This design comes from an exercise in tuning for small area and a short achievable clock period on the open sky130 flow, not from production work. In this exercise RTL edits were held to simulation tests only and were not proved equivalent to the original. The series may have gaps, and a smaller design here may also do less where the tests do not look.

Run 1, layout detail:
Window x 93 to 133, y 320 to 360 um. Cells in grey, sequential cells in the stronger grey; small squares are vias.
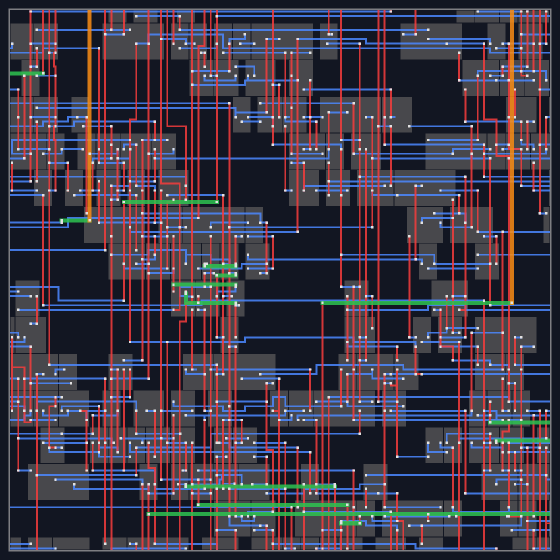
Run 1, the clock tree on the layout:
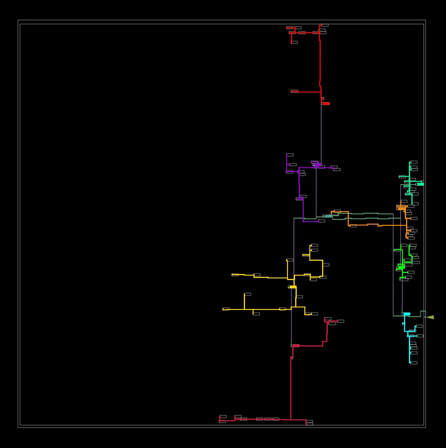
Run 1, routing congestion:
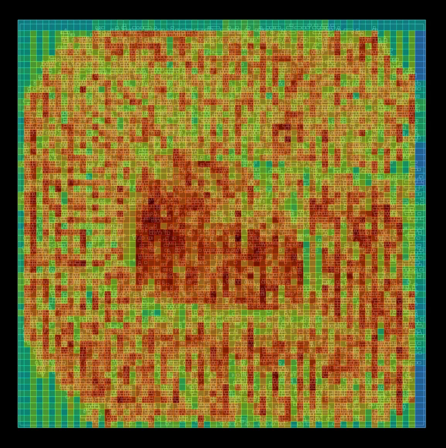
Run 1, wires at chosen ports, followed through buffers:
Scale: 1 px per um.
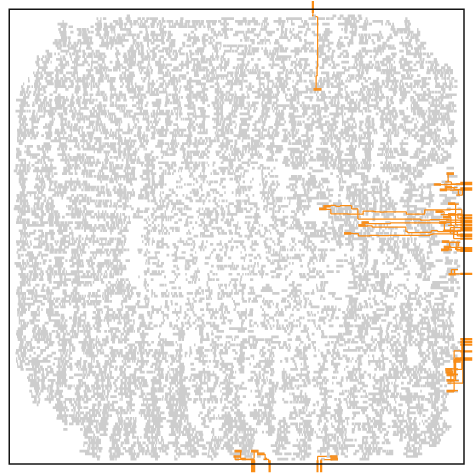
`design/flow/design.v`:
```
`default_nettype none
module fdiv (
  input  wire [31:0] x1,
  input  wire [31:0] x2,
  output wire [31:0]  y
);
  wire        s1 = x1[31:31];
  wire        s2 = x2[31:31];
  wire [ 7:0] e1 = x1[30:23];
  wire [ 7:0] e2 = x2[30:23];
  wire [23:0] m1 =(e1==0) ? {1'b0,x1[22:0]} : {1'b1,x1[22:0]};
  wire [23:0] m2 =(e2==0) ? {1'b0,x2[22:0]} : {1'b1,x2[22:0]};
  wire [47:0] dividend = {m1,24'b0};  
  wire [23:0] divisor  =  m2       ;  
  wire [47:0] q        ;  
  wire [47:0] q_rounded;  
  wire [47:0] r [48]   ;  
  wire signed [ 7:0] e_offset;   
  wire signed [ 8:0] e_crude ;   
  wire               inf;        
  wire               dnm;        
  wire        [ 8:0] dnm_rshift; 
  assign y[31:31] = s1 ^ s2;
  assign y[30:23] =
    (dnm) ?   0 :
    (inf) ? 255 : e_crude[7:0];
  assign y[22: 0] =
    (inf)            ? 0 :
    (dnm)            ? 0 :
    (e_offset == 23) ? q_rounded[46:24]:
    (e_offset == 22) ? q_rounded[45:23]:
    (e_offset == 21) ? q_rounded[44:22]:
    (e_offset == 20) ? q_rounded[43:21]:
    (e_offset == 19) ? q_rounded[42:20]:
    (e_offset == 18) ? q_rounded[41:19]:
    (e_offset == 17) ? q_rounded[40:18]:
    (e_offset == 16) ? q_rounded[39:17]:
    (e_offset == 15) ? q_rounded[38:16]:
    (e_offset == 14) ? q_rounded[37:15]:
    (e_offset == 13) ? q_rounded[36:14]:
    (e_offset == 12) ? q_rounded[35:13]:
    (e_offset == 11) ? q_rounded[34:12]:
    (e_offset == 10) ? q_rounded[33:11]:
    (e_offset ==  9) ? q_rounded[32:10]:
    (e_offset ==  8) ? q_rounded[31: 9]:
    (e_offset ==  7) ? q_rounded[30: 8]:
    (e_offset ==  6) ? q_rounded[29: 7]:
    (e_offset ==  5) ? q_rounded[28: 6]:
    (e_offset ==  4) ? q_rounded[27: 5]:
    (e_offset ==  3) ? q_rounded[26: 4]:
    (e_offset ==  2) ? q_rounded[25: 3]:
    (e_offset ==  1) ? q_rounded[24: 2]:
    (e_offset ==  0) ? q_rounded[23: 1]:
    (e_offset == -1) ? q_rounded[22: 0]:
    (e_offset == -2) ?{q_rounded[21: 0], 1'b0}:
    (e_offset == -3) ?{q_rounded[20: 0], 2'b0}:
    (e_offset == -4) ?{q_rounded[19: 0], 3'b0}:
    (e_offset == -5) ?{q_rounded[18: 0], 4'b0}:
    (e_offset == -6) ?{q_rounded[17: 0], 5'b0}:
    (e_offset == -7) ?{q_rounded[16: 0], 6'b0}:
    (e_offset == -8) ?{q_rounded[15: 0], 7'b0}:
    (e_offset == -9) ?{q_rounded[14: 0], 8'b0}:
    (e_offset ==-10) ?{q_rounded[13: 0], 9'b0}:
    (e_offset ==-11) ?{q_rounded[12: 0],10'b0}:
    (e_offset ==-12) ?{q_rounded[11: 0],11'b0}:
    (e_offset ==-13) ?{q_rounded[10: 0],12'b0}:
    (e_offset ==-14) ?{q_rounded[ 9: 0],13'b0}:
    (e_offset ==-15) ?{q_rounded[ 8: 0],14'b0}:
    (e_offset ==-16) ?{q_rounded[ 7: 0],15'b0}:
    (e_offset ==-17) ?{q_rounded[ 6: 0],16'b0}:
    (e_offset ==-18) ?{q_rounded[ 5: 0],17'b0}:
    (e_offset ==-19) ?{q_rounded[ 4: 0],18'b0}:
    (e_offset ==-20) ?{q_rounded[ 3: 0],19'b0}:
    (e_offset ==-21) ?{q_rounded[ 2: 0],20'b0}:
    (e_offset ==-22) ?{q_rounded[ 1: 0],21'b0}:
    (e_offset ==-23) ?{q_rounded[ 0: 0],22'b0}: 0;
  assign e_offset =
    (q_rounded[47:47])? 23:
    (q_rounded[46:46])? 22:
    (q_rounded[45:45])? 21:
    (q_rounded[44:44])? 20:
    (q_rounded[43:43])? 19:
    (q_rounded[42:42])? 18:
    (q_rounded[41:41])? 17:
    (q_rounded[40:40])? 16:
    (q_rounded[39:39])? 15:
    (q_rounded[38:38])? 14:
    (q_rounded[37:37])? 13:
    (q_rounded[36:36])? 12:
    (q_rounded[35:35])? 11:
    (q_rounded[34:34])? 10:
    (q_rounded[33:33])?  9:
    (q_rounded[32:32])?  8:
    (q_rounded[31:31])?  7:
    (q_rounded[30:30])?  6:
    (q_rounded[29:29])?  5:
    (q_rounded[28:28])?  4:
    (q_rounded[27:27])?  3:
    (q_rounded[26:26])?  2:
    (q_rounded[25:25])?  1:
    (q_rounded[24:24])?  0:
    (q_rounded[23:23])? -1:
    (q_rounded[22:22])? -2:
    (q_rounded[21:21])? -3:
    (q_rounded[20:20])? -4:
    (q_rounded[19:19])? -5:
    (q_rounded[18:18])? -6:
    (q_rounded[17:17])? -7:
    (q_rounded[16:16])? -8:
    (q_rounded[15:15])? -9:
    (q_rounded[14:14])?-10:
    (q_rounded[13:13])?-11:
    (q_rounded[12:12])?-12:
    (q_rounded[11:11])?-13:
    (q_rounded[10:10])?-14:
    (q_rounded[ 9: 9])?-15:
    (q_rounded[ 8: 8])?-16:
    (q_rounded[ 7: 7])?-17:
    (q_rounded[ 6: 6])?-18:
    (q_rounded[ 5: 5])?-19:
    (q_rounded[ 4: 4])?-20:
    (q_rounded[ 3: 3])?-21:
    (q_rounded[ 2: 2])?-22:
    (q_rounded[ 1: 1])?-23: -24;
  assign e_crude    = signed'({1'b0,e1})-signed'({1'b0,e2})+9'(e_offset)+9'(signed'(127));
  assign inf        = (e_crude >= 255);
  assign dnm        = (e_crude <=   0);
  assign dnm_rshift = (dnm) ? ~(e_crude) : 0;  
  assign r[47]    = (71'(dividend) >= {divisor,47'b0}) ? dividend-{divisor[0:0],47'b0}:dividend;
  assign r[46]    = (70'(r[47]) >= {divisor,46'b0}) ? r[47]-{divisor[ 1:0],46'b0}:r[47];
  assign r[45]    = (69'(r[46]) >= {divisor,45'b0}) ? r[46]-{divisor[ 2:0],45'b0}:r[46];
  assign r[44]    = (68'(r[45]) >= {divisor,44'b0}) ? r[45]-{divisor[ 3:0],44'b0}:r[45];
  assign r[43]    = (67'(r[44]) >= {divisor,43'b0}) ? r[44]-{divisor[ 4:0],43'b0}:r[44];
  assign r[42]    = (66'(r[43]) >= {divisor,42'b0}) ? r[43]-{divisor[ 5:0],42'b0}:r[43];
  assign r[41]    = (65'(r[42]) >= {divisor,41'b0}) ? r[42]-{divisor[ 6:0],41'b0}:r[42];
  assign r[40]    = (64'(r[41]) >= {divisor,40'b0}) ? r[41]-{divisor[ 7:0],40'b0}:r[41];
  assign r[39]    = (63'(r[40]) >= {divisor,39'b0}) ? r[40]-{divisor[ 8:0],39'b0}:r[40];
  assign r[38]    = (62'(r[39]) >= {divisor,38'b0}) ? r[39]-{divisor[ 9:0],38'b0}:r[39];
  assign r[37]    = (61'(r[38]) >= {divisor,37'b0}) ? r[38]-{divisor[10:0],37'b0}:r[38];
  assign r[36]    = (60'(r[37]) >= {divisor,36'b0}) ? r[37]-{divisor[11:0],36'b0}:r[37];
  assign r[35]    = (59'(r[36]) >= {divisor,35'b0}) ? r[36]-{divisor[12:0],35'b0}:r[36];
  assign r[34]    = (58'(r[35]) >= {divisor,34'b0}) ? r[35]-{divisor[13:0],34'b0}:r[35];
  assign r[33]    = (57'(r[34]) >= {divisor,33'b0}) ? r[34]-{divisor[14:0],33'b0}:r[34];
  assign r[32]    = (56'(r[33]) >= {divisor,32'b0}) ? r[33]-{divisor[15:0],32'b0}:r[33];
  assign r[31]    = (55'(r[32]) >= {divisor,31'b0}) ? r[32]-{divisor[16:0],31'b0}:r[32];
  assign r[30]    = (54'(r[31]) >= {divisor,30'b0}) ? r[31]-{divisor[17:0],30'b0}:r[31];
  assign r[29]    = (53'(r[30]) >= {divisor,29'b0}) ? r[30]-{divisor[18:0],29'b0}:r[30];
  assign r[28]    = (52'(r[29]) >= {divisor,28'b0}) ? r[29]-{divisor[19:0],28'b0}:r[29];
  assign r[27]    = (51'(r[28]) >= {divisor,27'b0}) ? r[28]-{divisor[20:0],27'b0}:r[28];
  assign r[26]    = (50'(r[27]) >= {divisor,26'b0}) ? r[27]-{divisor[21:0],26'b0}:r[27];
  assign r[25]    = (49'(r[26]) >= {divisor,25'b0}) ? r[26]-{divisor[22:0],25'b0}:r[26];
  assign r[24]    = (    r[25]  >= {divisor,24'b0}) ? r[25]-{divisor[23:0],24'b0}:r[25];
  assign r[23]    = (r[24] >= 48'({divisor,23'b0})) ? r[24]-48'({divisor,23'b0}):r[24];
  assign r[22]    = (r[23] >= 48'({divisor,22'b0})) ? r[23]-48'({divisor,22'b0}):r[23];
  assign r[21]    = (r[22] >= 48'({divisor,21'b0})) ? r[22]-48'({divisor,21'b0}):r[22];
  assign r[20]    = (r[21] >= 48'({divisor,20'b0})) ? r[21]-48'({divisor,20'b0}):r[21];
  assign r[19]    = (r[20] >= 48'({divisor,19'b0})) ? r[20]-48'({divisor,19'b0}):r[20];
  assign r[18]    = (r[19] >= 48'({divisor,18'b0})) ? r[19]-48'({divisor,18'b0}):r[19];
  assign r[17]    = (r[18] >= 48'({divisor,17'b0})) ? r[18]-48'({divisor,17'b0}):r[18];
  assign r[16]    = (r[17] >= 48'({divisor,16'b0})) ? r[17]-48'({divisor,16'b0}):r[17];
  assign r[15]    = (r[16] >= 48'({divisor,15'b0})) ? r[16]-48'({divisor,15'b0}):r[16];
  assign r[14]    = (r[15] >= 48'({divisor,14'b0})) ? r[15]-48'({divisor,14'b0}):r[15];
  assign r[13]    = (r[14] >= 48'({divisor,13'b0})) ? r[14]-48'({divisor,13'b0}):r[14];
  assign r[12]    = (r[13] >= 48'({divisor,12'b0})) ? r[13]-48'({divisor,12'b0}):r[13];
  assign r[11]    = (r[12] >= 48'({divisor,11'b0})) ? r[12]-48'({divisor,11'b0}):r[12];
  assign r[10]    = (r[11] >= 48'({divisor,10'b0})) ? r[11]-48'({divisor,10'b0}):r[11];
  assign r[ 9]    = (r[10] >= 48'({divisor, 9'b0})) ? r[10]-48'({divisor, 9'b0}):r[10];
  assign r[ 8]    = (r[ 9] >= 48'({divisor, 8'b0})) ? r[ 9]-48'({divisor, 8'b0}):r[ 9];
  assign r[ 7]    = (r[ 8] >= 48'({divisor, 7'b0})) ? r[ 8]-48'({divisor, 7'b0}):r[ 8];
  assign r[ 6]    = (r[ 7] >= 48'({divisor, 6'b0})) ? r[ 7]-48'({divisor, 6'b0}):r[ 7];
  assign r[ 5]    = (r[ 6] >= 48'({divisor, 5'b0})) ? r[ 6]-48'({divisor, 5'b0}):r[ 6];
  assign r[ 4]    = (r[ 5] >= 48'({divisor, 4'b0})) ? r[ 5]-48'({divisor, 4'b0}):r[ 5];
  assign r[ 3]    = (r[ 4] >= 48'({divisor, 3'b0})) ? r[ 4]-48'({divisor, 3'b0}):r[ 4];
  assign r[ 2]    = (r[ 3] >= 48'({divisor, 2'b0})) ? r[ 3]-48'({divisor, 2'b0}):r[ 3];
  assign r[ 1]    = (r[ 2] >= 48'({divisor, 1'b0})) ? r[ 2]-48'({divisor, 1'b0}):r[ 2];
  assign r[ 0]    = (r[ 1] >= 48'( divisor       )) ? r[ 1]-48'( divisor       ):r[ 1];
  assign q[47] = (71'(dividend) >= 71'({divisor,47'b0}));
  assign q[46] = (70'(r[47]) >= 70'({divisor,46'b0}));
  assign q[45] = (69'(r[46]) >= 69'({divisor,45'b0}));
  assign q[44] = (68'(r[45]) >= 68'({divisor,44'b0}));
  assign q[43] = (67'(r[44]) >= {divisor,43'b0});
  assign q[42] = (66'(r[43]) >= {divisor,42'b0});
  assign q[41] = (65'(r[42]) >= {divisor,41'b0});
  assign q[40] = (64'(r[41]) >= {divisor,40'b0});
  assign q[39] = (63'(r[40]) >= {divisor,39'b0});
  assign q[38] = (62'(r[39]) >= {divisor,38'b0});
  assign q[37] = (61'(r[38]) >= {divisor,37'b0});
  assign q[36] = (60'(r[37]) >= {divisor,36'b0});
  assign q[35] = (59'(r[36]) >= {divisor,35'b0});
  assign q[34] = (58'(r[35]) >= {divisor,34'b0});
  assign q[33] = (57'(r[34]) >= {divisor,33'b0});
  assign q[32] = (56'(r[33]) >= {divisor,32'b0});
  assign q[31] = (55'(r[32]) >= {divisor,31'b0});
  assign q[30] = (54'(r[31]) >= {divisor,30'b0});
  assign q[29] = (53'(r[30]) >= {divisor,29'b0});
  assign q[28] = (52'(r[29]) >= {divisor,28'b0});
  assign q[27] = (51'(r[28]) >= {divisor,27'b0});
  assign q[26] = (50'(r[27]) >= {divisor,26'b0});
  assign q[25] = (49'(r[26]) >= {divisor,25'b0});
  assign q[24] = (    r[25] >= {divisor,24'b0});
  assign q[23] = (    r[24] >= 48'({divisor,23'b0}));
  assign q[22] = (    r[23] >= 48'({divisor,22'b0}));
  assign q[21] = (    r[22] >= 48'({divisor,21'b0}));
  assign q[20] = (    r[21] >= 48'({divisor,20'b0}));
  assign q[19] = (    r[20] >= 48'({divisor,19'b0}));
  assign q[18] = (    r[19] >= 48'({divisor,18'b0}));
  assign q[17] = (    r[18] >= 48'({divisor,17'b0}));
  assign q[16] = (    r[17] >= 48'({divisor,16'b0}));
  assign q[15] = (    r[16] >= 48'({divisor,15'b0}));
  assign q[14] = (    r[15] >= 48'({divisor,14'b0}));
  assign q[13] = (    r[14] >= 48'({divisor,13'b0}));
  assign q[12] = (    r[13] >= 48'({divisor,12'b0}));
  assign q[11] = (    r[12] >= 48'({divisor,11'b0}));
  assign q[10] = (    r[11] >= 48'({divisor,10'b0}));
  assign q[ 9] = (    r[10] >= 48'({divisor, 9'b0}));
  assign q[ 8] = (    r[ 9] >= 48'({divisor, 8'b0}));
  assign q[ 7] = (    r[ 8] >= 48'({divisor, 7'b0}));
  assign q[ 6] = (    r[ 7] >= 48'({divisor, 6'b0}));
  assign q[ 5] = (    r[ 6] >= 48'({divisor, 5'b0}));
  assign q[ 4] = (    r[ 5] >= 48'({divisor, 4'b0}));
  assign q[ 3] = (    r[ 4] >= 48'({divisor, 3'b0}));
  assign q[ 2] = (    r[ 3] >= 48'({divisor, 2'b0}));
  assign q[ 1] = (    r[ 2] >= 48'({divisor, 1'b0}));
  assign q[ 0] = (    r[ 1] >= 48'( divisor       ));
  assign q_rounded=({r[0],1'b0} >= divisor) ? q+1:q;  
endmodule
`default_nettype wire
module fdiv_stream (
    input wire clk,
    input wire rstn,
    input wire in_valid,
    input wire [31:0] in_x1,
    input wire [31:0] in_x2,
    output reg out_valid,
    output reg [31:0] out_y );
    reg v_q;
    reg [31:0] x1_q;
    reg [31:0] x2_q;
    wire [31:0] y;
    fdiv fdiv0 (
        .x1(x1_q),
        .x2(x2_q),
        .y(y)
    );
    always @(posedge clk) begin
        if (~rstn) begin
            v_q <= 1'b0;
            out_valid <= 1'b0;
        end else begin
            v_q <= in_valid;
            out_valid <= v_q;
        end
        x1_q <= in_x1;
        x2_q <= in_x2;
        out_y <= y;
    end
endmodule
```
`design/flow/run.sh`:
```
#!/bin/bash
# synth_recipe.tcl (not shown) runs the flow's synth.tcl, then flattens the netlist and writes it again
# the make line also repeats each setting of config.mk as NAME=value (left out here)
make -C /OpenROAD-flow-scripts/flow DESIGN_CONFIG=/design/flow/config.mk WORK_HOME=/design/flow/orfs CLKGATE_MAP_FILE= SYNTH_SCRIPT=/design/flow/synth_recipe.tcl finish
```
`design/flow/config.mk`:
```
export PLATFORM = sky130hd
export DESIGN_NAME = fdiv_stream
export DESIGN_NICKNAME = fdiv_stream
export VERILOG_FILES = /design/flow/design.v
export SDC_FILE = /design/flow/constraint.sdc
export NUM_CORES = 4
export LEC_CHECK = 0
export CAP_MARGIN = 20
export CORE_MARGIN = 2
export CORE_UTILIZATION = 40
export SLEW_MARGIN = 20
```
`design/flow/constraint.sdc`:
```
create_clock -name core_clock -period 170.0 [get_ports {clk}]
set_input_delay 34.0000 -clock core_clock [delete_from_list [all_inputs] [get_ports {clk}]]
set_output_delay 34.0000 -clock core_clock [all_outputs]
set_load 0.01 [all_outputs]
```
==> key figures, run 1 <==
Status
  • Status: timing/DRC/antenna clean

Global routing
  • Vias in the first global route: ~89000
  • Largest net degree at the start of global routing: 64
  • Global routing's busiest layer: met2

Worst setup path
  • WS Path Type: register to register
  • Reg-to-Reg End: out_y[6]
  • Arrival time of the worst setup path: 162.18 ns
  • Worst Setup Start Kind: register
  • Worst path max stage delay: 0.61 ns

Route
  • Highest routed layer: met5
  • Routed Antenna Nets: 0
  • WL met3: 32.5 mm
  • Via Count: 97000
  • Number of remaining DRC errors: 0

Synth
  • Top-count cell post-synth: nor2_1
  • Most instantiated cells after synthesis: nor2_1, a21oi_1, ha_1
  • FFs w/ async S/R, synth: 0
  • Largest family of logic cells by synthesized area: compound AO/OA/AOI/OAI gates
  • Syn_nets: 12700
  • FF+latch count, synth: 98
  • Synthesized cell area: 80700 um2
  • Xor and xnor area share after synthesis: 0.0890
  • Avg Cell Area, Syn: 6.87 um2
  • Synth unique cells: 207
  • Main synth FF type: dfxtp_1

Floorplanning
  • Tapcell count: approximately 2700
  • Core Area: 200000 um2
  • Die Y-Extent: roughly 450 um
  • Die area: 205000 um2

CTS
  • Worst-path clk slew: roughly 0.08 ns
  • CTS Hold Bufs: 0
  • Post-CTS Setup Bufs: 12
  • Clock latency (worst-skew pair): 0.44 ns

Hold path
  • Worst hold path depth: 1

Placement
  • Routability cong.: 1.06

Cells and area
  • Area Growth Syn to Fin: 16.2%
  • Commonest non-fill, non-tap cell in the layout: nor2_1
  • Register area: 1980 um2
  • FILL cells: 20600
  • Biggest regs: out_y (32), x1_q (32), x2_q (32)
  • Non-clk bufs: 1048
  • Commonest non-fill, non-tap cells in the layout: nor2_1, a21oi_1, buf_4, nand2_1, ha_1

STA
  • Final min period: 161.84 ns
  • Final hold slack: 0.428 ns
  • Part of the cycle the worst path needs: 0.952
  • Slew at the pin with the worst max-slew slack: 1.35 ns
  • RSZ-0062 raised after global routing: yes
  • Final hold violations: 0
  • Final count of pins violating max slew: 0
About 'layout detail':
M2 -> red
M3 -> green
M1 -> blue
M4 -> orange
cells with their middle in the window = 132
sequential cells in the window = 0
most frequent = nor2_1 (29), a21oi_1 (21), ha_1 (17)

About 'the clock tree on the layout':
TritonCTS Buffers: 9
total number of H-tree levels: 3
CTS root buf: clkbuf_16

About 'routing congestion':
GR Layer Usage met1: 0.476
met2 GRT Util: 0.538

About 'wires at chosen ports, followed through buffers':
in_x1 -> orange  # direction input, edge 25 right, 6 bottom, 1 top, end cells 32, buffers 32, wire 1620 um
Ports: 100
IO buf count: 99

--- run 2 (changed files replaced; the others as in run 1) ---
==> design/flow/design.v <==
`default_nettype none
module fdiv_norm (
  input  wire [31:0] x1,
  input  wire [31:0] x2,
  output wire        s,     
  output wire        z,     
  output wire [22:0] a,     
  output wire [22:0] b,     
  output wire signed [5:0] g,  
  output wire [ 8:0] e      
);
  wire [7:0] e1 = x1[30:23];
  wire [7:0] e2 = x2[30:23];
  wire [23:0] m1 = {|e1, x1[22:0]};
  wire [23:0] m2 = {|e2, x2[22:0]};
  function automatic [4:0] lzc24(input [23:0] m);
    integer i;
    begin
      lzc24 = 5'd24;
      for (i = 0; i < 24; i = i + 1)
        if (m[i]) lzc24 = 5'd23 - i[4:0];
    end
  endfunction
  wire [4:0] lz1 = lzc24(m1);
  wire [4:0] lz2 = lzc24(m2);
  wire [23:0] a1 = m1 << lz1;
  wire [23:0] b1 = m2 << lz2;
  assign s = x1[31] ^ x2[31];
  assign z = ~(|m1) | ~(|m2);
  assign a = a1[22:0];
  assign b = b1[22:0];
  assign g = {1'b0, lz2} - {1'b0, lz1};
  assign e = {1'b0, e1} - {1'b0, e2} + (z ? 9'd103 : 9'd126 + {{3{g[5]}}, g});
endmodule
module fdiv_row (
  input  wire [23:0] r,     
  input  wire        bin,   
  input  wire [22:0] b,     
  output wire [23:0] r_o,
  output wire        q_o
);
  wire [24:0] t = {r, bin};
  wire [25:0] d = {1'b0, t} - {2'b01, b};
  assign q_o = ~d[25];
  assign r_o = q_o ? d[23:0] : t[23:0];
endmodule
module fdiv_post (
  input  wire [24:0] p,
  input  wire [23:0] rem,
  input  wire [22:0] b,
  input  wire signed [5:0] g,
  input  wire [ 8:0] e,
  input  wire        z,
  input  wire        s,
  output wire [31:0] y
);
  wire [23:0] bf  = {1'b1, b};
  wire        neg = g[5];
  wire [4:0]  sh  = neg ? 5'd0 - g[4:0] : 5'd0;
  wire [4:0]  n   = g[4:0] + 5'd1;
  wire [23:0] bs  = bf >> n;
  wire [23:0] dr  = bf - rem;
  wire        c   = ~neg & (dr <= bs);
  wire [24:0] inc = neg ? (25'd1 << (sh - 5'd1)) : {24'd0, c};
  wire [25:0] v   = {1'b0, p} + {1'b0, inc};
  wire [25:0] vm  = v & ~((26'd1 << sh) - 26'd1);
  wire [1:0]  ea  = v[25] ? 2'd2 : v[24] ? 2'd1 : 2'd0;
  wire [22:0] m   = v[25] ? vm[24:2] : v[24] ? vm[23:1] : vm[22:0];
  wire [8:0]  ec  = e + (z ? 9'd0 : {7'd0, ea});
  wire        inf = (ec == 9'd255);
  wire        dnm = ec[8] | (ec == 9'd0);
  assign y = {s, dnm ? 8'd0 : inf ? 8'd255 : ec[7:0], (inf | dnm | z) ? 23'd0 : m};
endmodule
`default_nettype wire
module fdiv_stream (
    input wire clk,
    input wire rstn,
    input wire in_valid,
    input wire [31:0] in_x1,
    input wire [31:0] in_x2,
    output reg out_valid,
    output reg [31:0] out_y );
    reg v_q;
    reg [31:0] x1_q;
    reg [31:0] x2_q;
    always @(posedge clk) begin
        if (~rstn) v_q <= 1'b0; else v_q <= in_valid;
        x1_q <= in_x1;
        x2_q <= in_x2;
    end
    wire        n_s;
    wire        n_z;
    wire [22:0] n_a;    
    wire [22:0] n_b;    
    wire signed [5:0] n_g;   
    wire [8:0]  n_e;    
    fdiv_norm norm0 (.x1(x1_q), .x2(x2_q), .s(n_s), .z(n_z), .a(n_a), .b(n_b), .g(n_g), .e(n_e));
    wire [23:0] r24_r; wire r24_q;
    fdiv_row r24 (.r({2'b01, n_a[22:1]}), .bin(n_a[0]), .b(n_b), .r_o(r24_r), .q_o(r24_q));
    wire [23:0] r23_r; wire r23_q;
    fdiv_row r23 (.r(r24_r), .bin(1'b0), .b(n_b), .r_o(r23_r), .q_o(r23_q));
    wire [23:0] r22_r; wire r22_q;
    fdiv_row r22 (.r(r23_r), .bin(1'b0), .b(n_b), .r_o(r22_r), .q_o(r22_q));
    wire [23:0] r21_r; wire r21_q;
    fdiv_row r21 (.r(r22_r), .bin(1'b0), .b(n_b), .r_o(r21_r), .q_o(r21_q));
    wire [23:0] r20_r; wire r20_q;
    fdiv_row r20 (.r(r21_r), .bin(1'b0), .b(n_b), .r_o(r20_r), .q_o(r20_q));
    wire [23:0] r19_r; wire r19_q;
    fdiv_row r19 (.r(r20_r), .bin(1'b0), .b(n_b), .r_o(r19_r), .q_o(r19_q));
    reg v_1, s_1, z_1;
    reg [22:0] b_1;
    reg signed [5:0] g_1;
    reg [8:0] e_1;
    reg [23:0] r_1;
    reg [5:0] q_1;
    always @(posedge clk) begin
        if (~rstn) v_1 <= 1'b0; else v_1 <= v_q;
        s_1 <= n_s;
        z_1 <= n_z;
        b_1 <= n_b;
        g_1 <= n_g;
        e_1 <= n_e;
        r_1 <= r19_r;
        q_1 <= {{{{{r24_q, r23_q}, r22_q}, r21_q}, r20_q}, r19_q};
    end
    wire [23:0] r18_r; wire r18_q;
    fdiv_row r18 (.r(r_1), .bin(1'b0), .b(b_1), .r_o(r18_r), .q_o(r18_q));
    wire [23:0] r17_r; wire r17_q;
    fdiv_row r17 (.r(r18_r), .bin(1'b0), .b(b_1), .r_o(r17_r), .q_o(r17_q));
    wire [23:0] r16_r; wire r16_q;
    fdiv_row r16 (.r(r17_r), .bin(1'b0), .b(b_1), .r_o(r16_r), .q_o(r16_q));
    wire [23:0] r15_r; wire r15_q;
    fdiv_row r15 (.r(r16_r), .bin(1'b0), .b(b_1), .r_o(r15_r), .q_o(r15_q));
    wire [23:0] r14_r; wire r14_q;
    fdiv_row r14 (.r(r15_r), .bin(1'b0), .b(b_1), .r_o(r14_r), .q_o(r14_q));
    wire [23:0] r13_r; wire r13_q;
    fdiv_row r13 (.r(r14_r), .bin(1'b0), .b(b_1), .r_o(r13_r), .q_o(r13_q));
    wire [23:0] r12_r; wire r12_q;
    fdiv_row r12 (.r(r13_r), .bin(1'b0), .b(b_1), .r_o(r12_r), .q_o(r12_q));
    reg v_2, s_2, z_2;
    reg [22:0] b_2;
    reg signed [5:0] g_2;
    reg [8:0] e_2;
    reg [23:0] r_2;
    reg [12:0] q_2;
    always @(posedge clk) begin
        if (~rstn) v_2 <= 1'b0; else v_2 <= v_1;
        s_2 <= s_1;
        z_2 <= z_1;
        b_2 <= b_1;
        g_2 <= g_1;
        e_2 <= e_1;
        r_2 <= r12_r;
        q_2 <= {{{{{{{q_1, r18_q}, r17_q}, r16_q}, r15_q}, r14_q}, r13_q}, r12_q};
    end
    wire [23:0] r11_r; wire r11_q;
    fdiv_row r11 (.r(r_2), .bin(1'b0), .b(b_2), .r_o(r11_r), .q_o(r11_q));
    wire [23:0] r10_r; wire r10_q;
    fdiv_row r10 (.r(r11_r), .bin(1'b0), .b(b_2), .r_o(r10_r), .q_o(r10_q));
    wire [23:0] r9_r; wire r9_q;
    fdiv_row r9 (.r(r10_r), .bin(1'b0), .b(b_2), .r_o(r9_r), .q_o(r9_q));
    wire [23:0] r8_r; wire r8_q;
    fdiv_row r8 (.r(r9_r), .bin(1'b0), .b(b_2), .r_o(r8_r), .q_o(r8_q));
    wire [23:0] r7_r; wire r7_q;
    fdiv_row r7 (.r(r8_r), .bin(1'b0), .b(b_2), .r_o(r7_r), .q_o(r7_q));
    wire [23:0] r6_r; wire r6_q;
    fdiv_row r6 (.r(r7_r), .bin(1'b0), .b(b_2), .r_o(r6_r), .q_o(r6_q));
    wire [23:0] r5_r; wire r5_q;
    fdiv_row r5 (.r(r6_r), .bin(1'b0), .b(b_2), .r_o(r5_r), .q_o(r5_q));
    reg v_3, s_3, z_3;
    reg [22:0] b_3;
    reg signed [5:0] g_3;
    reg [8:0] e_3;
    reg [23:0] r_3;
    reg [19:0] q_3;
    always @(posedge clk) begin
        if (~rstn) v_3 <= 1'b0; else v_3 <= v_2;
        s_3 <= s_2;
        z_3 <= z_2;
        b_3 <= b_2;
        g_3 <= g_2;
        e_3 <= e_2;
        r_3 <= r5_r;
        q_3 <= {{{{{{{q_2, r11_q}, r10_q}, r9_q}, r8_q}, r7_q}, r6_q}, r5_q};
    end
    wire [23:0] r4_r; wire r4_q;
    fdiv_row r4 (.r(r_3), .bin(1'b0), .b(b_3), .r_o(r4_r), .q_o(r4_q));
    wire [23:0] r3_r; wire r3_q;
    fdiv_row r3 (.r(r4_r), .bin(1'b0), .b(b_3), .r_o(r3_r), .q_o(r3_q));
    wire [23:0] r2_r; wire r2_q;
    fdiv_row r2 (.r(r3_r), .bin(1'b0), .b(b_3), .r_o(r2_r), .q_o(r2_q));
    wire [23:0] r1_r; wire r1_q;
    fdiv_row r1 (.r(r2_r), .bin(1'b0), .b(b_3), .r_o(r1_r), .q_o(r1_q));
    wire [23:0] r0_r; wire r0_q;
    fdiv_row r0 (.r(r1_r), .bin(1'b0), .b(b_3), .r_o(r0_r), .q_o(r0_q));
    wire [31:0] y;
    fdiv_post post0 (.p({{{{{q_3, r4_q}, r3_q}, r2_q}, r1_q}, r0_q}), .rem(r0_r), .b(b_3), .g(g_3), .e(e_3), .z(z_3), .s(s_3), .y(y));
    always @(posedge clk) begin
        if (~rstn) out_valid <= 1'b0; else out_valid <= v_3;
        out_y <= y;
    end
endmodule
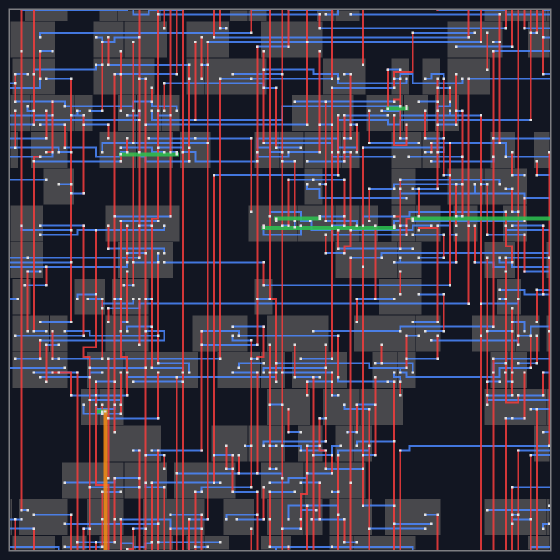
Run 2: layout detail
Window x 67 to 107, y 241 to 281 um. Cells in grey, sequential cells in the stronger grey; small squares are vias.
M1 -> blue
M3 -> green
M2 -> red
M4 -> orange
most frequent = ha_1 (15), a21oi_1 (11), xnor2_1 (10)
sequential cells in the window = 0
cells with their middle in the window = 107

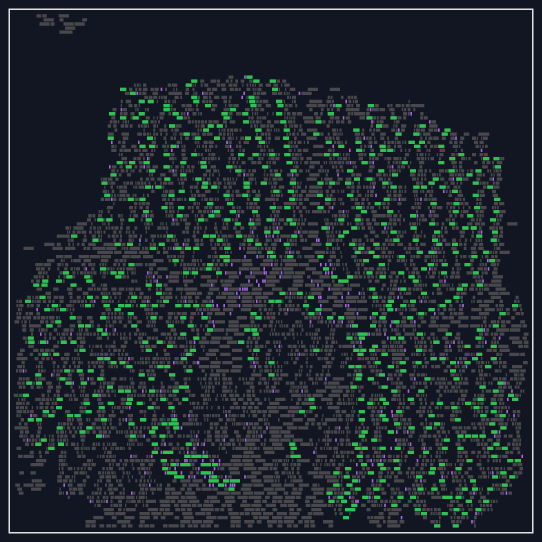
Run 2: gate-type map
Scale: 1.5 px per um.
inv cells -> purple  # cells 303, most used inv_1
fa/ha/maj cells -> green  # cells 660, most used ha_1, where widely spread
Final Non-Filler Cells: 7674
multi-input combinational area share: 0.760
commonest non-fill, non-tap cell in the layout: ha_1

==> run 2 against run 1 <==
First-iteration DRC count fell by 72%. Setup slack improved by 130 ns. Critical endpoint is now out_y[6]. Die area fell by 41%. Sequential share of layout area rose by 11 points. Clock skew rose by 0.014 ns. Highest routed layer is now met4.
==> key figures, run 2 <==
STA
  • Slew at the pin with the worst max-slew slack: 1.13 ns (-0.227 ns)
  • Part of the cycle the worst path needs: 0.209 (-0.743)
  • Final min period: 35.47 ns (-126.37 ns)
  • Final count of pins violating max slew: 0 (unchanged)

Route
  • Highest routed layer: met4
  • Number of remaining DRC errors: 0 (unchanged)

Worst setup path
  • Reg-to-Reg End: out_y[22]
  • Arrival time of the worst setup path: 1.47 ns (-160.71 ns)
  • Worst path max stage delay: 0.53 ns (-0.08 ns)

CTS
  • Post-CTS Setup Bufs: 0 (-12)
  • Worst-path clk slew: 0.07 ns (about the same)
  • CTS root buf: clkbuf_16

Placement
  • IO buf count: 99 (unchanged)

Floorplanning
  • Tapcell count: 1536 (-42%)
  • Die Y-Extent: 348 um (-23%)

Status
  • Status: timing/DRC/antenna clean

Cells and area
  • FILL cells: 11800 (-43%)
  • Area Growth Syn to Fin: 8.29%
  • Biggest regs: out_y (32), x1_q (32), x2_q (32)
  • Register area: 6650 um2 (+240%)
  • Commonest non-fill, non-tap cells in the layout: ha_1, nor2_1, a21oi_1, nand2_1, xnor2_1

Synth
  • Top-count cell post-synth: ha_1
  • FFs w/ async S/R, synth: 0 (unchanged)
  • Most instantiated cells after synthesis: ha_1, nor2_1, a21oi_1
  • Xor and xnor area share after synthesis: 0.0985 (+0.00948)
  • Avg Cell Area, Syn: 7.79 um2 (+13%)

Global routing
  • Met2 GRT Util: 0.380 (-0.158)
  • Largest net degree at the start of global routing: 39 (-39%)
  • GR Layer Usage met1: 0.284 (-0.192)
Run 2, the clock tree on the layout:
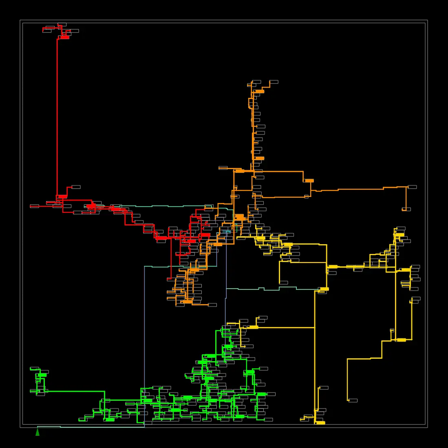

## Run 3: files that changed since run 2, shown whole
==> design/flow/design.v <==
`default_nettype none
module fdiv_norm (
  input  wire [31:0] x1,
  input  wire [31:0] x2,
  output wire        s,     
  output wire        z,     
  output wire [22:0] a,     
  output wire [22:0] b,     
  output wire signed [5:0] g,  
  output wire [ 8:0] e      
);
  wire [7:0] e1 = x1[30:23];
  wire [7:0] e2 = x2[30:23];
  wire [23:0] m1 = {|e1, x1[22:0]};
  wire [23:0] m2 = {|e2, x2[22:0]};
  function automatic [4:0] lzc24(input [23:0] m);
    integer i;
    begin
      lzc24 = 5'd24;
      for (i = 0; i < 24; i = i + 1)
        if (m[i]) lzc24 = 5'd23 - i[4:0];
    end
  endfunction
  wire [4:0] lz1 = lzc24(m1);
  wire [4:0] lz2 = lzc24(m2);
  wire [23:0] a1 = m1 << lz1;
  wire [23:0] b1 = m2 << lz2;
  assign s = x1[31] ^ x2[31];
  assign z = ~(|m1) | ~(|m2);
  assign a = a1[22:0];
  assign b = b1[22:0];
  assign g = {1'b0, lz2} - {1'b0, lz1};
  assign e = {1'b0, e1} - {1'b0, e2} + (z ? 9'd103 : 9'd126 + {{3{g[5]}}, g});
endmodule
module fdiv_srt0 (
  input  wire [22:0] a,
  input  wire [22:0] b,
  output wire [26:0] s_o,
  output wire [26:0] c_o
);
  wire [26:0] y = {4'b0001, a};
  wire [26:0] d = {4'b1110, ~b};
  assign s_o = y ^ d;
  assign c_o = {y[25:0] & d[25:0], 1'b1};
endmodule
module fdiv_srt (
  input  wire [26:0] s,
  input  wire [26:0] c,
  input  wire [22:0] b,
  output wire [26:0] s_o,
  output wire [26:0] c_o,
  output wire        qp,    
  output wire        qn     
);
  wire [26:0] ys = {s[25:0], 1'b0};
  wire [26:0] yc = {c[25:0], 1'b0};
  wire [3:0] est = s[25:22] + c[25:22];
  assign qp = ~est[3];
  assign qn = est[3] & ~(&est);
  wire [22:0] sel = qp ? ~b : qn ? b : 23'd0;
  wire [26:0] d = {qp, qp, qp, qn, sel};
  assign s_o = ys ^ yc ^ d;
  assign c_o = {(ys[25:0] & yc[25:0]) | (ys[25:0] & d[25:0]) | (yc[25:0] & d[25:0]), qp};
endmodule
module fdiv_rca #(parameter W = 8) (
  input  wire [W-1:0] x,
  input  wire [W-1:0] y,
  input  wire         ci,
  output wire [W-1:0] s
);
  wire [W:0] c;
  assign c[0] = ci;
  genvar i;
  generate
    for (i = 0; i < W; i = i + 1) begin : bit_
      assign s[i]   = x[i] ^ y[i] ^ c[i];
      assign c[i+1] = (x[i] & y[i]) | (x[i] & c[i]) | (y[i] & c[i]);
    end
  endgenerate
endmodule
module fdiv_post (
  input  wire [26:0] s,
  input  wire [26:0] c,
  input  wire [23:0] qp,    
  input  wire [23:0] qn,
  input  wire [22:0] b,
  input  wire signed [5:0] g,
  input  wire [ 8:0] e,
  input  wire        z,
  input  wire        sg,
  output wire [31:0] y
);
  wire [23:0] bf  = {1'b1, b};
  wire        neg = g[5];
  wire [4:0]  gi  = ~g[4:0];              
  wire [23:0] bs  = neg ? 24'd0 : {1'b0, bf[23:1]} >> g[4:0];
  wire [24:0] oh  = neg ? (25'd1 << gi) : 25'd0;
  wire [25:0] keep = neg ? ~((26'd2 << gi) - 26'd1) : {26{1'b1}};
  wire [26:0] k_s = s ^ c ^ {3'd0, bs};
  wire [26:0] k_c = {(s[25:0] & c[25:0]) | (s[25:0] & {2'd0, bs}) | (c[25:0] & {2'd0, bs}), 1'b0};
  wire [26:0] t;
  fdiv_rca #(27) add_t (.x(k_s), .y(k_c), .ci(1'b0), .s(t));
  wire        c_lo = ~t[26];
  wire [26:0] u;
  fdiv_rca #(27) add_u (.x(t), .y(~{3'd0, bf}), .ci(1'b1), .s(u));
  wire        c_hi = ~u[26];
  wire [25:0] xa = {2'b01, qp};
  wire [25:0] xb = {2'b01, ~qn};
  wire [25:0] xo = {1'b0, oh};
  wire [25:0] x_s = xa ^ xb ^ xo;
  wire [25:0] x_c = {(xa[24:0] & xb[24:0]) | (xa[24:0] & xo[24:0]) | (xb[24:0] & xo[24:0]), 1'b0};
  wire [25:0] x;
  fdiv_rca #(26) add_x (.x(x_s), .y(x_c), .ci(1'b0), .s(x));
  wire [25:0] x0 = {~x[25], x[24:0]};
  wire [25:0] x1 = x0 + 26'd1;
  wire [25:0] x2 = x0 + 26'd2;
  wire [25:0] v  = c_hi ? x2 : c_lo ? x1 : x0;
  wire [25:0] vm  = v & keep;
  wire [22:0] m   = v[25] ? vm[24:2] : v[24] ? vm[23:1] : vm[22:0];
  wire [8:0]  e1  = e + 9'd1;
  wire [8:0]  e2  = e + 9'd2;
  wire [8:0]  ec  = z ? e : v[25] ? e2 : v[24] ? e1 : e;
  wire        inf = (ec == 9'd255);
  wire        dnm = ec[8] | (ec == 9'd0);
  assign y = {sg, dnm ? 8'd0 : inf ? 8'd255 : ec[7:0], (inf | dnm | z) ? 23'd0 : m};
endmodule
`default_nettype wire
module fdiv_stream (
    input wire clk,
    input wire rstn,
    input wire in_valid,
    input wire [31:0] in_x1,
    input wire [31:0] in_x2,
    output reg out_valid,
    output reg [31:0] out_y );
    reg v_q;
    reg [31:0] x1_q;
    reg [31:0] x2_q;
    always @(posedge clk) begin
        if (~rstn) v_q <= 1'b0; else v_q <= in_valid;
        x1_q <= in_x1;
        x2_q <= in_x2;
    end
    wire n_s, n_z;
    wire [22:0] n_a, n_b;
    wire signed [5:0] n_g;
    wire [8:0] n_e;
    fdiv_norm norm0 (.x1(x1_q), .x2(x2_q), .s(n_s), .z(n_z), .a(n_a), .b(n_b), .g(n_g), .e(n_e));
    wire [26:0] d1_s, d1_c;
    fdiv_srt0 d1 (.a(n_a), .b(n_b), .s_o(d1_s), .c_o(d1_c));
    wire [26:0] d2_s, d2_c; wire d2_p, d2_n;
    fdiv_srt d2 (.s(d1_s), .c(d1_c), .b(n_b), .s_o(d2_s), .c_o(d2_c), .qp(d2_p), .qn(d2_n));
    wire [26:0] d3_s, d3_c; wire d3_p, d3_n;
    fdiv_srt d3 (.s(d2_s), .c(d2_c), .b(n_b), .s_o(d3_s), .c_o(d3_c), .qp(d3_p), .qn(d3_n));
    wire [26:0] d4_s, d4_c; wire d4_p, d4_n;
    fdiv_srt d4 (.s(d3_s), .c(d3_c), .b(n_b), .s_o(d4_s), .c_o(d4_c), .qp(d4_p), .qn(d4_n));
    wire [26:0] d5_s, d5_c; wire d5_p, d5_n;
    fdiv_srt d5 (.s(d4_s), .c(d4_c), .b(n_b), .s_o(d5_s), .c_o(d5_c), .qp(d5_p), .qn(d5_n));
    wire [26:0] d6_s, d6_c; wire d6_p, d6_n;
    fdiv_srt d6 (.s(d5_s), .c(d5_c), .b(n_b), .s_o(d6_s), .c_o(d6_c), .qp(d6_p), .qn(d6_n));
    wire [26:0] d7_s, d7_c; wire d7_p, d7_n;
    fdiv_srt d7 (.s(d6_s), .c(d6_c), .b(n_b), .s_o(d7_s), .c_o(d7_c), .qp(d7_p), .qn(d7_n));
    wire [26:0] d8_s, d8_c; wire d8_p, d8_n;
    fdiv_srt d8 (.s(d7_s), .c(d7_c), .b(n_b), .s_o(d8_s), .c_o(d8_c), .qp(d8_p), .qn(d8_n));
    wire [26:0] d9_s, d9_c; wire d9_p, d9_n;
    fdiv_srt d9 (.s(d8_s), .c(d8_c), .b(n_b), .s_o(d9_s), .c_o(d9_c), .qp(d9_p), .qn(d9_n));
    wire [26:0] d10_s, d10_c; wire d10_p, d10_n;
    fdiv_srt d10 (.s(d9_s), .c(d9_c), .b(n_b), .s_o(d10_s), .c_o(d10_c), .qp(d10_p), .qn(d10_n));
    wire [26:0] d11_s, d11_c; wire d11_p, d11_n;
    fdiv_srt d11 (.s(d10_s), .c(d10_c), .b(n_b), .s_o(d11_s), .c_o(d11_c), .qp(d11_p), .qn(d11_n));
    reg v_1;
    reg s_1;
    reg z_1;
    reg [22:0] b_1;
    reg signed [5:0] g_1;
    reg [8:0] e_1;
    reg [26:0] ws_1;
    reg [26:0] wc_1;
    reg [9:0] qp_1;
    reg [9:0] qn_1;
    always @(posedge clk) begin
        if (~rstn) v_1 <= 1'b0; else v_1 <= v_q;
        s_1 <= n_s;
        z_1 <= n_z;
        b_1 <= n_b;
        g_1 <= n_g;
        e_1 <= n_e;
        ws_1 <= d11_s;
        wc_1 <= d11_c;
        qp_1 <= {{{{{{{{{d2_p, d3_p}, d4_p}, d5_p}, d6_p}, d7_p}, d8_p}, d9_p}, d10_p}, d11_p};
        qn_1 <= {{{{{{{{{d2_n, d3_n}, d4_n}, d5_n}, d6_n}, d7_n}, d8_n}, d9_n}, d10_n}, d11_n};
    end
    wire [26:0] d12_s, d12_c; wire d12_p, d12_n;
    fdiv_srt d12 (.s(ws_1), .c(wc_1), .b(b_1), .s_o(d12_s), .c_o(d12_c), .qp(d12_p), .qn(d12_n));
    wire [26:0] d13_s, d13_c; wire d13_p, d13_n;
    fdiv_srt d13 (.s(d12_s), .c(d12_c), .b(b_1), .s_o(d13_s), .c_o(d13_c), .qp(d13_p), .qn(d13_n));
    wire [26:0] d14_s, d14_c; wire d14_p, d14_n;
    fdiv_srt d14 (.s(d13_s), .c(d13_c), .b(b_1), .s_o(d14_s), .c_o(d14_c), .qp(d14_p), .qn(d14_n));
    wire [26:0] d15_s, d15_c; wire d15_p, d15_n;
    fdiv_srt d15 (.s(d14_s), .c(d14_c), .b(b_1), .s_o(d15_s), .c_o(d15_c), .qp(d15_p), .qn(d15_n));
    wire [26:0] d16_s, d16_c; wire d16_p, d16_n;
    fdiv_srt d16 (.s(d15_s), .c(d15_c), .b(b_1), .s_o(d16_s), .c_o(d16_c), .qp(d16_p), .qn(d16_n));
    wire [26:0] d17_s, d17_c; wire d17_p, d17_n;
    fdiv_srt d17 (.s(d16_s), .c(d16_c), .b(b_1), .s_o(d17_s), .c_o(d17_c), .qp(d17_p), .qn(d17_n));
    wire [26:0] d18_s, d18_c; wire d18_p, d18_n;
    fdiv_srt d18 (.s(d17_s), .c(d17_c), .b(b_1), .s_o(d18_s), .c_o(d18_c), .qp(d18_p), .qn(d18_n));
    wire [26:0] d19_s, d19_c; wire d19_p, d19_n;
    fdiv_srt d19 (.s(d18_s), .c(d18_c), .b(b_1), .s_o(d19_s), .c_o(d19_c), .qp(d19_p), .qn(d19_n));
    wire [26:0] d20_s, d20_c; wire d20_p, d20_n;
    fdiv_srt d20 (.s(d19_s), .c(d19_c), .b(b_1), .s_o(d20_s), .c_o(d20_c), .qp(d20_p), .qn(d20_n));
    wire [26:0] d21_s, d21_c; wire d21_p, d21_n;
    fdiv_srt d21 (.s(d20_s), .c(d20_c), .b(b_1), .s_o(d21_s), .c_o(d21_c), .qp(d21_p), .qn(d21_n));
    reg v_2;
    reg s_2;
    reg z_2;
    reg [22:0] b_2;
    reg signed [5:0] g_2;
    reg [8:0] e_2;
    reg [26:0] ws_2;
    reg [26:0] wc_2;
    reg [19:0] qp_2;
    reg [19:0] qn_2;
    always @(posedge clk) begin
        if (~rstn) v_2 <= 1'b0; else v_2 <= v_1;
        s_2 <= s_1;
        z_2 <= z_1;
        b_2 <= b_1;
        g_2 <= g_1;
        e_2 <= e_1;
        ws_2 <= d21_s;
        wc_2 <= d21_c;
        qp_2 <= {{{{{{{{{{qp_1, d12_p}, d13_p}, d14_p}, d15_p}, d16_p}, d17_p}, d18_p}, d19_p}, d20_p}, d21_p};
        qn_2 <= {{{{{{{{{{qn_1, d12_n}, d13_n}, d14_n}, d15_n}, d16_n}, d17_n}, d18_n}, d19_n}, d20_n}, d21_n};
    end
    wire [26:0] d22_s, d22_c; wire d22_p, d22_n;
    fdiv_srt d22 (.s(ws_2), .c(wc_2), .b(b_2), .s_o(d22_s), .c_o(d22_c), .qp(d22_p), .qn(d22_n));
    wire [26:0] d23_s, d23_c; wire d23_p, d23_n;
    fdiv_srt d23 (.s(d22_s), .c(d22_c), .b(b_2), .s_o(d23_s), .c_o(d23_c), .qp(d23_p), .qn(d23_n));
    wire [26:0] d24_s, d24_c; wire d24_p, d24_n;
    fdiv_srt d24 (.s(d23_s), .c(d23_c), .b(b_2), .s_o(d24_s), .c_o(d24_c), .qp(d24_p), .qn(d24_n));
    wire [26:0] d25_s, d25_c; wire d25_p, d25_n;
    fdiv_srt d25 (.s(d24_s), .c(d24_c), .b(b_2), .s_o(d25_s), .c_o(d25_c), .qp(d25_p), .qn(d25_n));
    wire [31:0] y;
    fdiv_post post0 (.s(d25_s), .c(d25_c), .qp({{{{qp_2, d22_p}, d23_p}, d24_p}, d25_p}), .qn({{{{qn_2, d22_n}, d23_n}, d24_n}, d25_n}), .b(b_2), .g(g_2), .e(e_2), .z(z_2), .sg(s_2), .y(y));
    always @(posedge clk) begin
        if (~rstn) out_valid <= 1'b0; else out_valid <= v_2;
        out_y <= y;
    end
endmodule
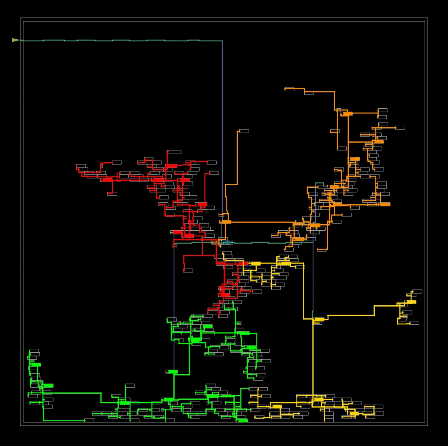
Run 3: the clock tree on the layout
total number of H-tree levels: 2
Seq Cell Count: 340
TritonCTS Buffers: 37
Clock Sinks: 340

==> run 3 against run 2 <==
Critical path depth did not move. Critical endpoint is now out_y[22]. Worst hold slack better by 0.0099 ns. Setup slack improved by 0.048 ns. Utilization rose by 0.14 points. Clock skew shrank 0.030 ns. Highest routed layer unchanged. Non-clock buffer count up 26. Fmax grew 0.14%. Wire length fell by 25%. Critical path type unchanged. Count of clock-buffer cells in the layout is 1 lower. Flip-flop and latch count is 8 higher.
==> key figures, run 3 <==
Status
  • Status: timing/DRC/antenna clean

Synth
  • Most instantiated cells after synthesis: fa_1, inv_1, nor2_1
  • Synth top area cells: fa_1, dfxtp_1, mux2i_1
  • Top-count cell post-synth: fa_1
  • Syn_nets: ~5200
  • Avg Cell Area, Syn: 9.07 um2 (+16%)
  • Mux cell area share after synthesis: 0.0808
  • FFs w/ async S/R, synth: 0 (unchanged)
  • Xor and xnor area share after synthesis: 0.0412 (-0.0572)
  • Synth Area in Compound Gates: 0.123

Worst setup path
  • CP Buf/Inv Count: 1
  • Required time worst endpoint: about 140 ns
  • Arrival time of the worst setup path: 1.42 ns (-0.05 ns)
  • Reg-to-Reg End: ws_1[19]
  • Crit path max-delay family: buffers and inverters
  • WS Path Type: register to primary output
  • Worst path max stage delay: 0.54 ns (about the same)
  • Number of cells on the worst reg-to-reg path: 108

Global routing
  • GR Layer Usage met1: 0.280 (-0.00394)
  • Met2 GRT Util: 0.347 (-0.0328)
  • Global-route track usage on met3: 0.0171
  • Largest net degree at the start of global routing: 48 (+23%)
  • Total GRT Usage: 0.205
  • First-pass GRT wire length: 168 mm

Cells and area
  • Biggest regs: out_y (32), x1_q (32), x2_q (32)
  • FILL cells: 9619 (-19%)
  • Area Growth Syn to Fin: 8.47%
  • Multi-input combinational area share: 0.686 (-0.0747)
  • Final Non-Filler Cells: 5579 (-27%)
  • Share of layout cells above drive strength 1: 0.0566
  • Commonest non-fill, non-tap cells in the layout: fa_1, inv_1, nor2_1, nand2_1, a21oi_1
  • Commonest non-fill, non-tap cell in the layout: fa_1
  • Register area: 6810 um2 (+2.4%)

CTS
  • CTS Hold Bufs: 0
  • CTS tree: built
  • Post-CTS Setup Bufs: 0 (unchanged)
  • Worst-path clk slew: 0.06 ns (about the same)
  • CTS root buf: clkbuf_16

STA
  • Part of the cycle the worst path needs: 0.208 (-0.000282)
  • Final count of pins violating max slew: 0 (unchanged)
  • Final min period: 35.42 ns (-0.0480 ns)
  • Slew at the pin with the worst max-slew slack: 1.09 ns (-0.0307 ns)

Placement
  • Routability cong.: 0.954
  • IO buf count: 99 (unchanged)

Floorplanning
  • Die Y-Extent: 318 um (-8.5%)
  • Tapcell count: 1287 (-16%)

Route
  • Highest routed layer: met4
  • DRT iter0 DRCs: about 2100
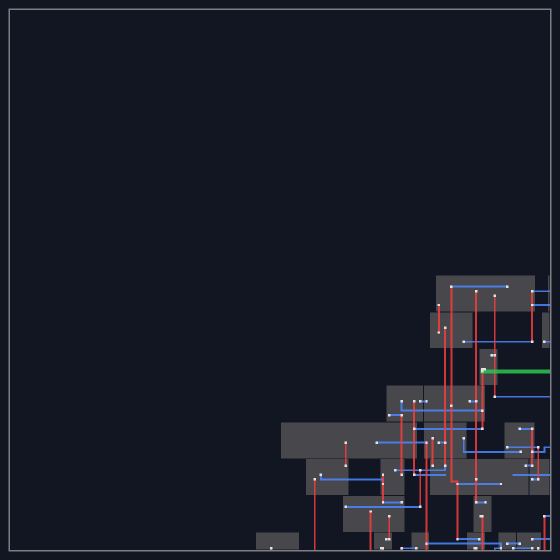
Run 3: layout detail
Window x 60 to 100, y 219 to 259 um. Cells in grey, sequential cells in the stronger grey; small squares are vias.
M1 -> blue
M3 -> green
M2 -> red
sequential cells in the window = 0
cells with their middle in the window = 13

Run 3, gate-type map:
Scale: 2 px per um.
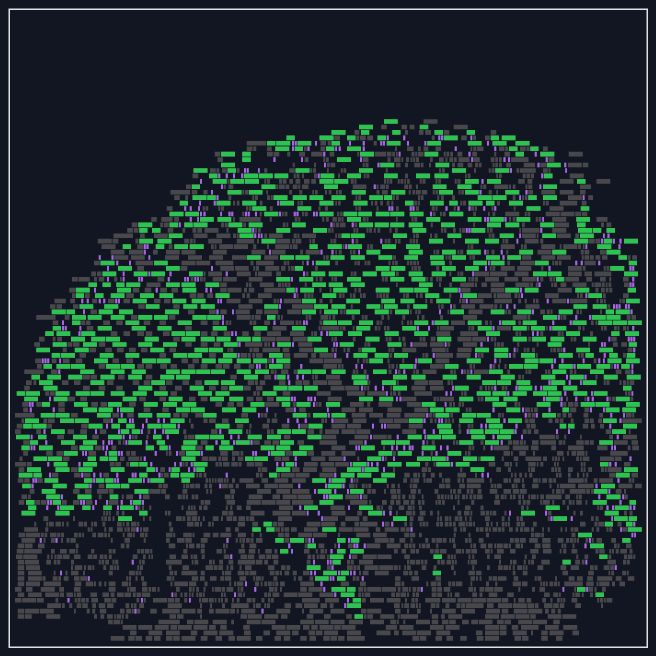

==> run 4: a larger rewrite; changed files in full <==
removed: design/flow/run.sh
==> design/flow/design.v <==
`default_nettype none
module fdiv_norm (
  input  wire [31:0] x1,
  input  wire [31:0] x2,
  output wire        s,     
  output wire        z,     
  output wire [22:0] a,     
  output wire [22:0] b,     
  output wire signed [5:0] g,  
  output wire [ 8:0] e      
);
  wire [7:0] e1 = x1[30:23];
  wire [7:0] e2 = x2[30:23];
  wire [23:0] m1 = {|e1, x1[22:0]};
  wire [23:0] m2 = {|e2, x2[22:0]};
  function automatic [28:0] norm24(input [23:0] m);
    reg [23:0] t;
    reg [4:0] k;
    begin
      t = m;
      k[4] = ~|t[23:8];  if (k[4]) t = {t[7:0], 16'd0};
      k[3] = ~|t[23:16]; if (k[3]) t = {t[15:0], 8'd0};
      k[2] = ~|t[23:20]; if (k[2]) t = {t[19:0], 4'd0};
      k[1] = ~|t[23:22]; if (k[1]) t = {t[21:0], 2'd0};
      k[0] = ~t[23];     if (k[0]) t = {t[22:0], 1'd0};
      norm24 = {k, t};
    end
  endfunction
  wire [4:0] lz1, lz2;
  wire [23:0] a1, b1;
  assign {lz1, a1} = norm24(m1);
  assign {lz2, b1} = norm24(m2);
  assign s = x1[31] ^ x2[31];
  assign z = ~(|m1) | ~(|m2);
  assign a = a1[22:0];
  assign b = b1[22:0];
  assign g = {1'b0, lz2} - {1'b0, lz1};
  assign e = {1'b0, e1} - {1'b0, e2} + (z ? 9'd103 : 9'd126 + {{3{g[5]}}, g});
endmodule
module fdiv_srt0 (
  input  wire [22:0] a,
  input  wire [22:0] b,
  output wire [25:0] s_o,
  output wire [25:0] c_o
);
  wire [25:0] y = {3'b001, a};
  wire [25:0] d = {3'b110, ~b};
  assign s_o = y ^ d;
  assign c_o = {y[24:0] & d[24:0], 1'b1};
endmodule
module fdiv_srt (
  input  wire [25:0] s,
  input  wire [25:0] c,
  input  wire [22:0] b,
  output wire [25:0] s_o,
  output wire [25:0] c_o,
  output wire        qp,    
  output wire        qn     
);
  wire [25:0] ys = {s[24:0], 1'b0};
  wire [25:0] yc = {c[24:0], 1'b0};
  wire [3:0] est = s[25:22] + c[25:22];
  assign qp = ~est[3];
  assign qn = est[3] & ~(&est);
  wire [22:0] sel = qp ? ~b : qn ? b : 23'd0;
  wire [25:0] d = {qp, qp, qn, sel};
  assign s_o = ys ^ yc ^ d;
  assign c_o = {(ys[24:0] & yc[24:0]) | (ys[24:0] & d[24:0]) | (yc[24:0] & d[24:0]), qp};
endmodule
module fdiv_rca #(parameter W = 8) (
  input  wire [W-1:0] x,
  input  wire [W-1:0] y,
  input  wire         ci,
  output wire [W-1:0] s
);
  wire [W:0] c;
  assign c[0] = ci;
  genvar i;
  generate
    for (i = 0; i < W; i = i + 1) begin : bit_
      assign s[i]   = x[i] ^ y[i] ^ c[i];
      assign c[i+1] = (x[i] & y[i]) | (x[i] & c[i]) | (y[i] & c[i]);
    end
  endgenerate
endmodule
module fdiv_post (
  input  wire [25:0] s,
  input  wire [25:0] c,
  input  wire [23:0] qp,    
  input  wire [23:0] qn,
  input  wire [22:0] b,
  input  wire signed [5:0] g,
  input  wire [ 8:0] e,
  input  wire        z,
  input  wire        sg,
  output wire [31:0] y
);
  wire [23:0] bf  = {1'b1, b};
  wire        neg = g[5];
  wire [4:0]  gi  = ~g[4:0];              
  wire [23:0] bs  = neg ? 24'd0 : {1'b0, bf[23:1]} >> g[4:0];
  wire [24:0] oh  = neg ? (25'd1 << gi) : 25'd0;
  wire [25:0] keep = neg ? ~((26'd2 << gi) - 26'd1) : {26{1'b1}};
  wire [25:0] k_s = s ^ c ^ {2'd0, bs};
  wire [25:0] k_c = {(s[24:0] & c[24:0]) | (s[24:0] & {1'd0, bs}) | (c[24:0] & {1'd0, bs}), 1'b0};
  wire [25:0] t;
  fdiv_rca #(26) add_t (.x(k_s), .y(k_c), .ci(1'b0), .s(t));
  wire        c_lo = ~t[25];
  wire [25:0] u;
  fdiv_rca #(26) add_u (.x(t), .y(~{2'd0, bf}), .ci(1'b1), .s(u));
  wire        c_hi = ~u[25];
  wire [25:0] xa = {2'b01, qp};
  wire [25:0] xb = {2'b01, ~qn};
  wire [25:0] xo = {1'b0, oh};
  wire [25:0] x_s = xa ^ xb ^ xo;
  wire [25:0] x_c = {(xa[24:0] & xb[24:0]) | (xa[24:0] & xo[24:0]) | (xb[24:0] & xo[24:0]), 1'b0};
  wire [25:0] x;
  fdiv_rca #(26) add_x (.x(x_s), .y(x_c), .ci(1'b0), .s(x));
  wire [25:0] x0 = {~x[25], x[24:0]};
  wire [25:0] x1 = x0 + 26'd1;
  wire [25:0] x2 = x0 + 26'd2;
  wire [25:0] v  = c_hi ? x2 : c_lo ? x1 : x0;
  wire [25:0] vm  = v & keep;
  wire [22:0] m   = v[25] ? vm[24:2] : v[24] ? vm[23:1] : vm[22:0];
  wire [8:0]  e1  = e + 9'd1;
  wire [8:0]  e2  = e + 9'd2;
  wire [8:0]  ec  = z ? e : v[25] ? e2 : v[24] ? e1 : e;
  wire        inf = (ec == 9'd255);
  wire        dnm = ec[8] | (ec == 9'd0);
  assign y = {sg, dnm ? 8'd0 : inf ? 8'd255 : ec[7:0], (inf | dnm | z) ? 23'd0 : m};
endmodule
`default_nettype wire
module fdiv_stream (
    input wire clk,
    input wire rstn,
    input wire in_valid,
    input wire [31:0] in_x1,
    input wire [31:0] in_x2,
    output reg out_valid,
    output reg [31:0] out_y );
    reg v_q;
    reg [31:0] x1_q;
    reg [31:0] x2_q;
    always @(posedge clk) begin
        if (~rstn) v_q <= 1'b0; else v_q <= in_valid;
        x1_q <= in_x1;
        x2_q <= in_x2;
    end
    wire n_s, n_z;
    wire [22:0] n_a, n_b;
    wire signed [5:0] n_g;
    wire [8:0] n_e;
    fdiv_norm norm0 (.x1(x1_q), .x2(x2_q), .s(n_s), .z(n_z), .a(n_a), .b(n_b), .g(n_g), .e(n_e));
    wire [25:0] d1_s, d1_c;
    fdiv_srt0 d1 (.a(n_a), .b(n_b), .s_o(d1_s), .c_o(d1_c));
    wire [25:0] d2_s, d2_c; wire d2_p, d2_n;
    fdiv_srt d2 (.s(d1_s), .c(d1_c), .b(n_b), .s_o(d2_s), .c_o(d2_c), .qp(d2_p), .qn(d2_n));
    wire [25:0] d3_s, d3_c; wire d3_p, d3_n;
    fdiv_srt d3 (.s(d2_s), .c(d2_c), .b(n_b), .s_o(d3_s), .c_o(d3_c), .qp(d3_p), .qn(d3_n));
    wire [25:0] d4_s, d4_c; wire d4_p, d4_n;
    fdiv_srt d4 (.s(d3_s), .c(d3_c), .b(n_b), .s_o(d4_s), .c_o(d4_c), .qp(d4_p), .qn(d4_n));
    wire [25:0] d5_s, d5_c; wire d5_p, d5_n;
    fdiv_srt d5 (.s(d4_s), .c(d4_c), .b(n_b), .s_o(d5_s), .c_o(d5_c), .qp(d5_p), .qn(d5_n));
    wire [25:0] d6_s, d6_c; wire d6_p, d6_n;
    fdiv_srt d6 (.s(d5_s), .c(d5_c), .b(n_b), .s_o(d6_s), .c_o(d6_c), .qp(d6_p), .qn(d6_n));
    wire [25:0] d7_s, d7_c; wire d7_p, d7_n;
    fdiv_srt d7 (.s(d6_s), .c(d6_c), .b(n_b), .s_o(d7_s), .c_o(d7_c), .qp(d7_p), .qn(d7_n));
    wire [25:0] d8_s, d8_c; wire d8_p, d8_n;
    fdiv_srt d8 (.s(d7_s), .c(d7_c), .b(n_b), .s_o(d8_s), .c_o(d8_c), .qp(d8_p), .qn(d8_n));
    wire [25:0] d9_s, d9_c; wire d9_p, d9_n;
    fdiv_srt d9 (.s(d8_s), .c(d8_c), .b(n_b), .s_o(d9_s), .c_o(d9_c), .qp(d9_p), .qn(d9_n));
    wire [25:0] d10_s, d10_c; wire d10_p, d10_n;
    fdiv_srt d10 (.s(d9_s), .c(d9_c), .b(n_b), .s_o(d10_s), .c_o(d10_c), .qp(d10_p), .qn(d10_n));
    wire [25:0] d11_s, d11_c; wire d11_p, d11_n;
    fdiv_srt d11 (.s(d10_s), .c(d10_c), .b(n_b), .s_o(d11_s), .c_o(d11_c), .qp(d11_p), .qn(d11_n));
    reg v_1;
    reg s_1;
    reg z_1;
    reg [22:0] b_1;
    reg signed [5:0] g_1;
    reg [8:0] e_1;
    reg [25:0] ws_1;
    reg [25:0] wc_1;
    reg [9:0] qp_1;
    reg [9:0] qn_1;
    always @(posedge clk) begin
        if (~rstn) v_1 <= 1'b0; else v_1 <= v_q;
        s_1 <= n_s;
        z_1 <= n_z;
        b_1 <= n_b;
        g_1 <= n_g;
        e_1 <= n_e;
        ws_1 <= d11_s;
        wc_1 <= d11_c;
        qp_1 <= {{{{{{{{{d2_p, d3_p}, d4_p}, d5_p}, d6_p}, d7_p}, d8_p}, d9_p}, d10_p}, d11_p};
        qn_1 <= {{{{{{{{{d2_n, d3_n}, d4_n}, d5_n}, d6_n}, d7_n}, d8_n}, d9_n}, d10_n}, d11_n};
    end
    wire [25:0] d12_s, d12_c; wire d12_p, d12_n;
    fdiv_srt d12 (.s(ws_1), .c(wc_1), .b(b_1), .s_o(d12_s), .c_o(d12_c), .qp(d12_p), .qn(d12_n));
    wire [25:0] d13_s, d13_c; wire d13_p, d13_n;
    fdiv_srt d13 (.s(d12_s), .c(d12_c), .b(b_1), .s_o(d13_s), .c_o(d13_c), .qp(d13_p), .qn(d13_n));
    wire [25:0] d14_s, d14_c; wire d14_p, d14_n;
    fdiv_srt d14 (.s(d13_s), .c(d13_c), .b(b_1), .s_o(d14_s), .c_o(d14_c), .qp(d14_p), .qn(d14_n));
    wire [25:0] d15_s, d15_c; wire d15_p, d15_n;
    fdiv_srt d15 (.s(d14_s), .c(d14_c), .b(b_1), .s_o(d15_s), .c_o(d15_c), .qp(d15_p), .qn(d15_n));
    wire [25:0] d16_s, d16_c; wire d16_p, d16_n;
    fdiv_srt d16 (.s(d15_s), .c(d15_c), .b(b_1), .s_o(d16_s), .c_o(d16_c), .qp(d16_p), .qn(d16_n));
    wire [25:0] d17_s, d17_c; wire d17_p, d17_n;
    fdiv_srt d17 (.s(d16_s), .c(d16_c), .b(b_1), .s_o(d17_s), .c_o(d17_c), .qp(d17_p), .qn(d17_n));
    wire [25:0] d18_s, d18_c; wire d18_p, d18_n;
    fdiv_srt d18 (.s(d17_s), .c(d17_c), .b(b_1), .s_o(d18_s), .c_o(d18_c), .qp(d18_p), .qn(d18_n));
    wire [25:0] d19_s, d19_c; wire d19_p, d19_n;
    fdiv_srt d19 (.s(d18_s), .c(d18_c), .b(b_1), .s_o(d19_s), .c_o(d19_c), .qp(d19_p), .qn(d19_n));
    wire [25:0] d20_s, d20_c; wire d20_p, d20_n;
    fdiv_srt d20 (.s(d19_s), .c(d19_c), .b(b_1), .s_o(d20_s), .c_o(d20_c), .qp(d20_p), .qn(d20_n));
    wire [25:0] d21_s, d21_c; wire d21_p, d21_n;
    fdiv_srt d21 (.s(d20_s), .c(d20_c), .b(b_1), .s_o(d21_s), .c_o(d21_c), .qp(d21_p), .qn(d21_n));
    reg v_2;
    reg s_2;
    reg z_2;
    reg [22:0] b_2;
    reg signed [5:0] g_2;
    reg [8:0] e_2;
    reg [25:0] ws_2;
    reg [25:0] wc_2;
    reg [19:0] qp_2;
    reg [19:0] qn_2;
    always @(posedge clk) begin
        if (~rstn) v_2 <= 1'b0; else v_2 <= v_1;
        s_2 <= s_1;
        z_2 <= z_1;
        b_2 <= b_1;
        g_2 <= g_1;
        e_2 <= e_1;
        ws_2 <= d21_s;
        wc_2 <= d21_c;
        qp_2 <= {{{{{{{{{{qp_1, d12_p}, d13_p}, d14_p}, d15_p}, d16_p}, d17_p}, d18_p}, d19_p}, d20_p}, d21_p};
        qn_2 <= {{{{{{{{{{qn_1, d12_n}, d13_n}, d14_n}, d15_n}, d16_n}, d17_n}, d18_n}, d19_n}, d20_n}, d21_n};
    end
    wire [25:0] d22_s, d22_c; wire d22_p, d22_n;
    fdiv_srt d22 (.s(ws_2), .c(wc_2), .b(b_2), .s_o(d22_s), .c_o(d22_c), .qp(d22_p), .qn(d22_n));
    wire [25:0] d23_s, d23_c; wire d23_p, d23_n;
    fdiv_srt d23 (.s(d22_s), .c(d22_c), .b(b_2), .s_o(d23_s), .c_o(d23_c), .qp(d23_p), .qn(d23_n));
    wire [25:0] d24_s, d24_c; wire d24_p, d24_n;
    fdiv_srt d24 (.s(d23_s), .c(d23_c), .b(b_2), .s_o(d24_s), .c_o(d24_c), .qp(d24_p), .qn(d24_n));
    wire [25:0] d25_s, d25_c; wire d25_p, d25_n;
    fdiv_srt d25 (.s(d24_s), .c(d24_c), .b(b_2), .s_o(d25_s), .c_o(d25_c), .qp(d25_p), .qn(d25_n));
    wire [31:0] y;
    fdiv_post post0 (.s(d25_s), .c(d25_c), .qp({{{{qp_2, d22_p}, d23_p}, d24_p}, d25_p}), .qn({{{{qn_2, d22_n}, d23_n}, d24_n}, d25_n}), .b(b_2), .g(g_2), .e(e_2), .z(z_2), .sg(s_2), .y(y));
    always @(posedge clk) begin
        if (~rstn) out_valid <= 1'b0; else out_valid <= v_2;
        out_y <= y;
    end
endmodule
==> design/flow/flow/run.sh <==
#!/bin/bash
# Layout: the standard flow (standard.sh), with one change to synthesis:
# Yosys's synth runs with -noabc, which skips only its generic pre-mapping
# ABC pass. The adder extraction then sees the full adders with the polarity
# the RTL writes them in, instead of wrapped in inverters; the final ABC
# mapping to the library, the registers and everything else stay standard.
set -euo pipefail
sed 's/yosys synth -nofsm -noshare /yosys synth -nofsm -noshare -noabc /' synth_recipe.tcl > synth_recipe_noabc.tcl
grep -q -- '-noabc' synth_recipe_noabc.tcl
bash standard.sh SYNTH_SCRIPT="$PWD/synth_recipe_noabc.tcl" finish > standard.log 2>&1
==> design/flow/standard.sh <==
#!/bin/bash
# synth_recipe.tcl (not shown) runs the flow's synth.tcl, then flattens the netlist and writes it again
# the make line also repeats each setting of config.mk as NAME=value (left out here)
make -C /OpenROAD-flow-scripts/flow DESIGN_CONFIG=/design/flow/config.mk WORK_HOME=/design/flow/orfs CLKGATE_MAP_FILE= SYNTH_SCRIPT=/design/flow/synth_recipe.tcl "${@:-finish}"
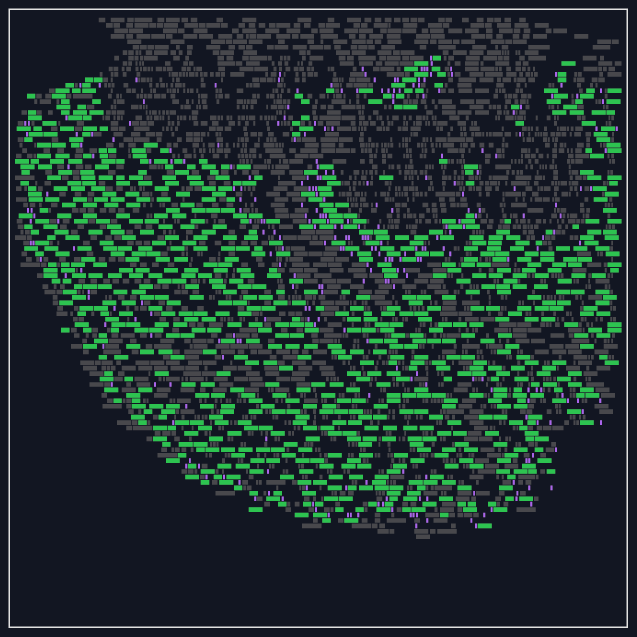
Run 4: gate-type map
Scale: 2 px per um.
inv cells -> purple  # cells 292, most used inv_1, where widely spread
fa/ha/maj cells -> green  # cells 826, most used fa_1

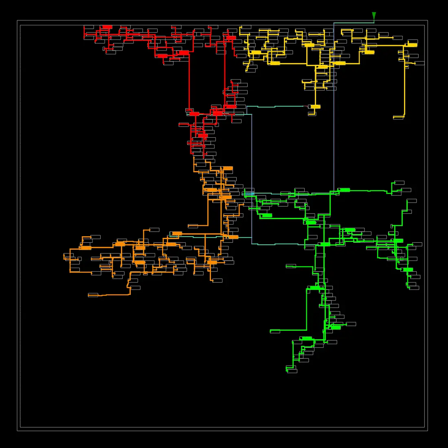
Run 4: the clock tree on the layout
TritonCTS Buffers: 38

==> run 4 against run 3 <==
Area after synthesis shrank 6.2%. Wire length shrank 9.9%. Fmax hardly changed. Sequential share of layout area increased by 1.0 points. Critical endpoint is now out_y[29]. Setup slack better by 0.030 ns. Die area is 6.2% lower. Synthesized cell count is 13% lower. Still clean. Cell area decreased by 6.1%. Critical path depth stayed put.
==> key figures, run 4 <==
Status
  • Status: timing/DRC/antenna clean

Cells and area
  • Commonest non-fill, non-tap cell in the layout: fa_1
  • FILL cells: 8781 (-8.7%)
  • Register area: 6810 um2 (about the same)
  • Share of layout cells above drive strength 1: 0.0611 (+0.00449)
  • Final Non-Filler Cells: 4950 (-11%)
  • Commonest non-fill, non-tap cells in the layout: fa_1, nand2_1, dfxtp_1, nor2_1, a21oi_1
  • Area Growth Syn to Fin: 8.64%
  • Signal buf overhead: 0.0360
  • Seq Cell Count: 340 (unchanged)

Hold path
  • Hold endpoint: qn_2[13]

Synth
  • Synth top area cells: fa_1, dfxtp_1, mux2i_1
  • Xor and xnor area share after synthesis: 0.0402 (-0.00107)
  • Most instantiated cells after synthesis: fa_1, nand2_1, dfxtp_1
  • Syn_nets: 4691 (-10%)
  • Avg Cell Area, Syn: 9.74 um2 (+7.4%)
  • Synth Area in Compound Gates: 0.120 (-0.00366)
  • Simple-Gate Fraction of Synth Area: 0.106
  • Synth unique cells: 85
  • Syn. warnings: 2
  • Mux cell area share after synthesis: 0.0749 (-0.00591)
  • Top-count cell post-synth: fa_1

Worst setup path
  • Arrival time of the worst setup path: 1.39 ns (-0.03 ns)
  • WS Path Type: register to primary output
  • CP Buf/Inv Count: 1 (unchanged)
  • Crit path max-delay family: buffers and inverters
  • Worst path max stage delay: 0.53 ns (about the same)
  • CP max stage cell: clkdlybuf4s50_1
  • Reg-to-Reg End: ws_1[1]
  • Number of cells on the worst reg-to-reg path: 98 (-9.3%)

STA
  • Part of the cycle the worst path needs: 0.208 (about the same)
  • Final count of pins violating max slew: 0 (unchanged)
  • Slew at the pin with the worst max-slew slack: 1.16 ns (+0.0674 ns)

CTS
  • Clock Sinks: 340 (unchanged)
  • CTS Hold Bufs: 0 (unchanged)
  • Total number of H-tree levels: 2 (unchanged)
  • Worst-path clk slew: 0.06 ns (about the same)
  • CTS tree: built
  • CTS root buf: clkbuf_16

Global routing
  • First-pass GRT wire length: 151 mm (-9.8%)
  • Global-route track usage on met3: 0.0274 (+0.0103)
  • GR Layer Usage met1: 0.270 (-0.0104)
  • Largest net degree at the start of global routing: 46 (-4.2%)

Route
  • Highest routed layer: met4
  • DRT iter0 DRCs: 1594 (-23%)

Placement
  • IO buf count: 99 (unchanged)

Flow run
  • Max-cap violation count: 0

Floorplanning
  • Die Y-Extent: 308 um (-3.1%)
  • Tapcell count: 1186 (-7.8%)
Run 4, layout detail:
Window x 57 to 97, y 211 to 251 um. Cells in grey, sequential cells in the stronger grey; small squares are vias.
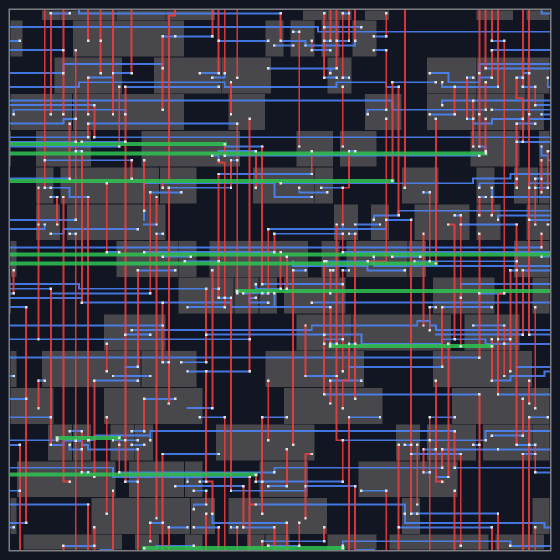

==> run 5, diff against run 4 <==
==> design/flow/run.sh (new file) <==
#!/bin/bash
# synth_recipe.tcl (not shown) runs the flow's synth.tcl, then flattens the netlist and writes it again
# the make line also repeats each setting of config.mk as NAME=value (left out here)
make -C /OpenROAD-flow-scripts/flow DESIGN_CONFIG=/design/flow/config.mk WORK_HOME=/design/flow/orfs CLKGATE_MAP_FILE= SYNTH_SCRIPT=/design/flow/synth_recipe.tcl finish
removed: design/flow/flow/run.sh
removed: design/flow/standard.sh
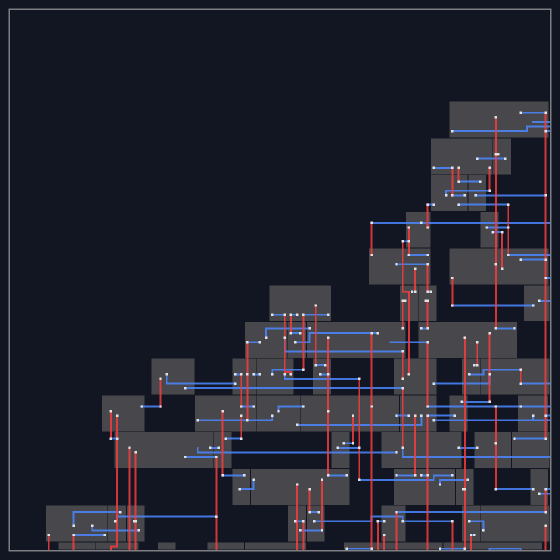
Run 5: layout detail
Window x 59 to 99, y 217 to 257 um. Cells in grey, sequential cells in the stronger grey; small squares are vias.
M2 -> red
M1 -> blue
most frequent = inv_1 (18), fa_1 (8), ha_1 (6)
cells with their middle in the window = 49
sequential cells in the window = 0

==> run 5 against run 4 <==
Highest routed layer unchanged. First-iteration DRC count rose by 18%. Cell count rose by 13%. Utilization barely moved. Critical endpoint is now out_valid. Wire length rose by 10%. Cell area rose by 5.1%. Critical path depth did not move. Non-clock buffer count rose by 9. Largest cell class unchanged. Via count rose by 11%. Area after synthesis rose by 4.9%. Clock skew fell by 0.012 ns. Still clean.
==> key figures, run 5 <==
CTS
  • CTS Hold Bufs: 0 (unchanged)
  • CTS tree: built
  • Total number of H-tree levels: 2 (unchanged)
  • CTS root buf: clkbuf_16
  • Worst-path clk slew: 0.06 ns (about the same)
  • TritonCTS Buffers: 37 (-2.6%)
  • Clock Sinks: 340 (unchanged)

Floorplanning
  • Tapcell count: 1276 (+7.6%)
  • Die Y-Extent: 316 um (+2.4%)

Synth
  • Most instantiated cells after synthesis: inv_1, fa_1, a21oi_1
  • Simple-Gate Fraction of Synth Area: 0.114 (+0.00779)
  • Synth unique cells: 90 (+5.9%)
  • Syn_nets: 5227 (+11%)
  • Xor and xnor area share after synthesis: 0.0377 (-0.00244)
  • Avg Cell Area, Syn: 8.90 um2 (-8.6%)

Flow run
  • Max-cap violation count: 0 (unchanged)

Status
  • Status: timing/DRC/antenna clean

Worst setup path
  • WS Path Type: register to primary output
  • CP Buf/Inv Count: 1 (unchanged)
  • Reg-to-Reg End: ws_2[3]
  • Number of cells on the worst reg-to-reg path: 104 (+6.1%)
  • Crit path max-delay family: buffers and inverters

STA
  • Final count of pins violating max slew: 0 (unchanged)
  • Slew at the pin with the worst max-slew slack: 1.10 ns (-0.0631 ns)
  • Part of the cycle the worst path needs: 0.208 (about the same)

Cells and area
  • Area Growth Syn to Fin: 8.82%
  • Signal buf overhead: 0.0358 (-0.000243)
  • Seq Cell Count: 340 (unchanged)
  • Commonest non-fill, non-tap cell in the layout: inv_1
  • Commonest non-fill, non-tap cells in the layout: inv_1, fa_1, a21oi_1, nor2_1, dfxtp_1
  • Share of layout cells above drive strength 1: 0.0525 (-0.00861)

Route
  • DRT iter0 DRCs: 1878 (+18%)
  • Highest routed layer: met4

Hold path
  • Hold endpoint: e_2[4]

Global routing
  • Largest net degree at the start of global routing: 51 (+11%)
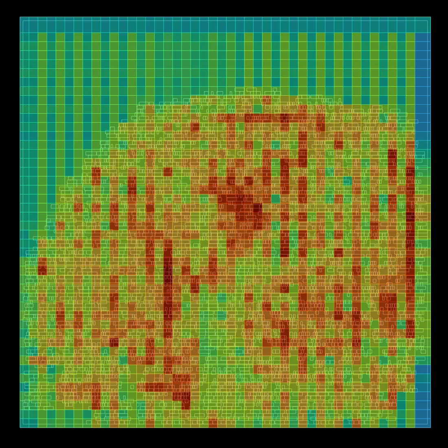
Run 5: routing congestion
Total GRT Usage: 0.208
GR Layer Usage met1: 0.284
global-route track usage on met3: 0.0233

Run 5, the clock tree on the layout:
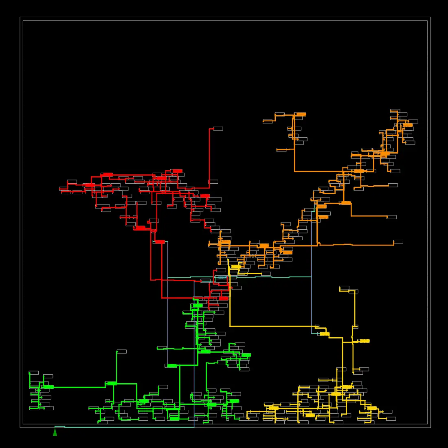

--- run 6 (changed files replaced; the others as in run 5) ---
removed: design/flow/run.sh
==> design/flow/design.v <==
`default_nettype none
module fdiv_norm (
  input  wire [31:0] x1,
  input  wire [31:0] x2,
  output wire        s,     
  output wire        z,     
  output wire [24:0] a,     
  output wire [22:0] b,     
  output wire signed [5:0] g,  
  output wire [ 8:0] e      
);
  wire [7:0] e1 = x1[30:23];
  wire [7:0] e2 = x2[30:23];
  wire [23:0] m1 = {|e1, x1[22:0]};
  wire [23:0] m2 = {|e2, x2[22:0]};
  function automatic [28:0] norm24(input [23:0] m);
    reg [23:0] t;
    reg [4:0] k;
    begin
      t = m;
      k[4] = ~|t[23:8];  if (k[4]) t = {t[7:0], 16'd0};
      k[3] = ~|t[23:16]; if (k[3]) t = {t[15:0], 8'd0};
      k[2] = ~|t[23:20]; if (k[2]) t = {t[19:0], 4'd0};
      k[1] = ~|t[23:22]; if (k[1]) t = {t[21:0], 2'd0};
      k[0] = ~t[23];     if (k[0]) t = {t[22:0], 1'd0};
      norm24 = {k, t};
    end
  endfunction
  wire [4:0] lz1, lz2;
  wire [23:0] a1, b1;
  assign {lz1, a1} = norm24(m1);
  assign {lz2, b1} = norm24(m2);
  wire lt = a1[22:0] < b1[22:0];    
  wire [5:0] g0 = {1'b0, lz2} - {1'b0, lz1};
  assign s = x1[31] ^ x2[31];
  assign z = ~(|m1) | ~(|m2);
  assign a = lt ? {a1, 1'b0} : {1'b0, a1};
  assign b = b1[22:0];
  assign g = g0 + {5'd0, ~lt};
  assign e = {1'b0, e1} - {1'b0, e2} + (z ? 9'd103 : 9'd126 + {{3{g[5]}}, g});
endmodule
module fdiv_srt0 (
  input  wire [24:0] a,
  input  wire [22:0] b,
  output wire [25:0] s_o,
  output wire [25:0] c_o
);
  wire [25:0] y = {1'b0, a};
  wire [25:0] d = {3'b110, ~b};
  assign s_o = y ^ d;
  assign c_o = {y[24:0] & d[24:0], 1'b1};
endmodule
module fdiv_srt (
  input  wire [25:0] s,
  input  wire [25:0] c,
  input  wire [22:0] b,
  output wire [25:0] s_o,
  output wire [25:0] c_o,
  output wire        qp,    
  output wire        qn     
);
  wire [25:0] ys = {s[24:0], 1'b0};
  wire [25:0] yc = {c[24:0], 1'b0};
  wire [3:0] est = s[25:22] + c[25:22];
  assign qp = ~est[3];
  assign qn = est[3] & ~(&est);
  wire [22:0] sel = qp ? ~b : qn ? b : 23'd0;
  wire [25:0] d = {qp, qp, qn, sel};
  assign s_o = ys ^ yc ^ d;
  assign c_o = {(ys[24:0] & yc[24:0]) | (ys[24:0] & d[24:0]) | (yc[24:0] & d[24:0]), qp};
endmodule
module fdiv_rca #(parameter W = 8) (
  input  wire [W-1:0] x,
  input  wire [W-1:0] y,
  input  wire         ci,
  output wire [W-1:0] s
);
  wire [W:0] c;
  assign c[0] = ci;
  genvar i;
  generate
    for (i = 0; i < W; i = i + 1) begin : bit_
      assign s[i]   = x[i] ^ y[i] ^ c[i];
      assign c[i+1] = (x[i] & y[i]) | (x[i] & c[i]) | (y[i] & c[i]);
    end
  endgenerate
endmodule
module fdiv_post (
  input  wire [25:0] s,
  input  wire [25:0] c,
  input  wire [22:0] qp,    
  input  wire [22:0] qn,
  input  wire [22:0] b,
  input  wire signed [5:0] g,
  input  wire [ 8:0] e,
  input  wire        z,
  input  wire        sg,
  output wire [31:0] y
);
  wire [23:0] bf  = {1'b1, b};
  wire        neg = g[5];
  wire [4:0]  gi  = ~g[4:0];              
  wire [23:0] bs  = neg ? 24'd0 : {1'b0, bf[23:1]} >> g[4:0];
  wire [23:0] oh  = neg ? (24'd1 << gi) : 24'd0;
  wire [24:0] keep = neg ? ~((25'd2 << gi) - 25'd1) : {25{1'b1}};
  wire [25:0] k_s = s ^ c ^ {2'd0, bs};
  wire [25:0] k_c = {(s[24:0] & c[24:0]) | (s[24:0] & {1'd0, bs}) | (c[24:0] & {1'd0, bs}), 1'b0};
  wire [25:0] t;
  fdiv_rca #(26) add_t (.x(k_s), .y(k_c), .ci(1'b0), .s(t));
  wire        c_lo = ~t[25];
  wire [25:0] u;
  fdiv_rca #(26) add_u (.x(t), .y(~{2'd0, bf}), .ci(1'b1), .s(u));
  wire        c_hi = ~u[25];
  wire [24:0] xa = {2'b01, qp};
  wire [24:0] xb = {2'b01, ~qn};
  wire [24:0] xo = {1'b0, oh};
  wire [24:0] x_s = xa ^ xb ^ xo;
  wire [24:0] x_c = {(xa[23:0] & xb[23:0]) | (xa[23:0] & xo[23:0]) | (xb[23:0] & xo[23:0]), 1'b0};
  wire [24:0] x;
  fdiv_rca #(25) add_x (.x(x_s), .y(x_c), .ci(1'b0), .s(x));
  wire [24:0] x0 = {~x[24], x[23:0]};
  wire [24:0] x1 = x0 + 25'd1;
  wire [24:0] x2 = x0 + 25'd2;
  wire [24:0] v  = c_hi ? x2 : c_lo ? x1 : x0;
  wire [24:0] vm  = v & keep;
  wire [22:0] m   = v[24] ? vm[23:1] : vm[22:0];
  wire [8:0]  ec  = (z | ~v[24]) ? e : e + 9'd1;
  wire        inf = (ec == 9'd255);
  wire        dnm = ec[8] | (ec == 9'd0);
  assign y = {sg, dnm ? 8'd0 : inf ? 8'd255 : ec[7:0], (inf | dnm | z) ? 23'd0 : m};
endmodule
`default_nettype wire
module fdiv_stream (
    input wire clk,
    input wire rstn,
    input wire in_valid,
    input wire [31:0] in_x1,
    input wire [31:0] in_x2,
    output reg out_valid,
    output reg [31:0] out_y );
    reg v_q;
    reg [31:0] x1_q;
    reg [31:0] x2_q;
    always @(posedge clk) begin
        if (~rstn) v_q <= 1'b0; else v_q <= in_valid;
        x1_q <= in_x1;
        x2_q <= in_x2;
    end
    wire n_s, n_z;
    wire [24:0] n_a; wire [22:0] n_b;
    wire signed [5:0] n_g;
    wire [8:0] n_e;
    fdiv_norm norm0 (.x1(x1_q), .x2(x2_q), .s(n_s), .z(n_z), .a(n_a), .b(n_b), .g(n_g), .e(n_e));
    wire [25:0] d1_s, d1_c;
    fdiv_srt0 d1 (.a(n_a), .b(n_b), .s_o(d1_s), .c_o(d1_c));
    wire [25:0] d2_s, d2_c; wire d2_p, d2_n;
    fdiv_srt d2 (.s(d1_s), .c(d1_c), .b(n_b), .s_o(d2_s), .c_o(d2_c), .qp(d2_p), .qn(d2_n));
    wire [25:0] d3_s, d3_c; wire d3_p, d3_n;
    fdiv_srt d3 (.s(d2_s), .c(d2_c), .b(n_b), .s_o(d3_s), .c_o(d3_c), .qp(d3_p), .qn(d3_n));
    wire [25:0] d4_s, d4_c; wire d4_p, d4_n;
    fdiv_srt d4 (.s(d3_s), .c(d3_c), .b(n_b), .s_o(d4_s), .c_o(d4_c), .qp(d4_p), .qn(d4_n));
    wire [25:0] d5_s, d5_c; wire d5_p, d5_n;
    fdiv_srt d5 (.s(d4_s), .c(d4_c), .b(n_b), .s_o(d5_s), .c_o(d5_c), .qp(d5_p), .qn(d5_n));
    wire [25:0] d6_s, d6_c; wire d6_p, d6_n;
    fdiv_srt d6 (.s(d5_s), .c(d5_c), .b(n_b), .s_o(d6_s), .c_o(d6_c), .qp(d6_p), .qn(d6_n));
    wire [25:0] d7_s, d7_c; wire d7_p, d7_n;
    fdiv_srt d7 (.s(d6_s), .c(d6_c), .b(n_b), .s_o(d7_s), .c_o(d7_c), .qp(d7_p), .qn(d7_n));
    wire [25:0] d8_s, d8_c; wire d8_p, d8_n;
    fdiv_srt d8 (.s(d7_s), .c(d7_c), .b(n_b), .s_o(d8_s), .c_o(d8_c), .qp(d8_p), .qn(d8_n));
    wire [25:0] d9_s, d9_c; wire d9_p, d9_n;
    fdiv_srt d9 (.s(d8_s), .c(d8_c), .b(n_b), .s_o(d9_s), .c_o(d9_c), .qp(d9_p), .qn(d9_n));
    wire [25:0] d10_s, d10_c; wire d10_p, d10_n;
    fdiv_srt d10 (.s(d9_s), .c(d9_c), .b(n_b), .s_o(d10_s), .c_o(d10_c), .qp(d10_p), .qn(d10_n));
    reg v_1;
    reg s_1;
    reg z_1;
    reg [22:0] b_1;
    reg signed [5:0] g_1;
    reg [8:0] e_1;
    reg [25:0] ws_1;
    reg [25:0] wc_1;
    reg [8:0] qp_1;
    reg [8:0] qn_1;
    always @(posedge clk) begin
        if (~rstn) v_1 <= 1'b0; else v_1 <= v_q;
        s_1 <= n_s;
        z_1 <= n_z;
        b_1 <= n_b;
        g_1 <= n_g;
        e_1 <= n_e;
        ws_1 <= d10_s;
        wc_1 <= d10_c;
        qp_1 <= {{{{{{{{d2_p, d3_p}, d4_p}, d5_p}, d6_p}, d7_p}, d8_p}, d9_p}, d10_p};
        qn_1 <= {{{{{{{{d2_n, d3_n}, d4_n}, d5_n}, d6_n}, d7_n}, d8_n}, d9_n}, d10_n};
    end
    wire [25:0] d11_s, d11_c; wire d11_p, d11_n;
    fdiv_srt d11 (.s(ws_1), .c(wc_1), .b(b_1), .s_o(d11_s), .c_o(d11_c), .qp(d11_p), .qn(d11_n));
    wire [25:0] d12_s, d12_c; wire d12_p, d12_n;
    fdiv_srt d12 (.s(d11_s), .c(d11_c), .b(b_1), .s_o(d12_s), .c_o(d12_c), .qp(d12_p), .qn(d12_n));
    wire [25:0] d13_s, d13_c; wire d13_p, d13_n;
    fdiv_srt d13 (.s(d12_s), .c(d12_c), .b(b_1), .s_o(d13_s), .c_o(d13_c), .qp(d13_p), .qn(d13_n));
    wire [25:0] d14_s, d14_c; wire d14_p, d14_n;
    fdiv_srt d14 (.s(d13_s), .c(d13_c), .b(b_1), .s_o(d14_s), .c_o(d14_c), .qp(d14_p), .qn(d14_n));
    wire [25:0] d15_s, d15_c; wire d15_p, d15_n;
    fdiv_srt d15 (.s(d14_s), .c(d14_c), .b(b_1), .s_o(d15_s), .c_o(d15_c), .qp(d15_p), .qn(d15_n));
    wire [25:0] d16_s, d16_c; wire d16_p, d16_n;
    fdiv_srt d16 (.s(d15_s), .c(d15_c), .b(b_1), .s_o(d16_s), .c_o(d16_c), .qp(d16_p), .qn(d16_n));
    wire [25:0] d17_s, d17_c; wire d17_p, d17_n;
    fdiv_srt d17 (.s(d16_s), .c(d16_c), .b(b_1), .s_o(d17_s), .c_o(d17_c), .qp(d17_p), .qn(d17_n));
    wire [25:0] d18_s, d18_c; wire d18_p, d18_n;
    fdiv_srt d18 (.s(d17_s), .c(d17_c), .b(b_1), .s_o(d18_s), .c_o(d18_c), .qp(d18_p), .qn(d18_n));
    wire [25:0] d19_s, d19_c; wire d19_p, d19_n;
    fdiv_srt d19 (.s(d18_s), .c(d18_c), .b(b_1), .s_o(d19_s), .c_o(d19_c), .qp(d19_p), .qn(d19_n));
    wire [25:0] d20_s, d20_c; wire d20_p, d20_n;
    fdiv_srt d20 (.s(d19_s), .c(d19_c), .b(b_1), .s_o(d20_s), .c_o(d20_c), .qp(d20_p), .qn(d20_n));
    reg v_2;
    reg s_2;
    reg z_2;
    reg [22:0] b_2;
    reg signed [5:0] g_2;
    reg [8:0] e_2;
    reg [25:0] ws_2;
    reg [25:0] wc_2;
    reg [18:0] qp_2;
    reg [18:0] qn_2;
    always @(posedge clk) begin
        if (~rstn) v_2 <= 1'b0; else v_2 <= v_1;
        s_2 <= s_1;
        z_2 <= z_1;
        b_2 <= b_1;
        g_2 <= g_1;
        e_2 <= e_1;
        ws_2 <= d20_s;
        wc_2 <= d20_c;
        qp_2 <= {{{{{{{{{{qp_1, d11_p}, d12_p}, d13_p}, d14_p}, d15_p}, d16_p}, d17_p}, d18_p}, d19_p}, d20_p};
        qn_2 <= {{{{{{{{{{qn_1, d11_n}, d12_n}, d13_n}, d14_n}, d15_n}, d16_n}, d17_n}, d18_n}, d19_n}, d20_n};
    end
    wire [25:0] d21_s, d21_c; wire d21_p, d21_n;
    fdiv_srt d21 (.s(ws_2), .c(wc_2), .b(b_2), .s_o(d21_s), .c_o(d21_c), .qp(d21_p), .qn(d21_n));
    wire [25:0] d22_s, d22_c; wire d22_p, d22_n;
    fdiv_srt d22 (.s(d21_s), .c(d21_c), .b(b_2), .s_o(d22_s), .c_o(d22_c), .qp(d22_p), .qn(d22_n));
    wire [25:0] d23_s, d23_c; wire d23_p, d23_n;
    fdiv_srt d23 (.s(d22_s), .c(d22_c), .b(b_2), .s_o(d23_s), .c_o(d23_c), .qp(d23_p), .qn(d23_n));
    wire [25:0] d24_s, d24_c; wire d24_p, d24_n;
    fdiv_srt d24 (.s(d23_s), .c(d23_c), .b(b_2), .s_o(d24_s), .c_o(d24_c), .qp(d24_p), .qn(d24_n));
    wire [31:0] y;
    fdiv_post post0 (.s(d24_s), .c(d24_c), .qp({{{{qp_2, d21_p}, d22_p}, d23_p}, d24_p}), .qn({{{{qn_2, d21_n}, d22_n}, d23_n}, d24_n}), .b(b_2), .g(g_2), .e(e_2), .z(z_2), .sg(s_2), .y(y));
    always @(posedge clk) begin
        if (~rstn) out_valid <= 1'b0; else out_valid <= v_2;
        out_y <= y;
    end
endmodule
==> design/flow/flow/run.sh <==
#!/bin/bash
# Layout: the standard flow (standard.sh) with three changes.
# 1. Synthesis: Yosys's synth runs with -noabc, which skips only its generic
#    pre-mapping ABC pass, so the adder extraction sees the full adders with
#    the polarity the RTL writes them in instead of wrapped in inverters. The
#    final ABC mapping, the registers and the rest of synthesis are standard.
# 2. Port buffers: buffer_ports still buffers every input and output, with
#    sky130_fd_sc_hd__buf_1 instead of the delay cell it picks by default.
# 3. Clock tree: smaller buffers and no dummy loads.
set -euo pipefail
sed 's/yosys synth -nofsm -noshare /yosys synth -nofsm -noshare -noabc /' synth_recipe.tcl > synth_recipe_noabc.tcl
grep -q -- '-noabc' synth_recipe_noabc.tcl
bash standard.sh SYNTH_SCRIPT="$PWD/synth_recipe_noabc.tcl" \
  "BUFFER_PORTS_ARGS=-buffer_cell sky130_fd_sc_hd__buf_1" \
  "CTS_ARGS=-sink_clustering_enable -repair_clock_nets -buf_list sky130_fd_sc_hd__clkbuf_8 -dont_use_dummy_load" \
  finish > standard.log 2>&1
==> design/flow/standard.sh <==
#!/bin/bash
# synth_recipe.tcl (not shown) runs the flow's synth.tcl, then flattens the netlist and writes it again
# the make line also repeats each setting of config.mk as NAME=value (left out here)
make -C /OpenROAD-flow-scripts/flow DESIGN_CONFIG=/design/flow/config.mk WORK_HOME=/design/flow/orfs CLKGATE_MAP_FILE= SYNTH_SCRIPT=/design/flow/synth_recipe.tcl "${@:-finish}"
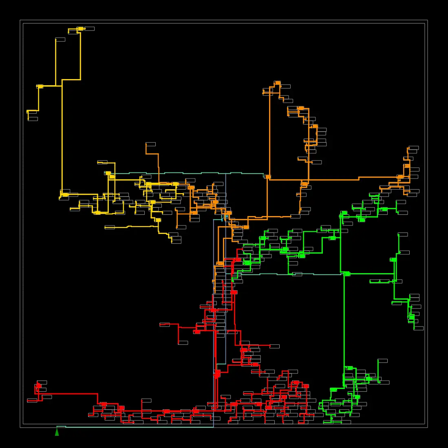
Run 6: the clock tree on the layout
TritonCTS Buffers: 58
Clock Sinks: 336

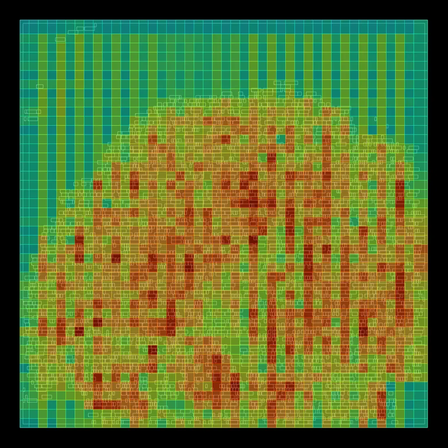
Run 6: routing congestion
GR Layer Usage met1: 0.280
wire per inst: 19.0 um

==> run 6 against run 5 <==
Sequential share of layout area is 1.1 points higher. Clock skew increased by 0.12 ns.
==> key figures, run 6 <==
Status
  • Status: timing/DRC/antenna clean

Synth
  • Syn_nets: 4797 (-8.2%)
  • Synth unique cells: 85 (-5.6%)
  • Simple-Gate Fraction of Synth Area: 0.120 (+0.00621)
  • Avg Cell Area, Syn: 9.39 um2 (+5.6%)
  • Xor and xnor area share after synthesis: 0.0403 (+0.00257)

Cells and area
  • Non-clk bufs: 161
  • Seq Cell Count: 336 (-1.2%)
  • Non-clock inverter count in the final layout: 289
  • Final Non-Filler Cells: 5045
  • Signal buf overhead: 0.0213 (-0.0144)
  • Share of layout cells above drive strength 1: 0.0612 (+0.00867)
  • Clock buffer cells: 58
  • Area Growth Syn to Fin: 6.14%
  • Commonest non-fill, non-tap cells in the layout: fa_1, o21ai_0, dfxtp_1, nor2_1, nand2_1

Hold path
  • Hold endpoint: qp_2[14]

Global routing
  • GR Overflow Total: 0

STA
  • Final count of pins violating max slew: 0 (unchanged)
  • Fmax: 28.4 MHz
  • Part of the cycle the worst path needs: 0.207 (-0.00139)
  • Slew at the pin with the worst max-slew slack: 1.02 ns (-0.0831 ns)

Worst setup path
  • CP Buf/Inv Count: 1 (unchanged)
  • WS Path Type: register to primary output
  • Number of cells on the worst reg-to-reg path: 105 (+0.96%)
  • CP max stage cell: dfxtp_1
  • Reg-to-Reg End: ws_1[23]
  • Crit path max-delay family: flip-flops

Floorplanning
  • Die Y-Extent: 307 um (-2.7%)
  • Tapcell count: 1186 (-7.1%)
  • Die X: 307 um

CTS
  • CTS Hold Bufs: 0 (unchanged)
  • CTS root buf: clkbuf_8
  • Worst-path clk slew: 0.06 ns (about the same)
  • Total number of H-tree levels: 2 (unchanged)
  • CTS tree: built

Route
  • Highest routed layer: met4
  • DRT iter0 DRCs: 2096 (+12%)
Run 6, gate-type map:
Scale: 2 px per um.
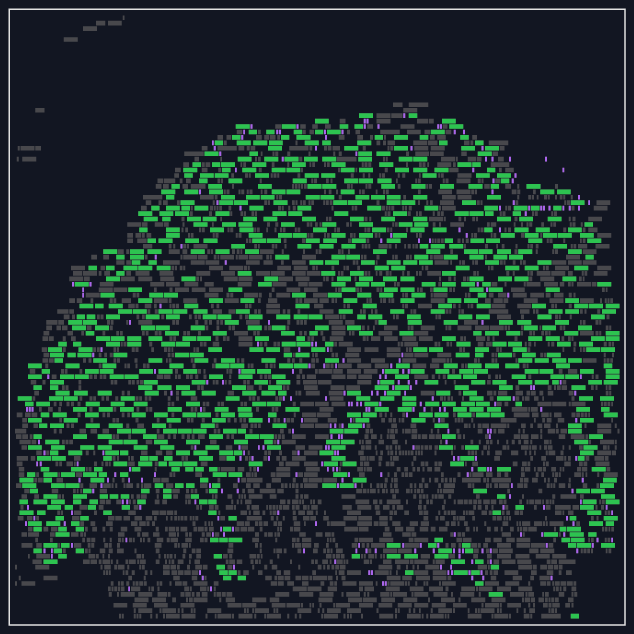

## Run 7: large edit since run 6, in outline
design/flow/design.v: 252 -> 277 lines; modules unchanged: 2
  fdiv_qsl4: new, 31 lines
  fdiv_r4: new, 22 lines
  fdiv_r2: new, 19 lines
  fdiv_post: edited, 44 -> 42 lines
  fdiv_stream: edited, 120 -> 105 lines
  removed: fdiv_srt0, fdiv_srt
==> module fdiv_r4 as of run 7 <==
module fdiv_r4 (
  input  wire [26:0] s,     
  input  wire [26:0] c,
  input  wire        first,  
  input  wire [22:0] b,
  output wire [26:0] s_o,
  output wire [26:0] c_o,
  output wire        qneg,
  output wire        q1,
  output wire        q2
);
  wire [26:0] ys = first ? s : {s[24:0], 2'b00};
  wire [26:0] yc = first ? c : {c[24:0], 2'b00};
  wire [6:0] yh = ys[26:20] + yc[26:20];
  wire pos;
  fdiv_qsl4 sel0 (.yh(yh), .i(b[22:20]), .neg(qneg), .pos(pos), .q1(q1), .q2(q2));
  wire [26:0] bb = {4'b0001, b};
  wire [26:0] mult = ({27{q1}} & bb) | ({27{q2}} & {bb[25:0], 1'b0});
  wire [26:0] d = mult ^ {27{pos}};
  assign s_o = ys ^ yc ^ d;
  assign c_o = {(ys[25:0] & yc[25:0]) | (ys[25:0] & d[25:0]) | (yc[25:0] & d[25:0]), pos};
endmodule
==> module fdiv_post as of run 7 <==
module fdiv_post (
  input  wire [25:0] s,
  input  wire [25:0] c,
  input  wire [24:0] qp,    
  input  wire [24:0] qn,
  input  wire [22:0] b,
  input  wire signed [5:0] g,
  input  wire [ 8:0] e,
  input  wire        z,
  input  wire        sg,
  output wire [31:0] y
);
  wire [23:0] bf  = {1'b1, b};
  wire        neg = g[5];
  wire [4:0]  gi  = ~g[4:0];              
  wire [23:0] bs  = neg ? 24'd0 : {1'b0, bf[23:1]} >> g[4:0];
  wire [23:0] oh  = neg ? (24'd1 << gi) : 24'd0;
  wire [24:0] keep = neg ? ~((25'd2 << gi) - 25'd1) : {25{1'b1}};
  wire [25:0] k_s = s ^ c ^ {2'd0, bs};
  wire [25:0] k_c = {(s[24:0] & c[24:0]) | (s[24:0] & {1'd0, bs}) | (c[24:0] & {1'd0, bs}), 1'b0};
  wire [25:0] t;
  fdiv_rca #(26) add_t (.x(k_s), .y(k_c), .ci(1'b0), .s(t));
  wire        c_lo = ~t[25];
  wire [25:0] u;
  fdiv_rca #(26) add_u (.x(t), .y(~{2'd0, bf}), .ci(1'b1), .s(u));
  wire        c_hi = ~u[25];
  wire [24:0] xb = ~qn;
  wire [24:0] xo = {1'b0, oh};
  wire [24:0] x_s = qp ^ xb ^ xo;
  wire [24:0] x_c = {(qp[23:0] & xb[23:0]) | (qp[23:0] & xo[23:0]) | (xb[23:0] & xo[23:0]), 1'b0};
  wire [24:0] x0;
  fdiv_rca #(25) add_x (.x(x_s), .y(x_c), .ci(1'b0), .s(x0));
  wire [24:0] x1 = x0 + 25'd1;
  wire [24:0] x2 = x0 + 25'd2;
  wire [24:0] v  = c_hi ? x2 : c_lo ? x1 : x0;
  wire [24:0] vm  = v & keep;
  wire [22:0] m   = v[24] ? vm[23:1] : vm[22:0];
  wire [8:0]  ec  = (z | ~v[24]) ? e : e + 9'd1;
  wire        inf = (ec == 9'd255);
  wire        dnm = ec[8] | (ec == 9'd0);
  assign y = {sg, dnm ? 8'd0 : inf ? 8'd255 : ec[7:0], (inf | dnm | z) ? 23'd0 : m};
endmodule
==> module fdiv_r2 as of run 7 <==
module fdiv_r2 (
  input  wire [26:0] s,
  input  wire [26:0] c,
  input  wire [22:0] b,
  output wire [26:0] s_o,
  output wire [26:0] c_o,
  output wire        qp,    
  output wire        qn     
);
  wire [26:0] ys = {s[25:0], 1'b0};
  wire [26:0] yc = {c[25:0], 1'b0};
  wire [3:0] est = s[25:22] + c[25:22];
  assign qp = ~est[3];
  assign qn = est[3] & ~(&est);
  wire [22:0] sel = qp ? ~b : qn ? b : 23'd0;
  wire [26:0] d = {qp, qp, qp, qn, sel};
  assign s_o = ys ^ yc ^ d;
  assign c_o = {(ys[25:0] & yc[25:0]) | (ys[25:0] & d[25:0]) | (yc[25:0] & d[25:0]), qp};
endmodule
==> module fdiv_qsl4 as of run 7 <==
module fdiv_qsl4 (
  input  wire [6:0] yh,
  input  wire [2:0] i,
  output wire       neg,   
  output wire       pos,   
  output wire       q1,    
  output wire       q2     
);
  reg signed [6:0] m2, m1, m0, mm1;
  always @* begin
    case (i)
      3'd0: begin m2 = 7'sd12; m1 = 7'sd4; m0 = -7'sd4; mm1 = -7'sd13; end
      3'd1: begin m2 = 7'sd14; m1 = 7'sd4; m0 = -7'sd6; mm1 = -7'sd15; end
      3'd2: begin m2 = 7'sd15; m1 = 7'sd4; m0 = -7'sd6; mm1 = -7'sd16; end
      3'd3: begin m2 = 7'sd16; m1 = 7'sd4; m0 = -7'sd6; mm1 = -7'sd18; end
      3'd4: begin m2 = 7'sd18; m1 = 7'sd6; m0 = -7'sd8; mm1 = -7'sd20; end
      3'd5: begin m2 = 7'sd20; m1 = 7'sd6; m0 = -7'sd8; mm1 = -7'sd20; end
      3'd6: begin m2 = 7'sd20; m1 = 7'sd8; m0 = -7'sd8; mm1 = -7'sd22; end
      default: begin m2 = 7'sd24; m1 = 7'sd8; m0 = -7'sd8; mm1 = -7'sd24; end
    endcase
  end
  wire signed [6:0] y = yh;
  wire ge2 = y >= m2;
  wire ge1 = y >= m1;
  wire ge0 = y >= m0;
  wire gem = y >= mm1;
  assign pos = ge1;
  assign neg = ~ge0;
  assign q2  = ge2 | ~gem;
  assign q1  = (ge1 & ~ge2) | (gem & ~ge0);
endmodule
--- a/design/flow/flow/run.sh
+++ b/design/flow/flow/run.sh
@@ -13,4 +13,4 @@
 bash standard.sh SYNTH_SCRIPT="$PWD/synth_recipe_noabc.tcl" \
   "BUFFER_PORTS_ARGS=-buffer_cell sky130_fd_sc_hd__buf_1" \
-  "CTS_ARGS=-sink_clustering_enable -repair_clock_nets -buf_list sky130_fd_sc_hd__clkbuf_8 -dont_use_dummy_load" \
+  "CTS_ARGS=-sink_clustering_enable -repair_clock_nets -buf_list {sky130_fd_sc_hd__clkbuf_4 sky130_fd_sc_hd__clkbuf_8 sky130_fd_sc_hd__clkbuf_16} -dont_use_dummy_load" \
   finish > standard.log 2>&1
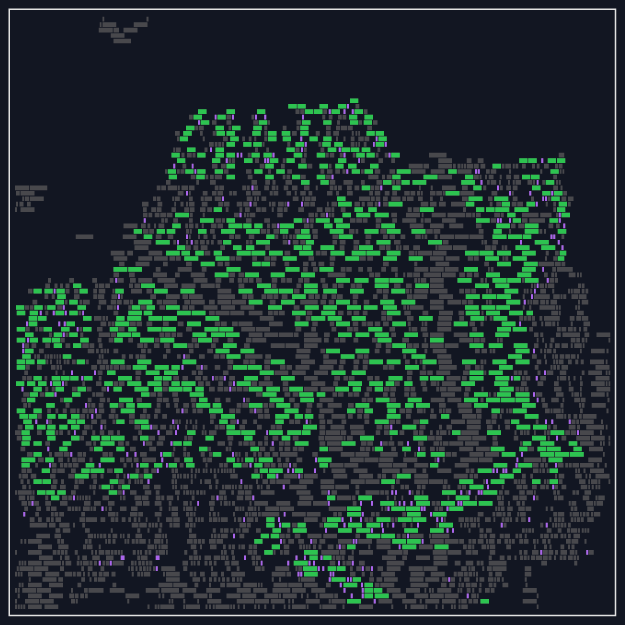
Run 7: gate-type map
Scale: 2 px per um.
inv cells -> purple  # cells 281, most used inv_1, where widely spread
fa/ha/maj cells -> green  # cells 741, most used ha_1

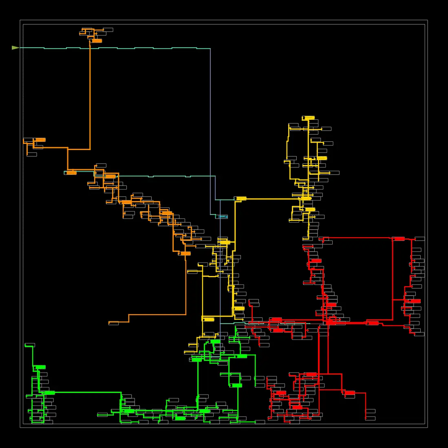
Run 7: the clock tree on the layout
TritonCTS Buffers: 37
Clock Sinks: 322
Seq Cell Count: 322

==> run 7 against run 6 <==
Sequential share of layout area shrank 0.30 points. Critical path depth is the same. Synthesized cell count shrank 0.74%. Still clean on timing, DRC and antenna. First-iteration DRC count shrank 14%.
==> key figures, run 7 <==
Status
  • Status: timing/DRC/antenna clean

Cells and area
  • Final Non-Filler Cells: 5025 (-0.40%)
  • Signal buf overhead: 0.0206 (-0.000710)
  • Non-clock inverter count in the final layout: 281 (-2.8%)
  • Clock buffer cells: 37 (-36%)
  • Commonest non-fill, non-tap cells in the layout: ha_1, fa_1, dfxtp_1, inv_1, xnor2_1
  • Area Growth Syn to Fin: 6.81%
  • Non-clk bufs: 154 (-4.3%)

Floorplanning
  • Initial core utilization: 0.403
  • Die Y-Extent: 302 um (-1.5%)
  • Die X: 302 um (-1.5%)
  • Tapcell count: 1165 (-1.8%)

Synth
  • Avg Cell Area, Syn: 9.17 um2 (-2.4%)
  • Mux cell area share after synthesis: 0.0439
  • Xor and xnor area share after synthesis: 0.0952 (+0.0549)
  • Simple-Gate Fraction of Synth Area: 0.120 (-0.000326)
  • Synth unique cells: 87 (+2.4%)
  • Syn_nets: 4688 (-2.3%)

Hold path
  • Hold endpoint: g_2[3]

STA
  • Part of the cycle the worst path needs: 0.206 (-0.000894)
  • Fmax: 28.5 MHz (+0.43%)
  • Final count of pins violating max slew: 0 (unchanged)

CTS
  • CTS Hold Bufs: 0 (unchanged)
  • CTS root buf: clkbuf_16
  • Worst-path clk slew: 0.06 ns (about the same)
  • CTS tree: built

Worst setup path
  • Number of cells on the worst reg-to-reg path: 95 (-9.5%)
  • Reg-to-Reg End: ws_1[7]
  • CP Buf/Inv Count: 1 (unchanged)
  • Crit path max-delay family: flip-flops
  • CP max stage cell: dfxtp_1

Global routing
  • GR Layer Usage met1: 0.277 (-0.00295)
  • GR Overflow Total: 0 (unchanged)

Route
  • Wire per inst: 18.4 um (-3.3%)
  • DRT iter0 DRCs: 1793 (-14%)
Run 7, routing congestion:
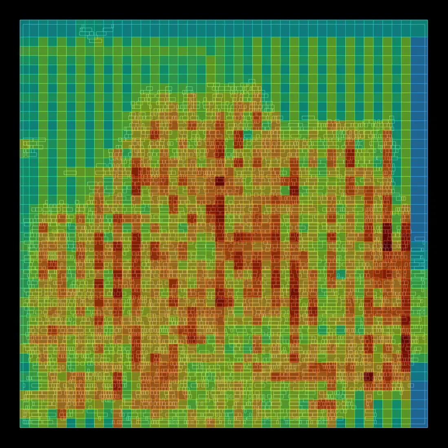

==> run 8, diff against run 7 <==
--- a/design/flow/flow/run.sh
+++ b/design/flow/flow/run.sh
@@ -12,5 +12,5 @@
 grep -q -- '-noabc' synth_recipe_noabc.tcl
 bash standard.sh SYNTH_SCRIPT="$PWD/synth_recipe_noabc.tcl" \
   "BUFFER_PORTS_ARGS=-buffer_cell sky130_fd_sc_hd__buf_1" \
-  "CTS_ARGS=-sink_clustering_enable -repair_clock_nets -buf_list {sky130_fd_sc_hd__clkbuf_4 sky130_fd_sc_hd__clkbuf_8 sky130_fd_sc_hd__clkbuf_16} -dont_use_dummy_load" \
+  "CTS_ARGS=-sink_clustering_enable -repair_clock_nets -buf_list sky130_fd_sc_hd__clkbuf_16 -sink_clustering_size 18 -sink_clustering_max_diameter 80 -dont_use_dummy_load" \
   finish > standard.log 2>&1
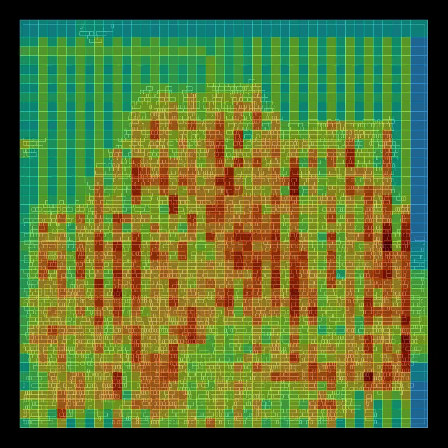
Run 8: routing congestion
wire per inst: 18.3 um
met2 GRT Util: 0.345
GR Layer Usage met1: 0.276

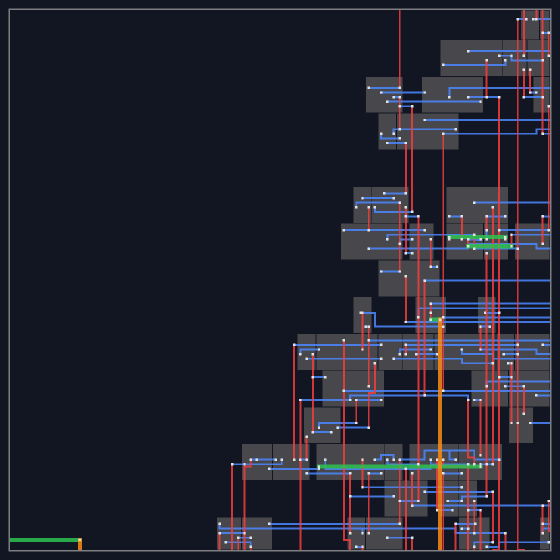
Run 8: layout detail
Window x 56 to 96, y 207 to 247 um. Cells in grey, sequential cells in the stronger grey; small squares are vias.
M4 -> orange
M2 -> red
M1 -> blue
M3 -> green
most frequent = ha_1 (12), inv_1 (5)
sequential cells in the window = 0
cells with their middle in the window = 47

==> run 8 against run 7 <==
Setup slack worse by 0.064 ns. First-iteration DRC count is 2.2% higher.
==> key figures, run 8 <==
Status
  • Status: timing/DRC/antenna clean

Global routing
  • GR Overflow Total: 0 (unchanged)

Floorplanning
  • Initial core utilization: 0.403 (unchanged)
  • Tapcell count: 1165 (unchanged)
  • Die Y-Extent: 302 um (unchanged)
  • Die area: 91500 um2

Synth
  • Avg Cell Area, Syn: 9.17 um2 (unchanged)
  • Syn_nets: 4688 (unchanged)
  • Xor and xnor area share after synthesis: 0.0952 (unchanged)
  • Synth unique cells: 87 (unchanged)
  • Simple-Gate Fraction of Synth Area: 0.120 (unchanged)

Route
  • DRT iter0 DRCs: 1833 (+2.2%)
  • Drt via density: 5.49

CTS
  • CTS root buf: clkbuf_16
  • CTS tree: built
  • TritonCTS Buffers: 28 (-24%)
  • Clock Sinks: 322 (unchanged)
  • CTS Hold Bufs: 0 (unchanged)
  • Worst-path clk slew: 0.08 ns (+0.02 ns)

Cells and area
  • Area Growth Syn to Fin: 6.19%
  • Signal buf overhead: 0.0207 (+0.000121)
  • Non-clk bufs: 154 (unchanged)
  • Final Non-Filler Cells: 5017 (-0.16%)
  • Clock buffer cells: 28 (-24%)
  • Commonest non-fill, non-tap cells in the layout: ha_1, fa_1, dfxtp_1, inv_1, xnor2_1
  • N_diodes: 1

STA
  • Fmax: 28.5 MHz (-0.18%)
  • Final count of pins violating max slew: 0 (unchanged)
  • Part of the cycle the worst path needs: 0.206 (+0.000376)

Worst setup path
  • CP max stage cell: dfxtp_1
  • CP Buf/Inv Count: 1 (unchanged)

Placement
  • Placement Cell Area: between 30000 and 40000 um2
Run 8, gate-type map:
Scale: 2 px per um.
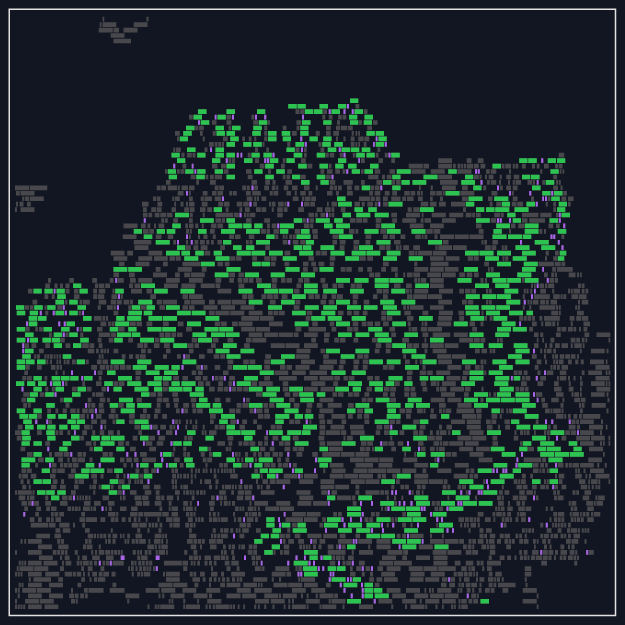

==> run 9, diff against run 8 <==
--- a/design/flow/flow/run.sh
+++ b/design/flow/flow/run.sh
@@ -12,5 +12,5 @@
 grep -q -- '-noabc' synth_recipe_noabc.tcl
 bash standard.sh SYNTH_SCRIPT="$PWD/synth_recipe_noabc.tcl" \
   "BUFFER_PORTS_ARGS=-buffer_cell sky130_fd_sc_hd__buf_1" \
-  "CTS_ARGS=-sink_clustering_enable -repair_clock_nets -buf_list sky130_fd_sc_hd__clkbuf_16 -sink_clustering_size 18 -sink_clustering_max_diameter 80 -dont_use_dummy_load" \
+  "CTS_ARGS=-sink_clustering_enable -repair_clock_nets -buf_list sky130_fd_sc_hd__clkbuf_8 -dont_use_dummy_load" \
   finish > standard.log 2>&1
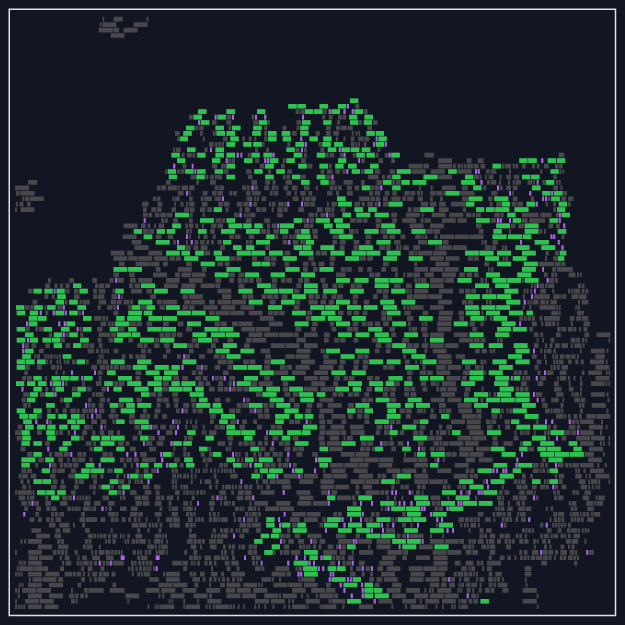
Run 9: gate-type map
Scale: 2 px per um.
inv cells -> purple  # cells 281, most used inv_1, where widely spread
fa/ha/maj cells -> green  # cells 741, most used ha_1

==> run 9 against run 8 <==
Still clean on timing, DRC and antenna. Cell count up 0.52%. Sequential share of layout area about the same. First-iteration DRC count fell by 0.71%. Wire length up 0.44%. Utilization hardly changed. Die area stayed put. Via count is 0.50% higher. Cell area hardly changed. Critical endpoint is now out_y[14]. Highest routed layer unchanged.
==> key figures, run 9 <==
Synth
  • Main synth FF type: dfxtp_1
  • Xor and xnor area share after synthesis: 0.0952 (unchanged)
  • Syn_nets: 4688 (unchanged)
  • Simple-Gate Fraction of Synth Area: 0.120 (unchanged)
  • Synth unique cells: 87 (unchanged)
  • Synthesized cell area: 35600 um2
  • Post-synth top area share: 0.200

CTS
  • CTS Hold Bufs: 0 (unchanged)
  • CTS root buf: clkbuf_8
  • Clock Sinks: 322 (unchanged)
  • Clock latency (worst-skew pair): 0.68 ns
  • CTS tree: built
  • Clk buf depth: 3
  • TritonCTS Buffers: 53 (+89%)

Cells and area
  • Largest cell class: multi-input combinational cells
  • Area Growth Syn to Fin: 6.28% (about the same)
  • Non-clk bufs: 154 (unchanged)
  • N_diodes: 2 (+1)
  • Seq Cell Count: approximately 320
  • Final Non-Filler Cells: 5043 (+0.52%)
  • Commonest non-fill, non-tap cells in the layout: ha_1, fa_1, dfxtp_1, inv_1, xnor2_1
  • Clock buffer cells: 53 (+89%)

Worst setup path
  • CP Capture Point: out_y[14]
  • CP max stage cell: dfxtp_1
  • Critical path endpoint category: primary output
  • Critical path, cell by cell: buf_1
  • CP Buf/Inv Count: 1 (unchanged)

Route
  • Wire per inst: 18.3 um (about the same)
  • DRT iter0 DRCs: 1820 (-0.71%)
  • Drt via density: 5.49 (about the same)

Global routing
  • Met2 GRT Util: 0.346 (+0.00104)
  • GR Layer Usage met1: 0.276 (about the same)
  • GR Overflow Total: 0 (unchanged)

Placement
  • Post-placement cell count: 4988
  • Placement Cell Area: 37100 um2 (unchanged)

STA
  • RSZ-0062 raised after global routing: no
  • Fmax: 28.5 MHz (-0.12%)
  • Final count of pins violating max slew: 0 (unchanged)
  • Part of the cycle the worst path needs: 0.207 (+0.000259)

Floorplanning
  • Tapcell count: 1165 (unchanged)
  • Initial core utilization: 0.403 (unchanged)
  • # rows: 109
  • Die Y-Extent: 302 um (unchanged)
  • Die area: 91500 um2 (unchanged)

Status
  • Status: timing/DRC/antenna clean
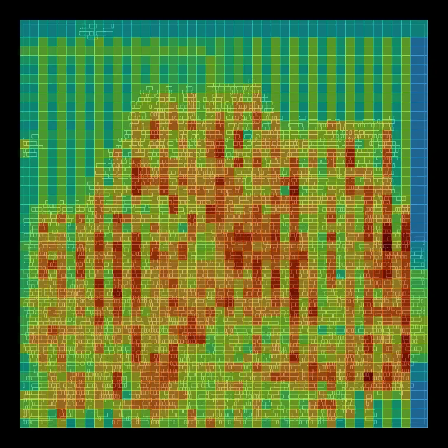
Run 9: routing congestion
global-route track usage on met3: 0.0212
Total GRT Usage: 0.204


==> notes/layouts.md <==
Pictures saved along the way, in no particular order.

Routing congestion.
picture 1
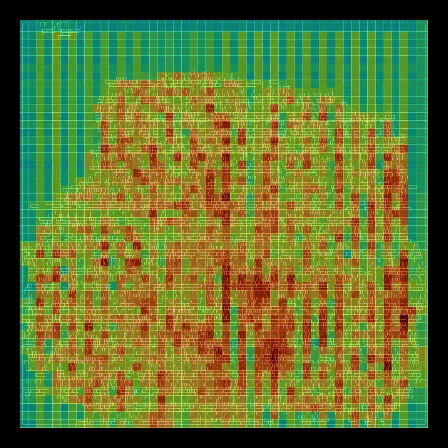
picture 2
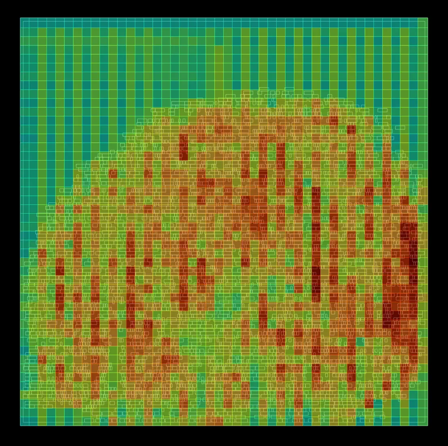
picture 3
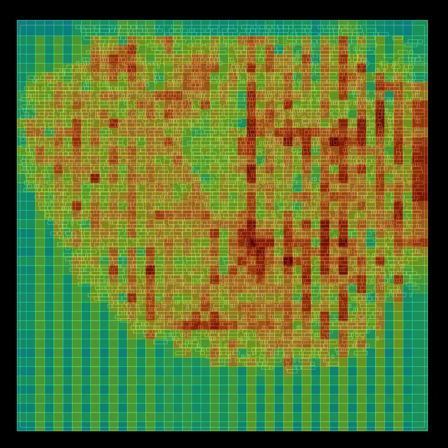
picture 1 -> run 2
picture 3 -> run 4
picture 2 -> run 3


==> notes/layouts.md <==
Pictures saved along the way, in no particular order.

Wires at chosen ports, followed through buffers.
Scale: 1.5 px per um.
(a)
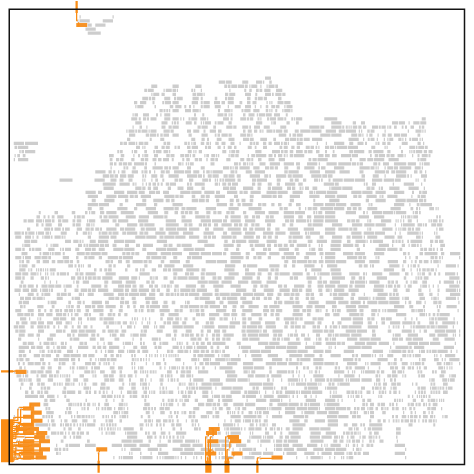
(b)
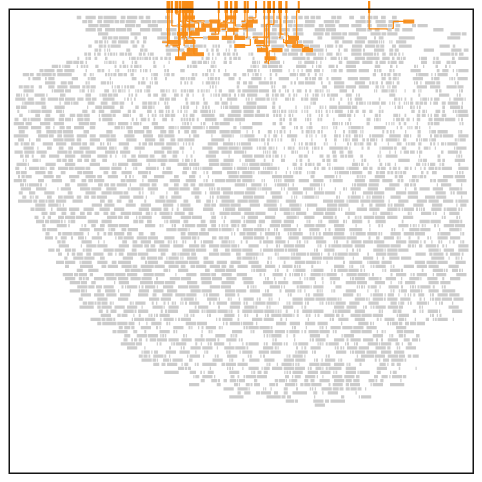
(c)
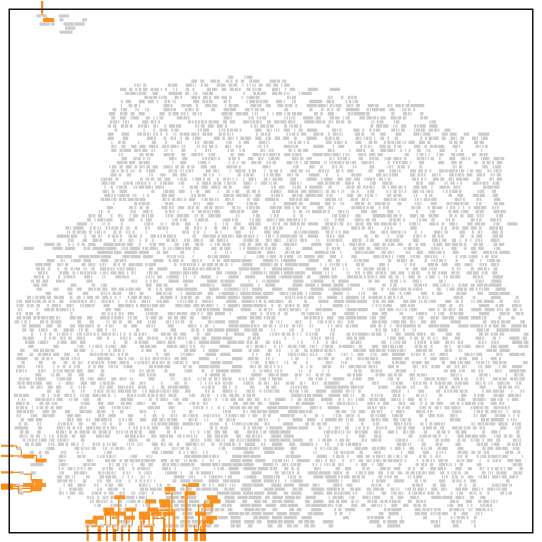
run 2: (c)
run 4: (b)
run 7: (a)
The one with the most cells is (c).
The one with the largest die is (c).

separate check: timing with driven ports:
The results above use ideal ports. As a check the final layouts listed here were re-extracted and re-timed, cells and wires unchanged.
Step 1 assumes that a clkbuf_16 drives the clock port and a buf_2 every other input.
Step 2 also shifts input and output timing later by t, the mid clock arrival at the registers, as if the neighbouring blocks saw the same clock.
a / b / c = ideal ports / drivers / drivers and shift; a / b = the first two.
| run | t (ns) | slack for setup (ns) | worst setup path after step 2 | cell pins on the clock port's net |
|---|---|---|---|---|
| run 1 | 0.492 | 8.163 / 8.163 / 8.163 | register to register | 1 |
| run 2 | 0.670 | 134.529 / 134.458 / 135.129 | register to output | 1 |
| run 3 | 0.633 | 134.577 / 134.509 / 135.142 | register to output | 1 |
| run 4 | 0.614 | 134.607 / 134.546 / 135.160 | register to output | 1 |
| run 5 | 0.619 | 134.575 / 134.519 / 135.137 | register to output | 1 |
| run 6 | 0.709 | 134.812 / 134.751 / 135.459 | register to output | 1 |
| run 7 | 0.605 | 134.964 / 134.903 / 135.508 | register to output | 1 |
| run 8 | 0.638 | 134.900 / 134.836 / 135.474 | register to output | 1 |
| run 9 | 0.680 | 134.856 / 134.797 / 135.478 | register to output | 1 |
After both steps every run listed still meets setup and hold.
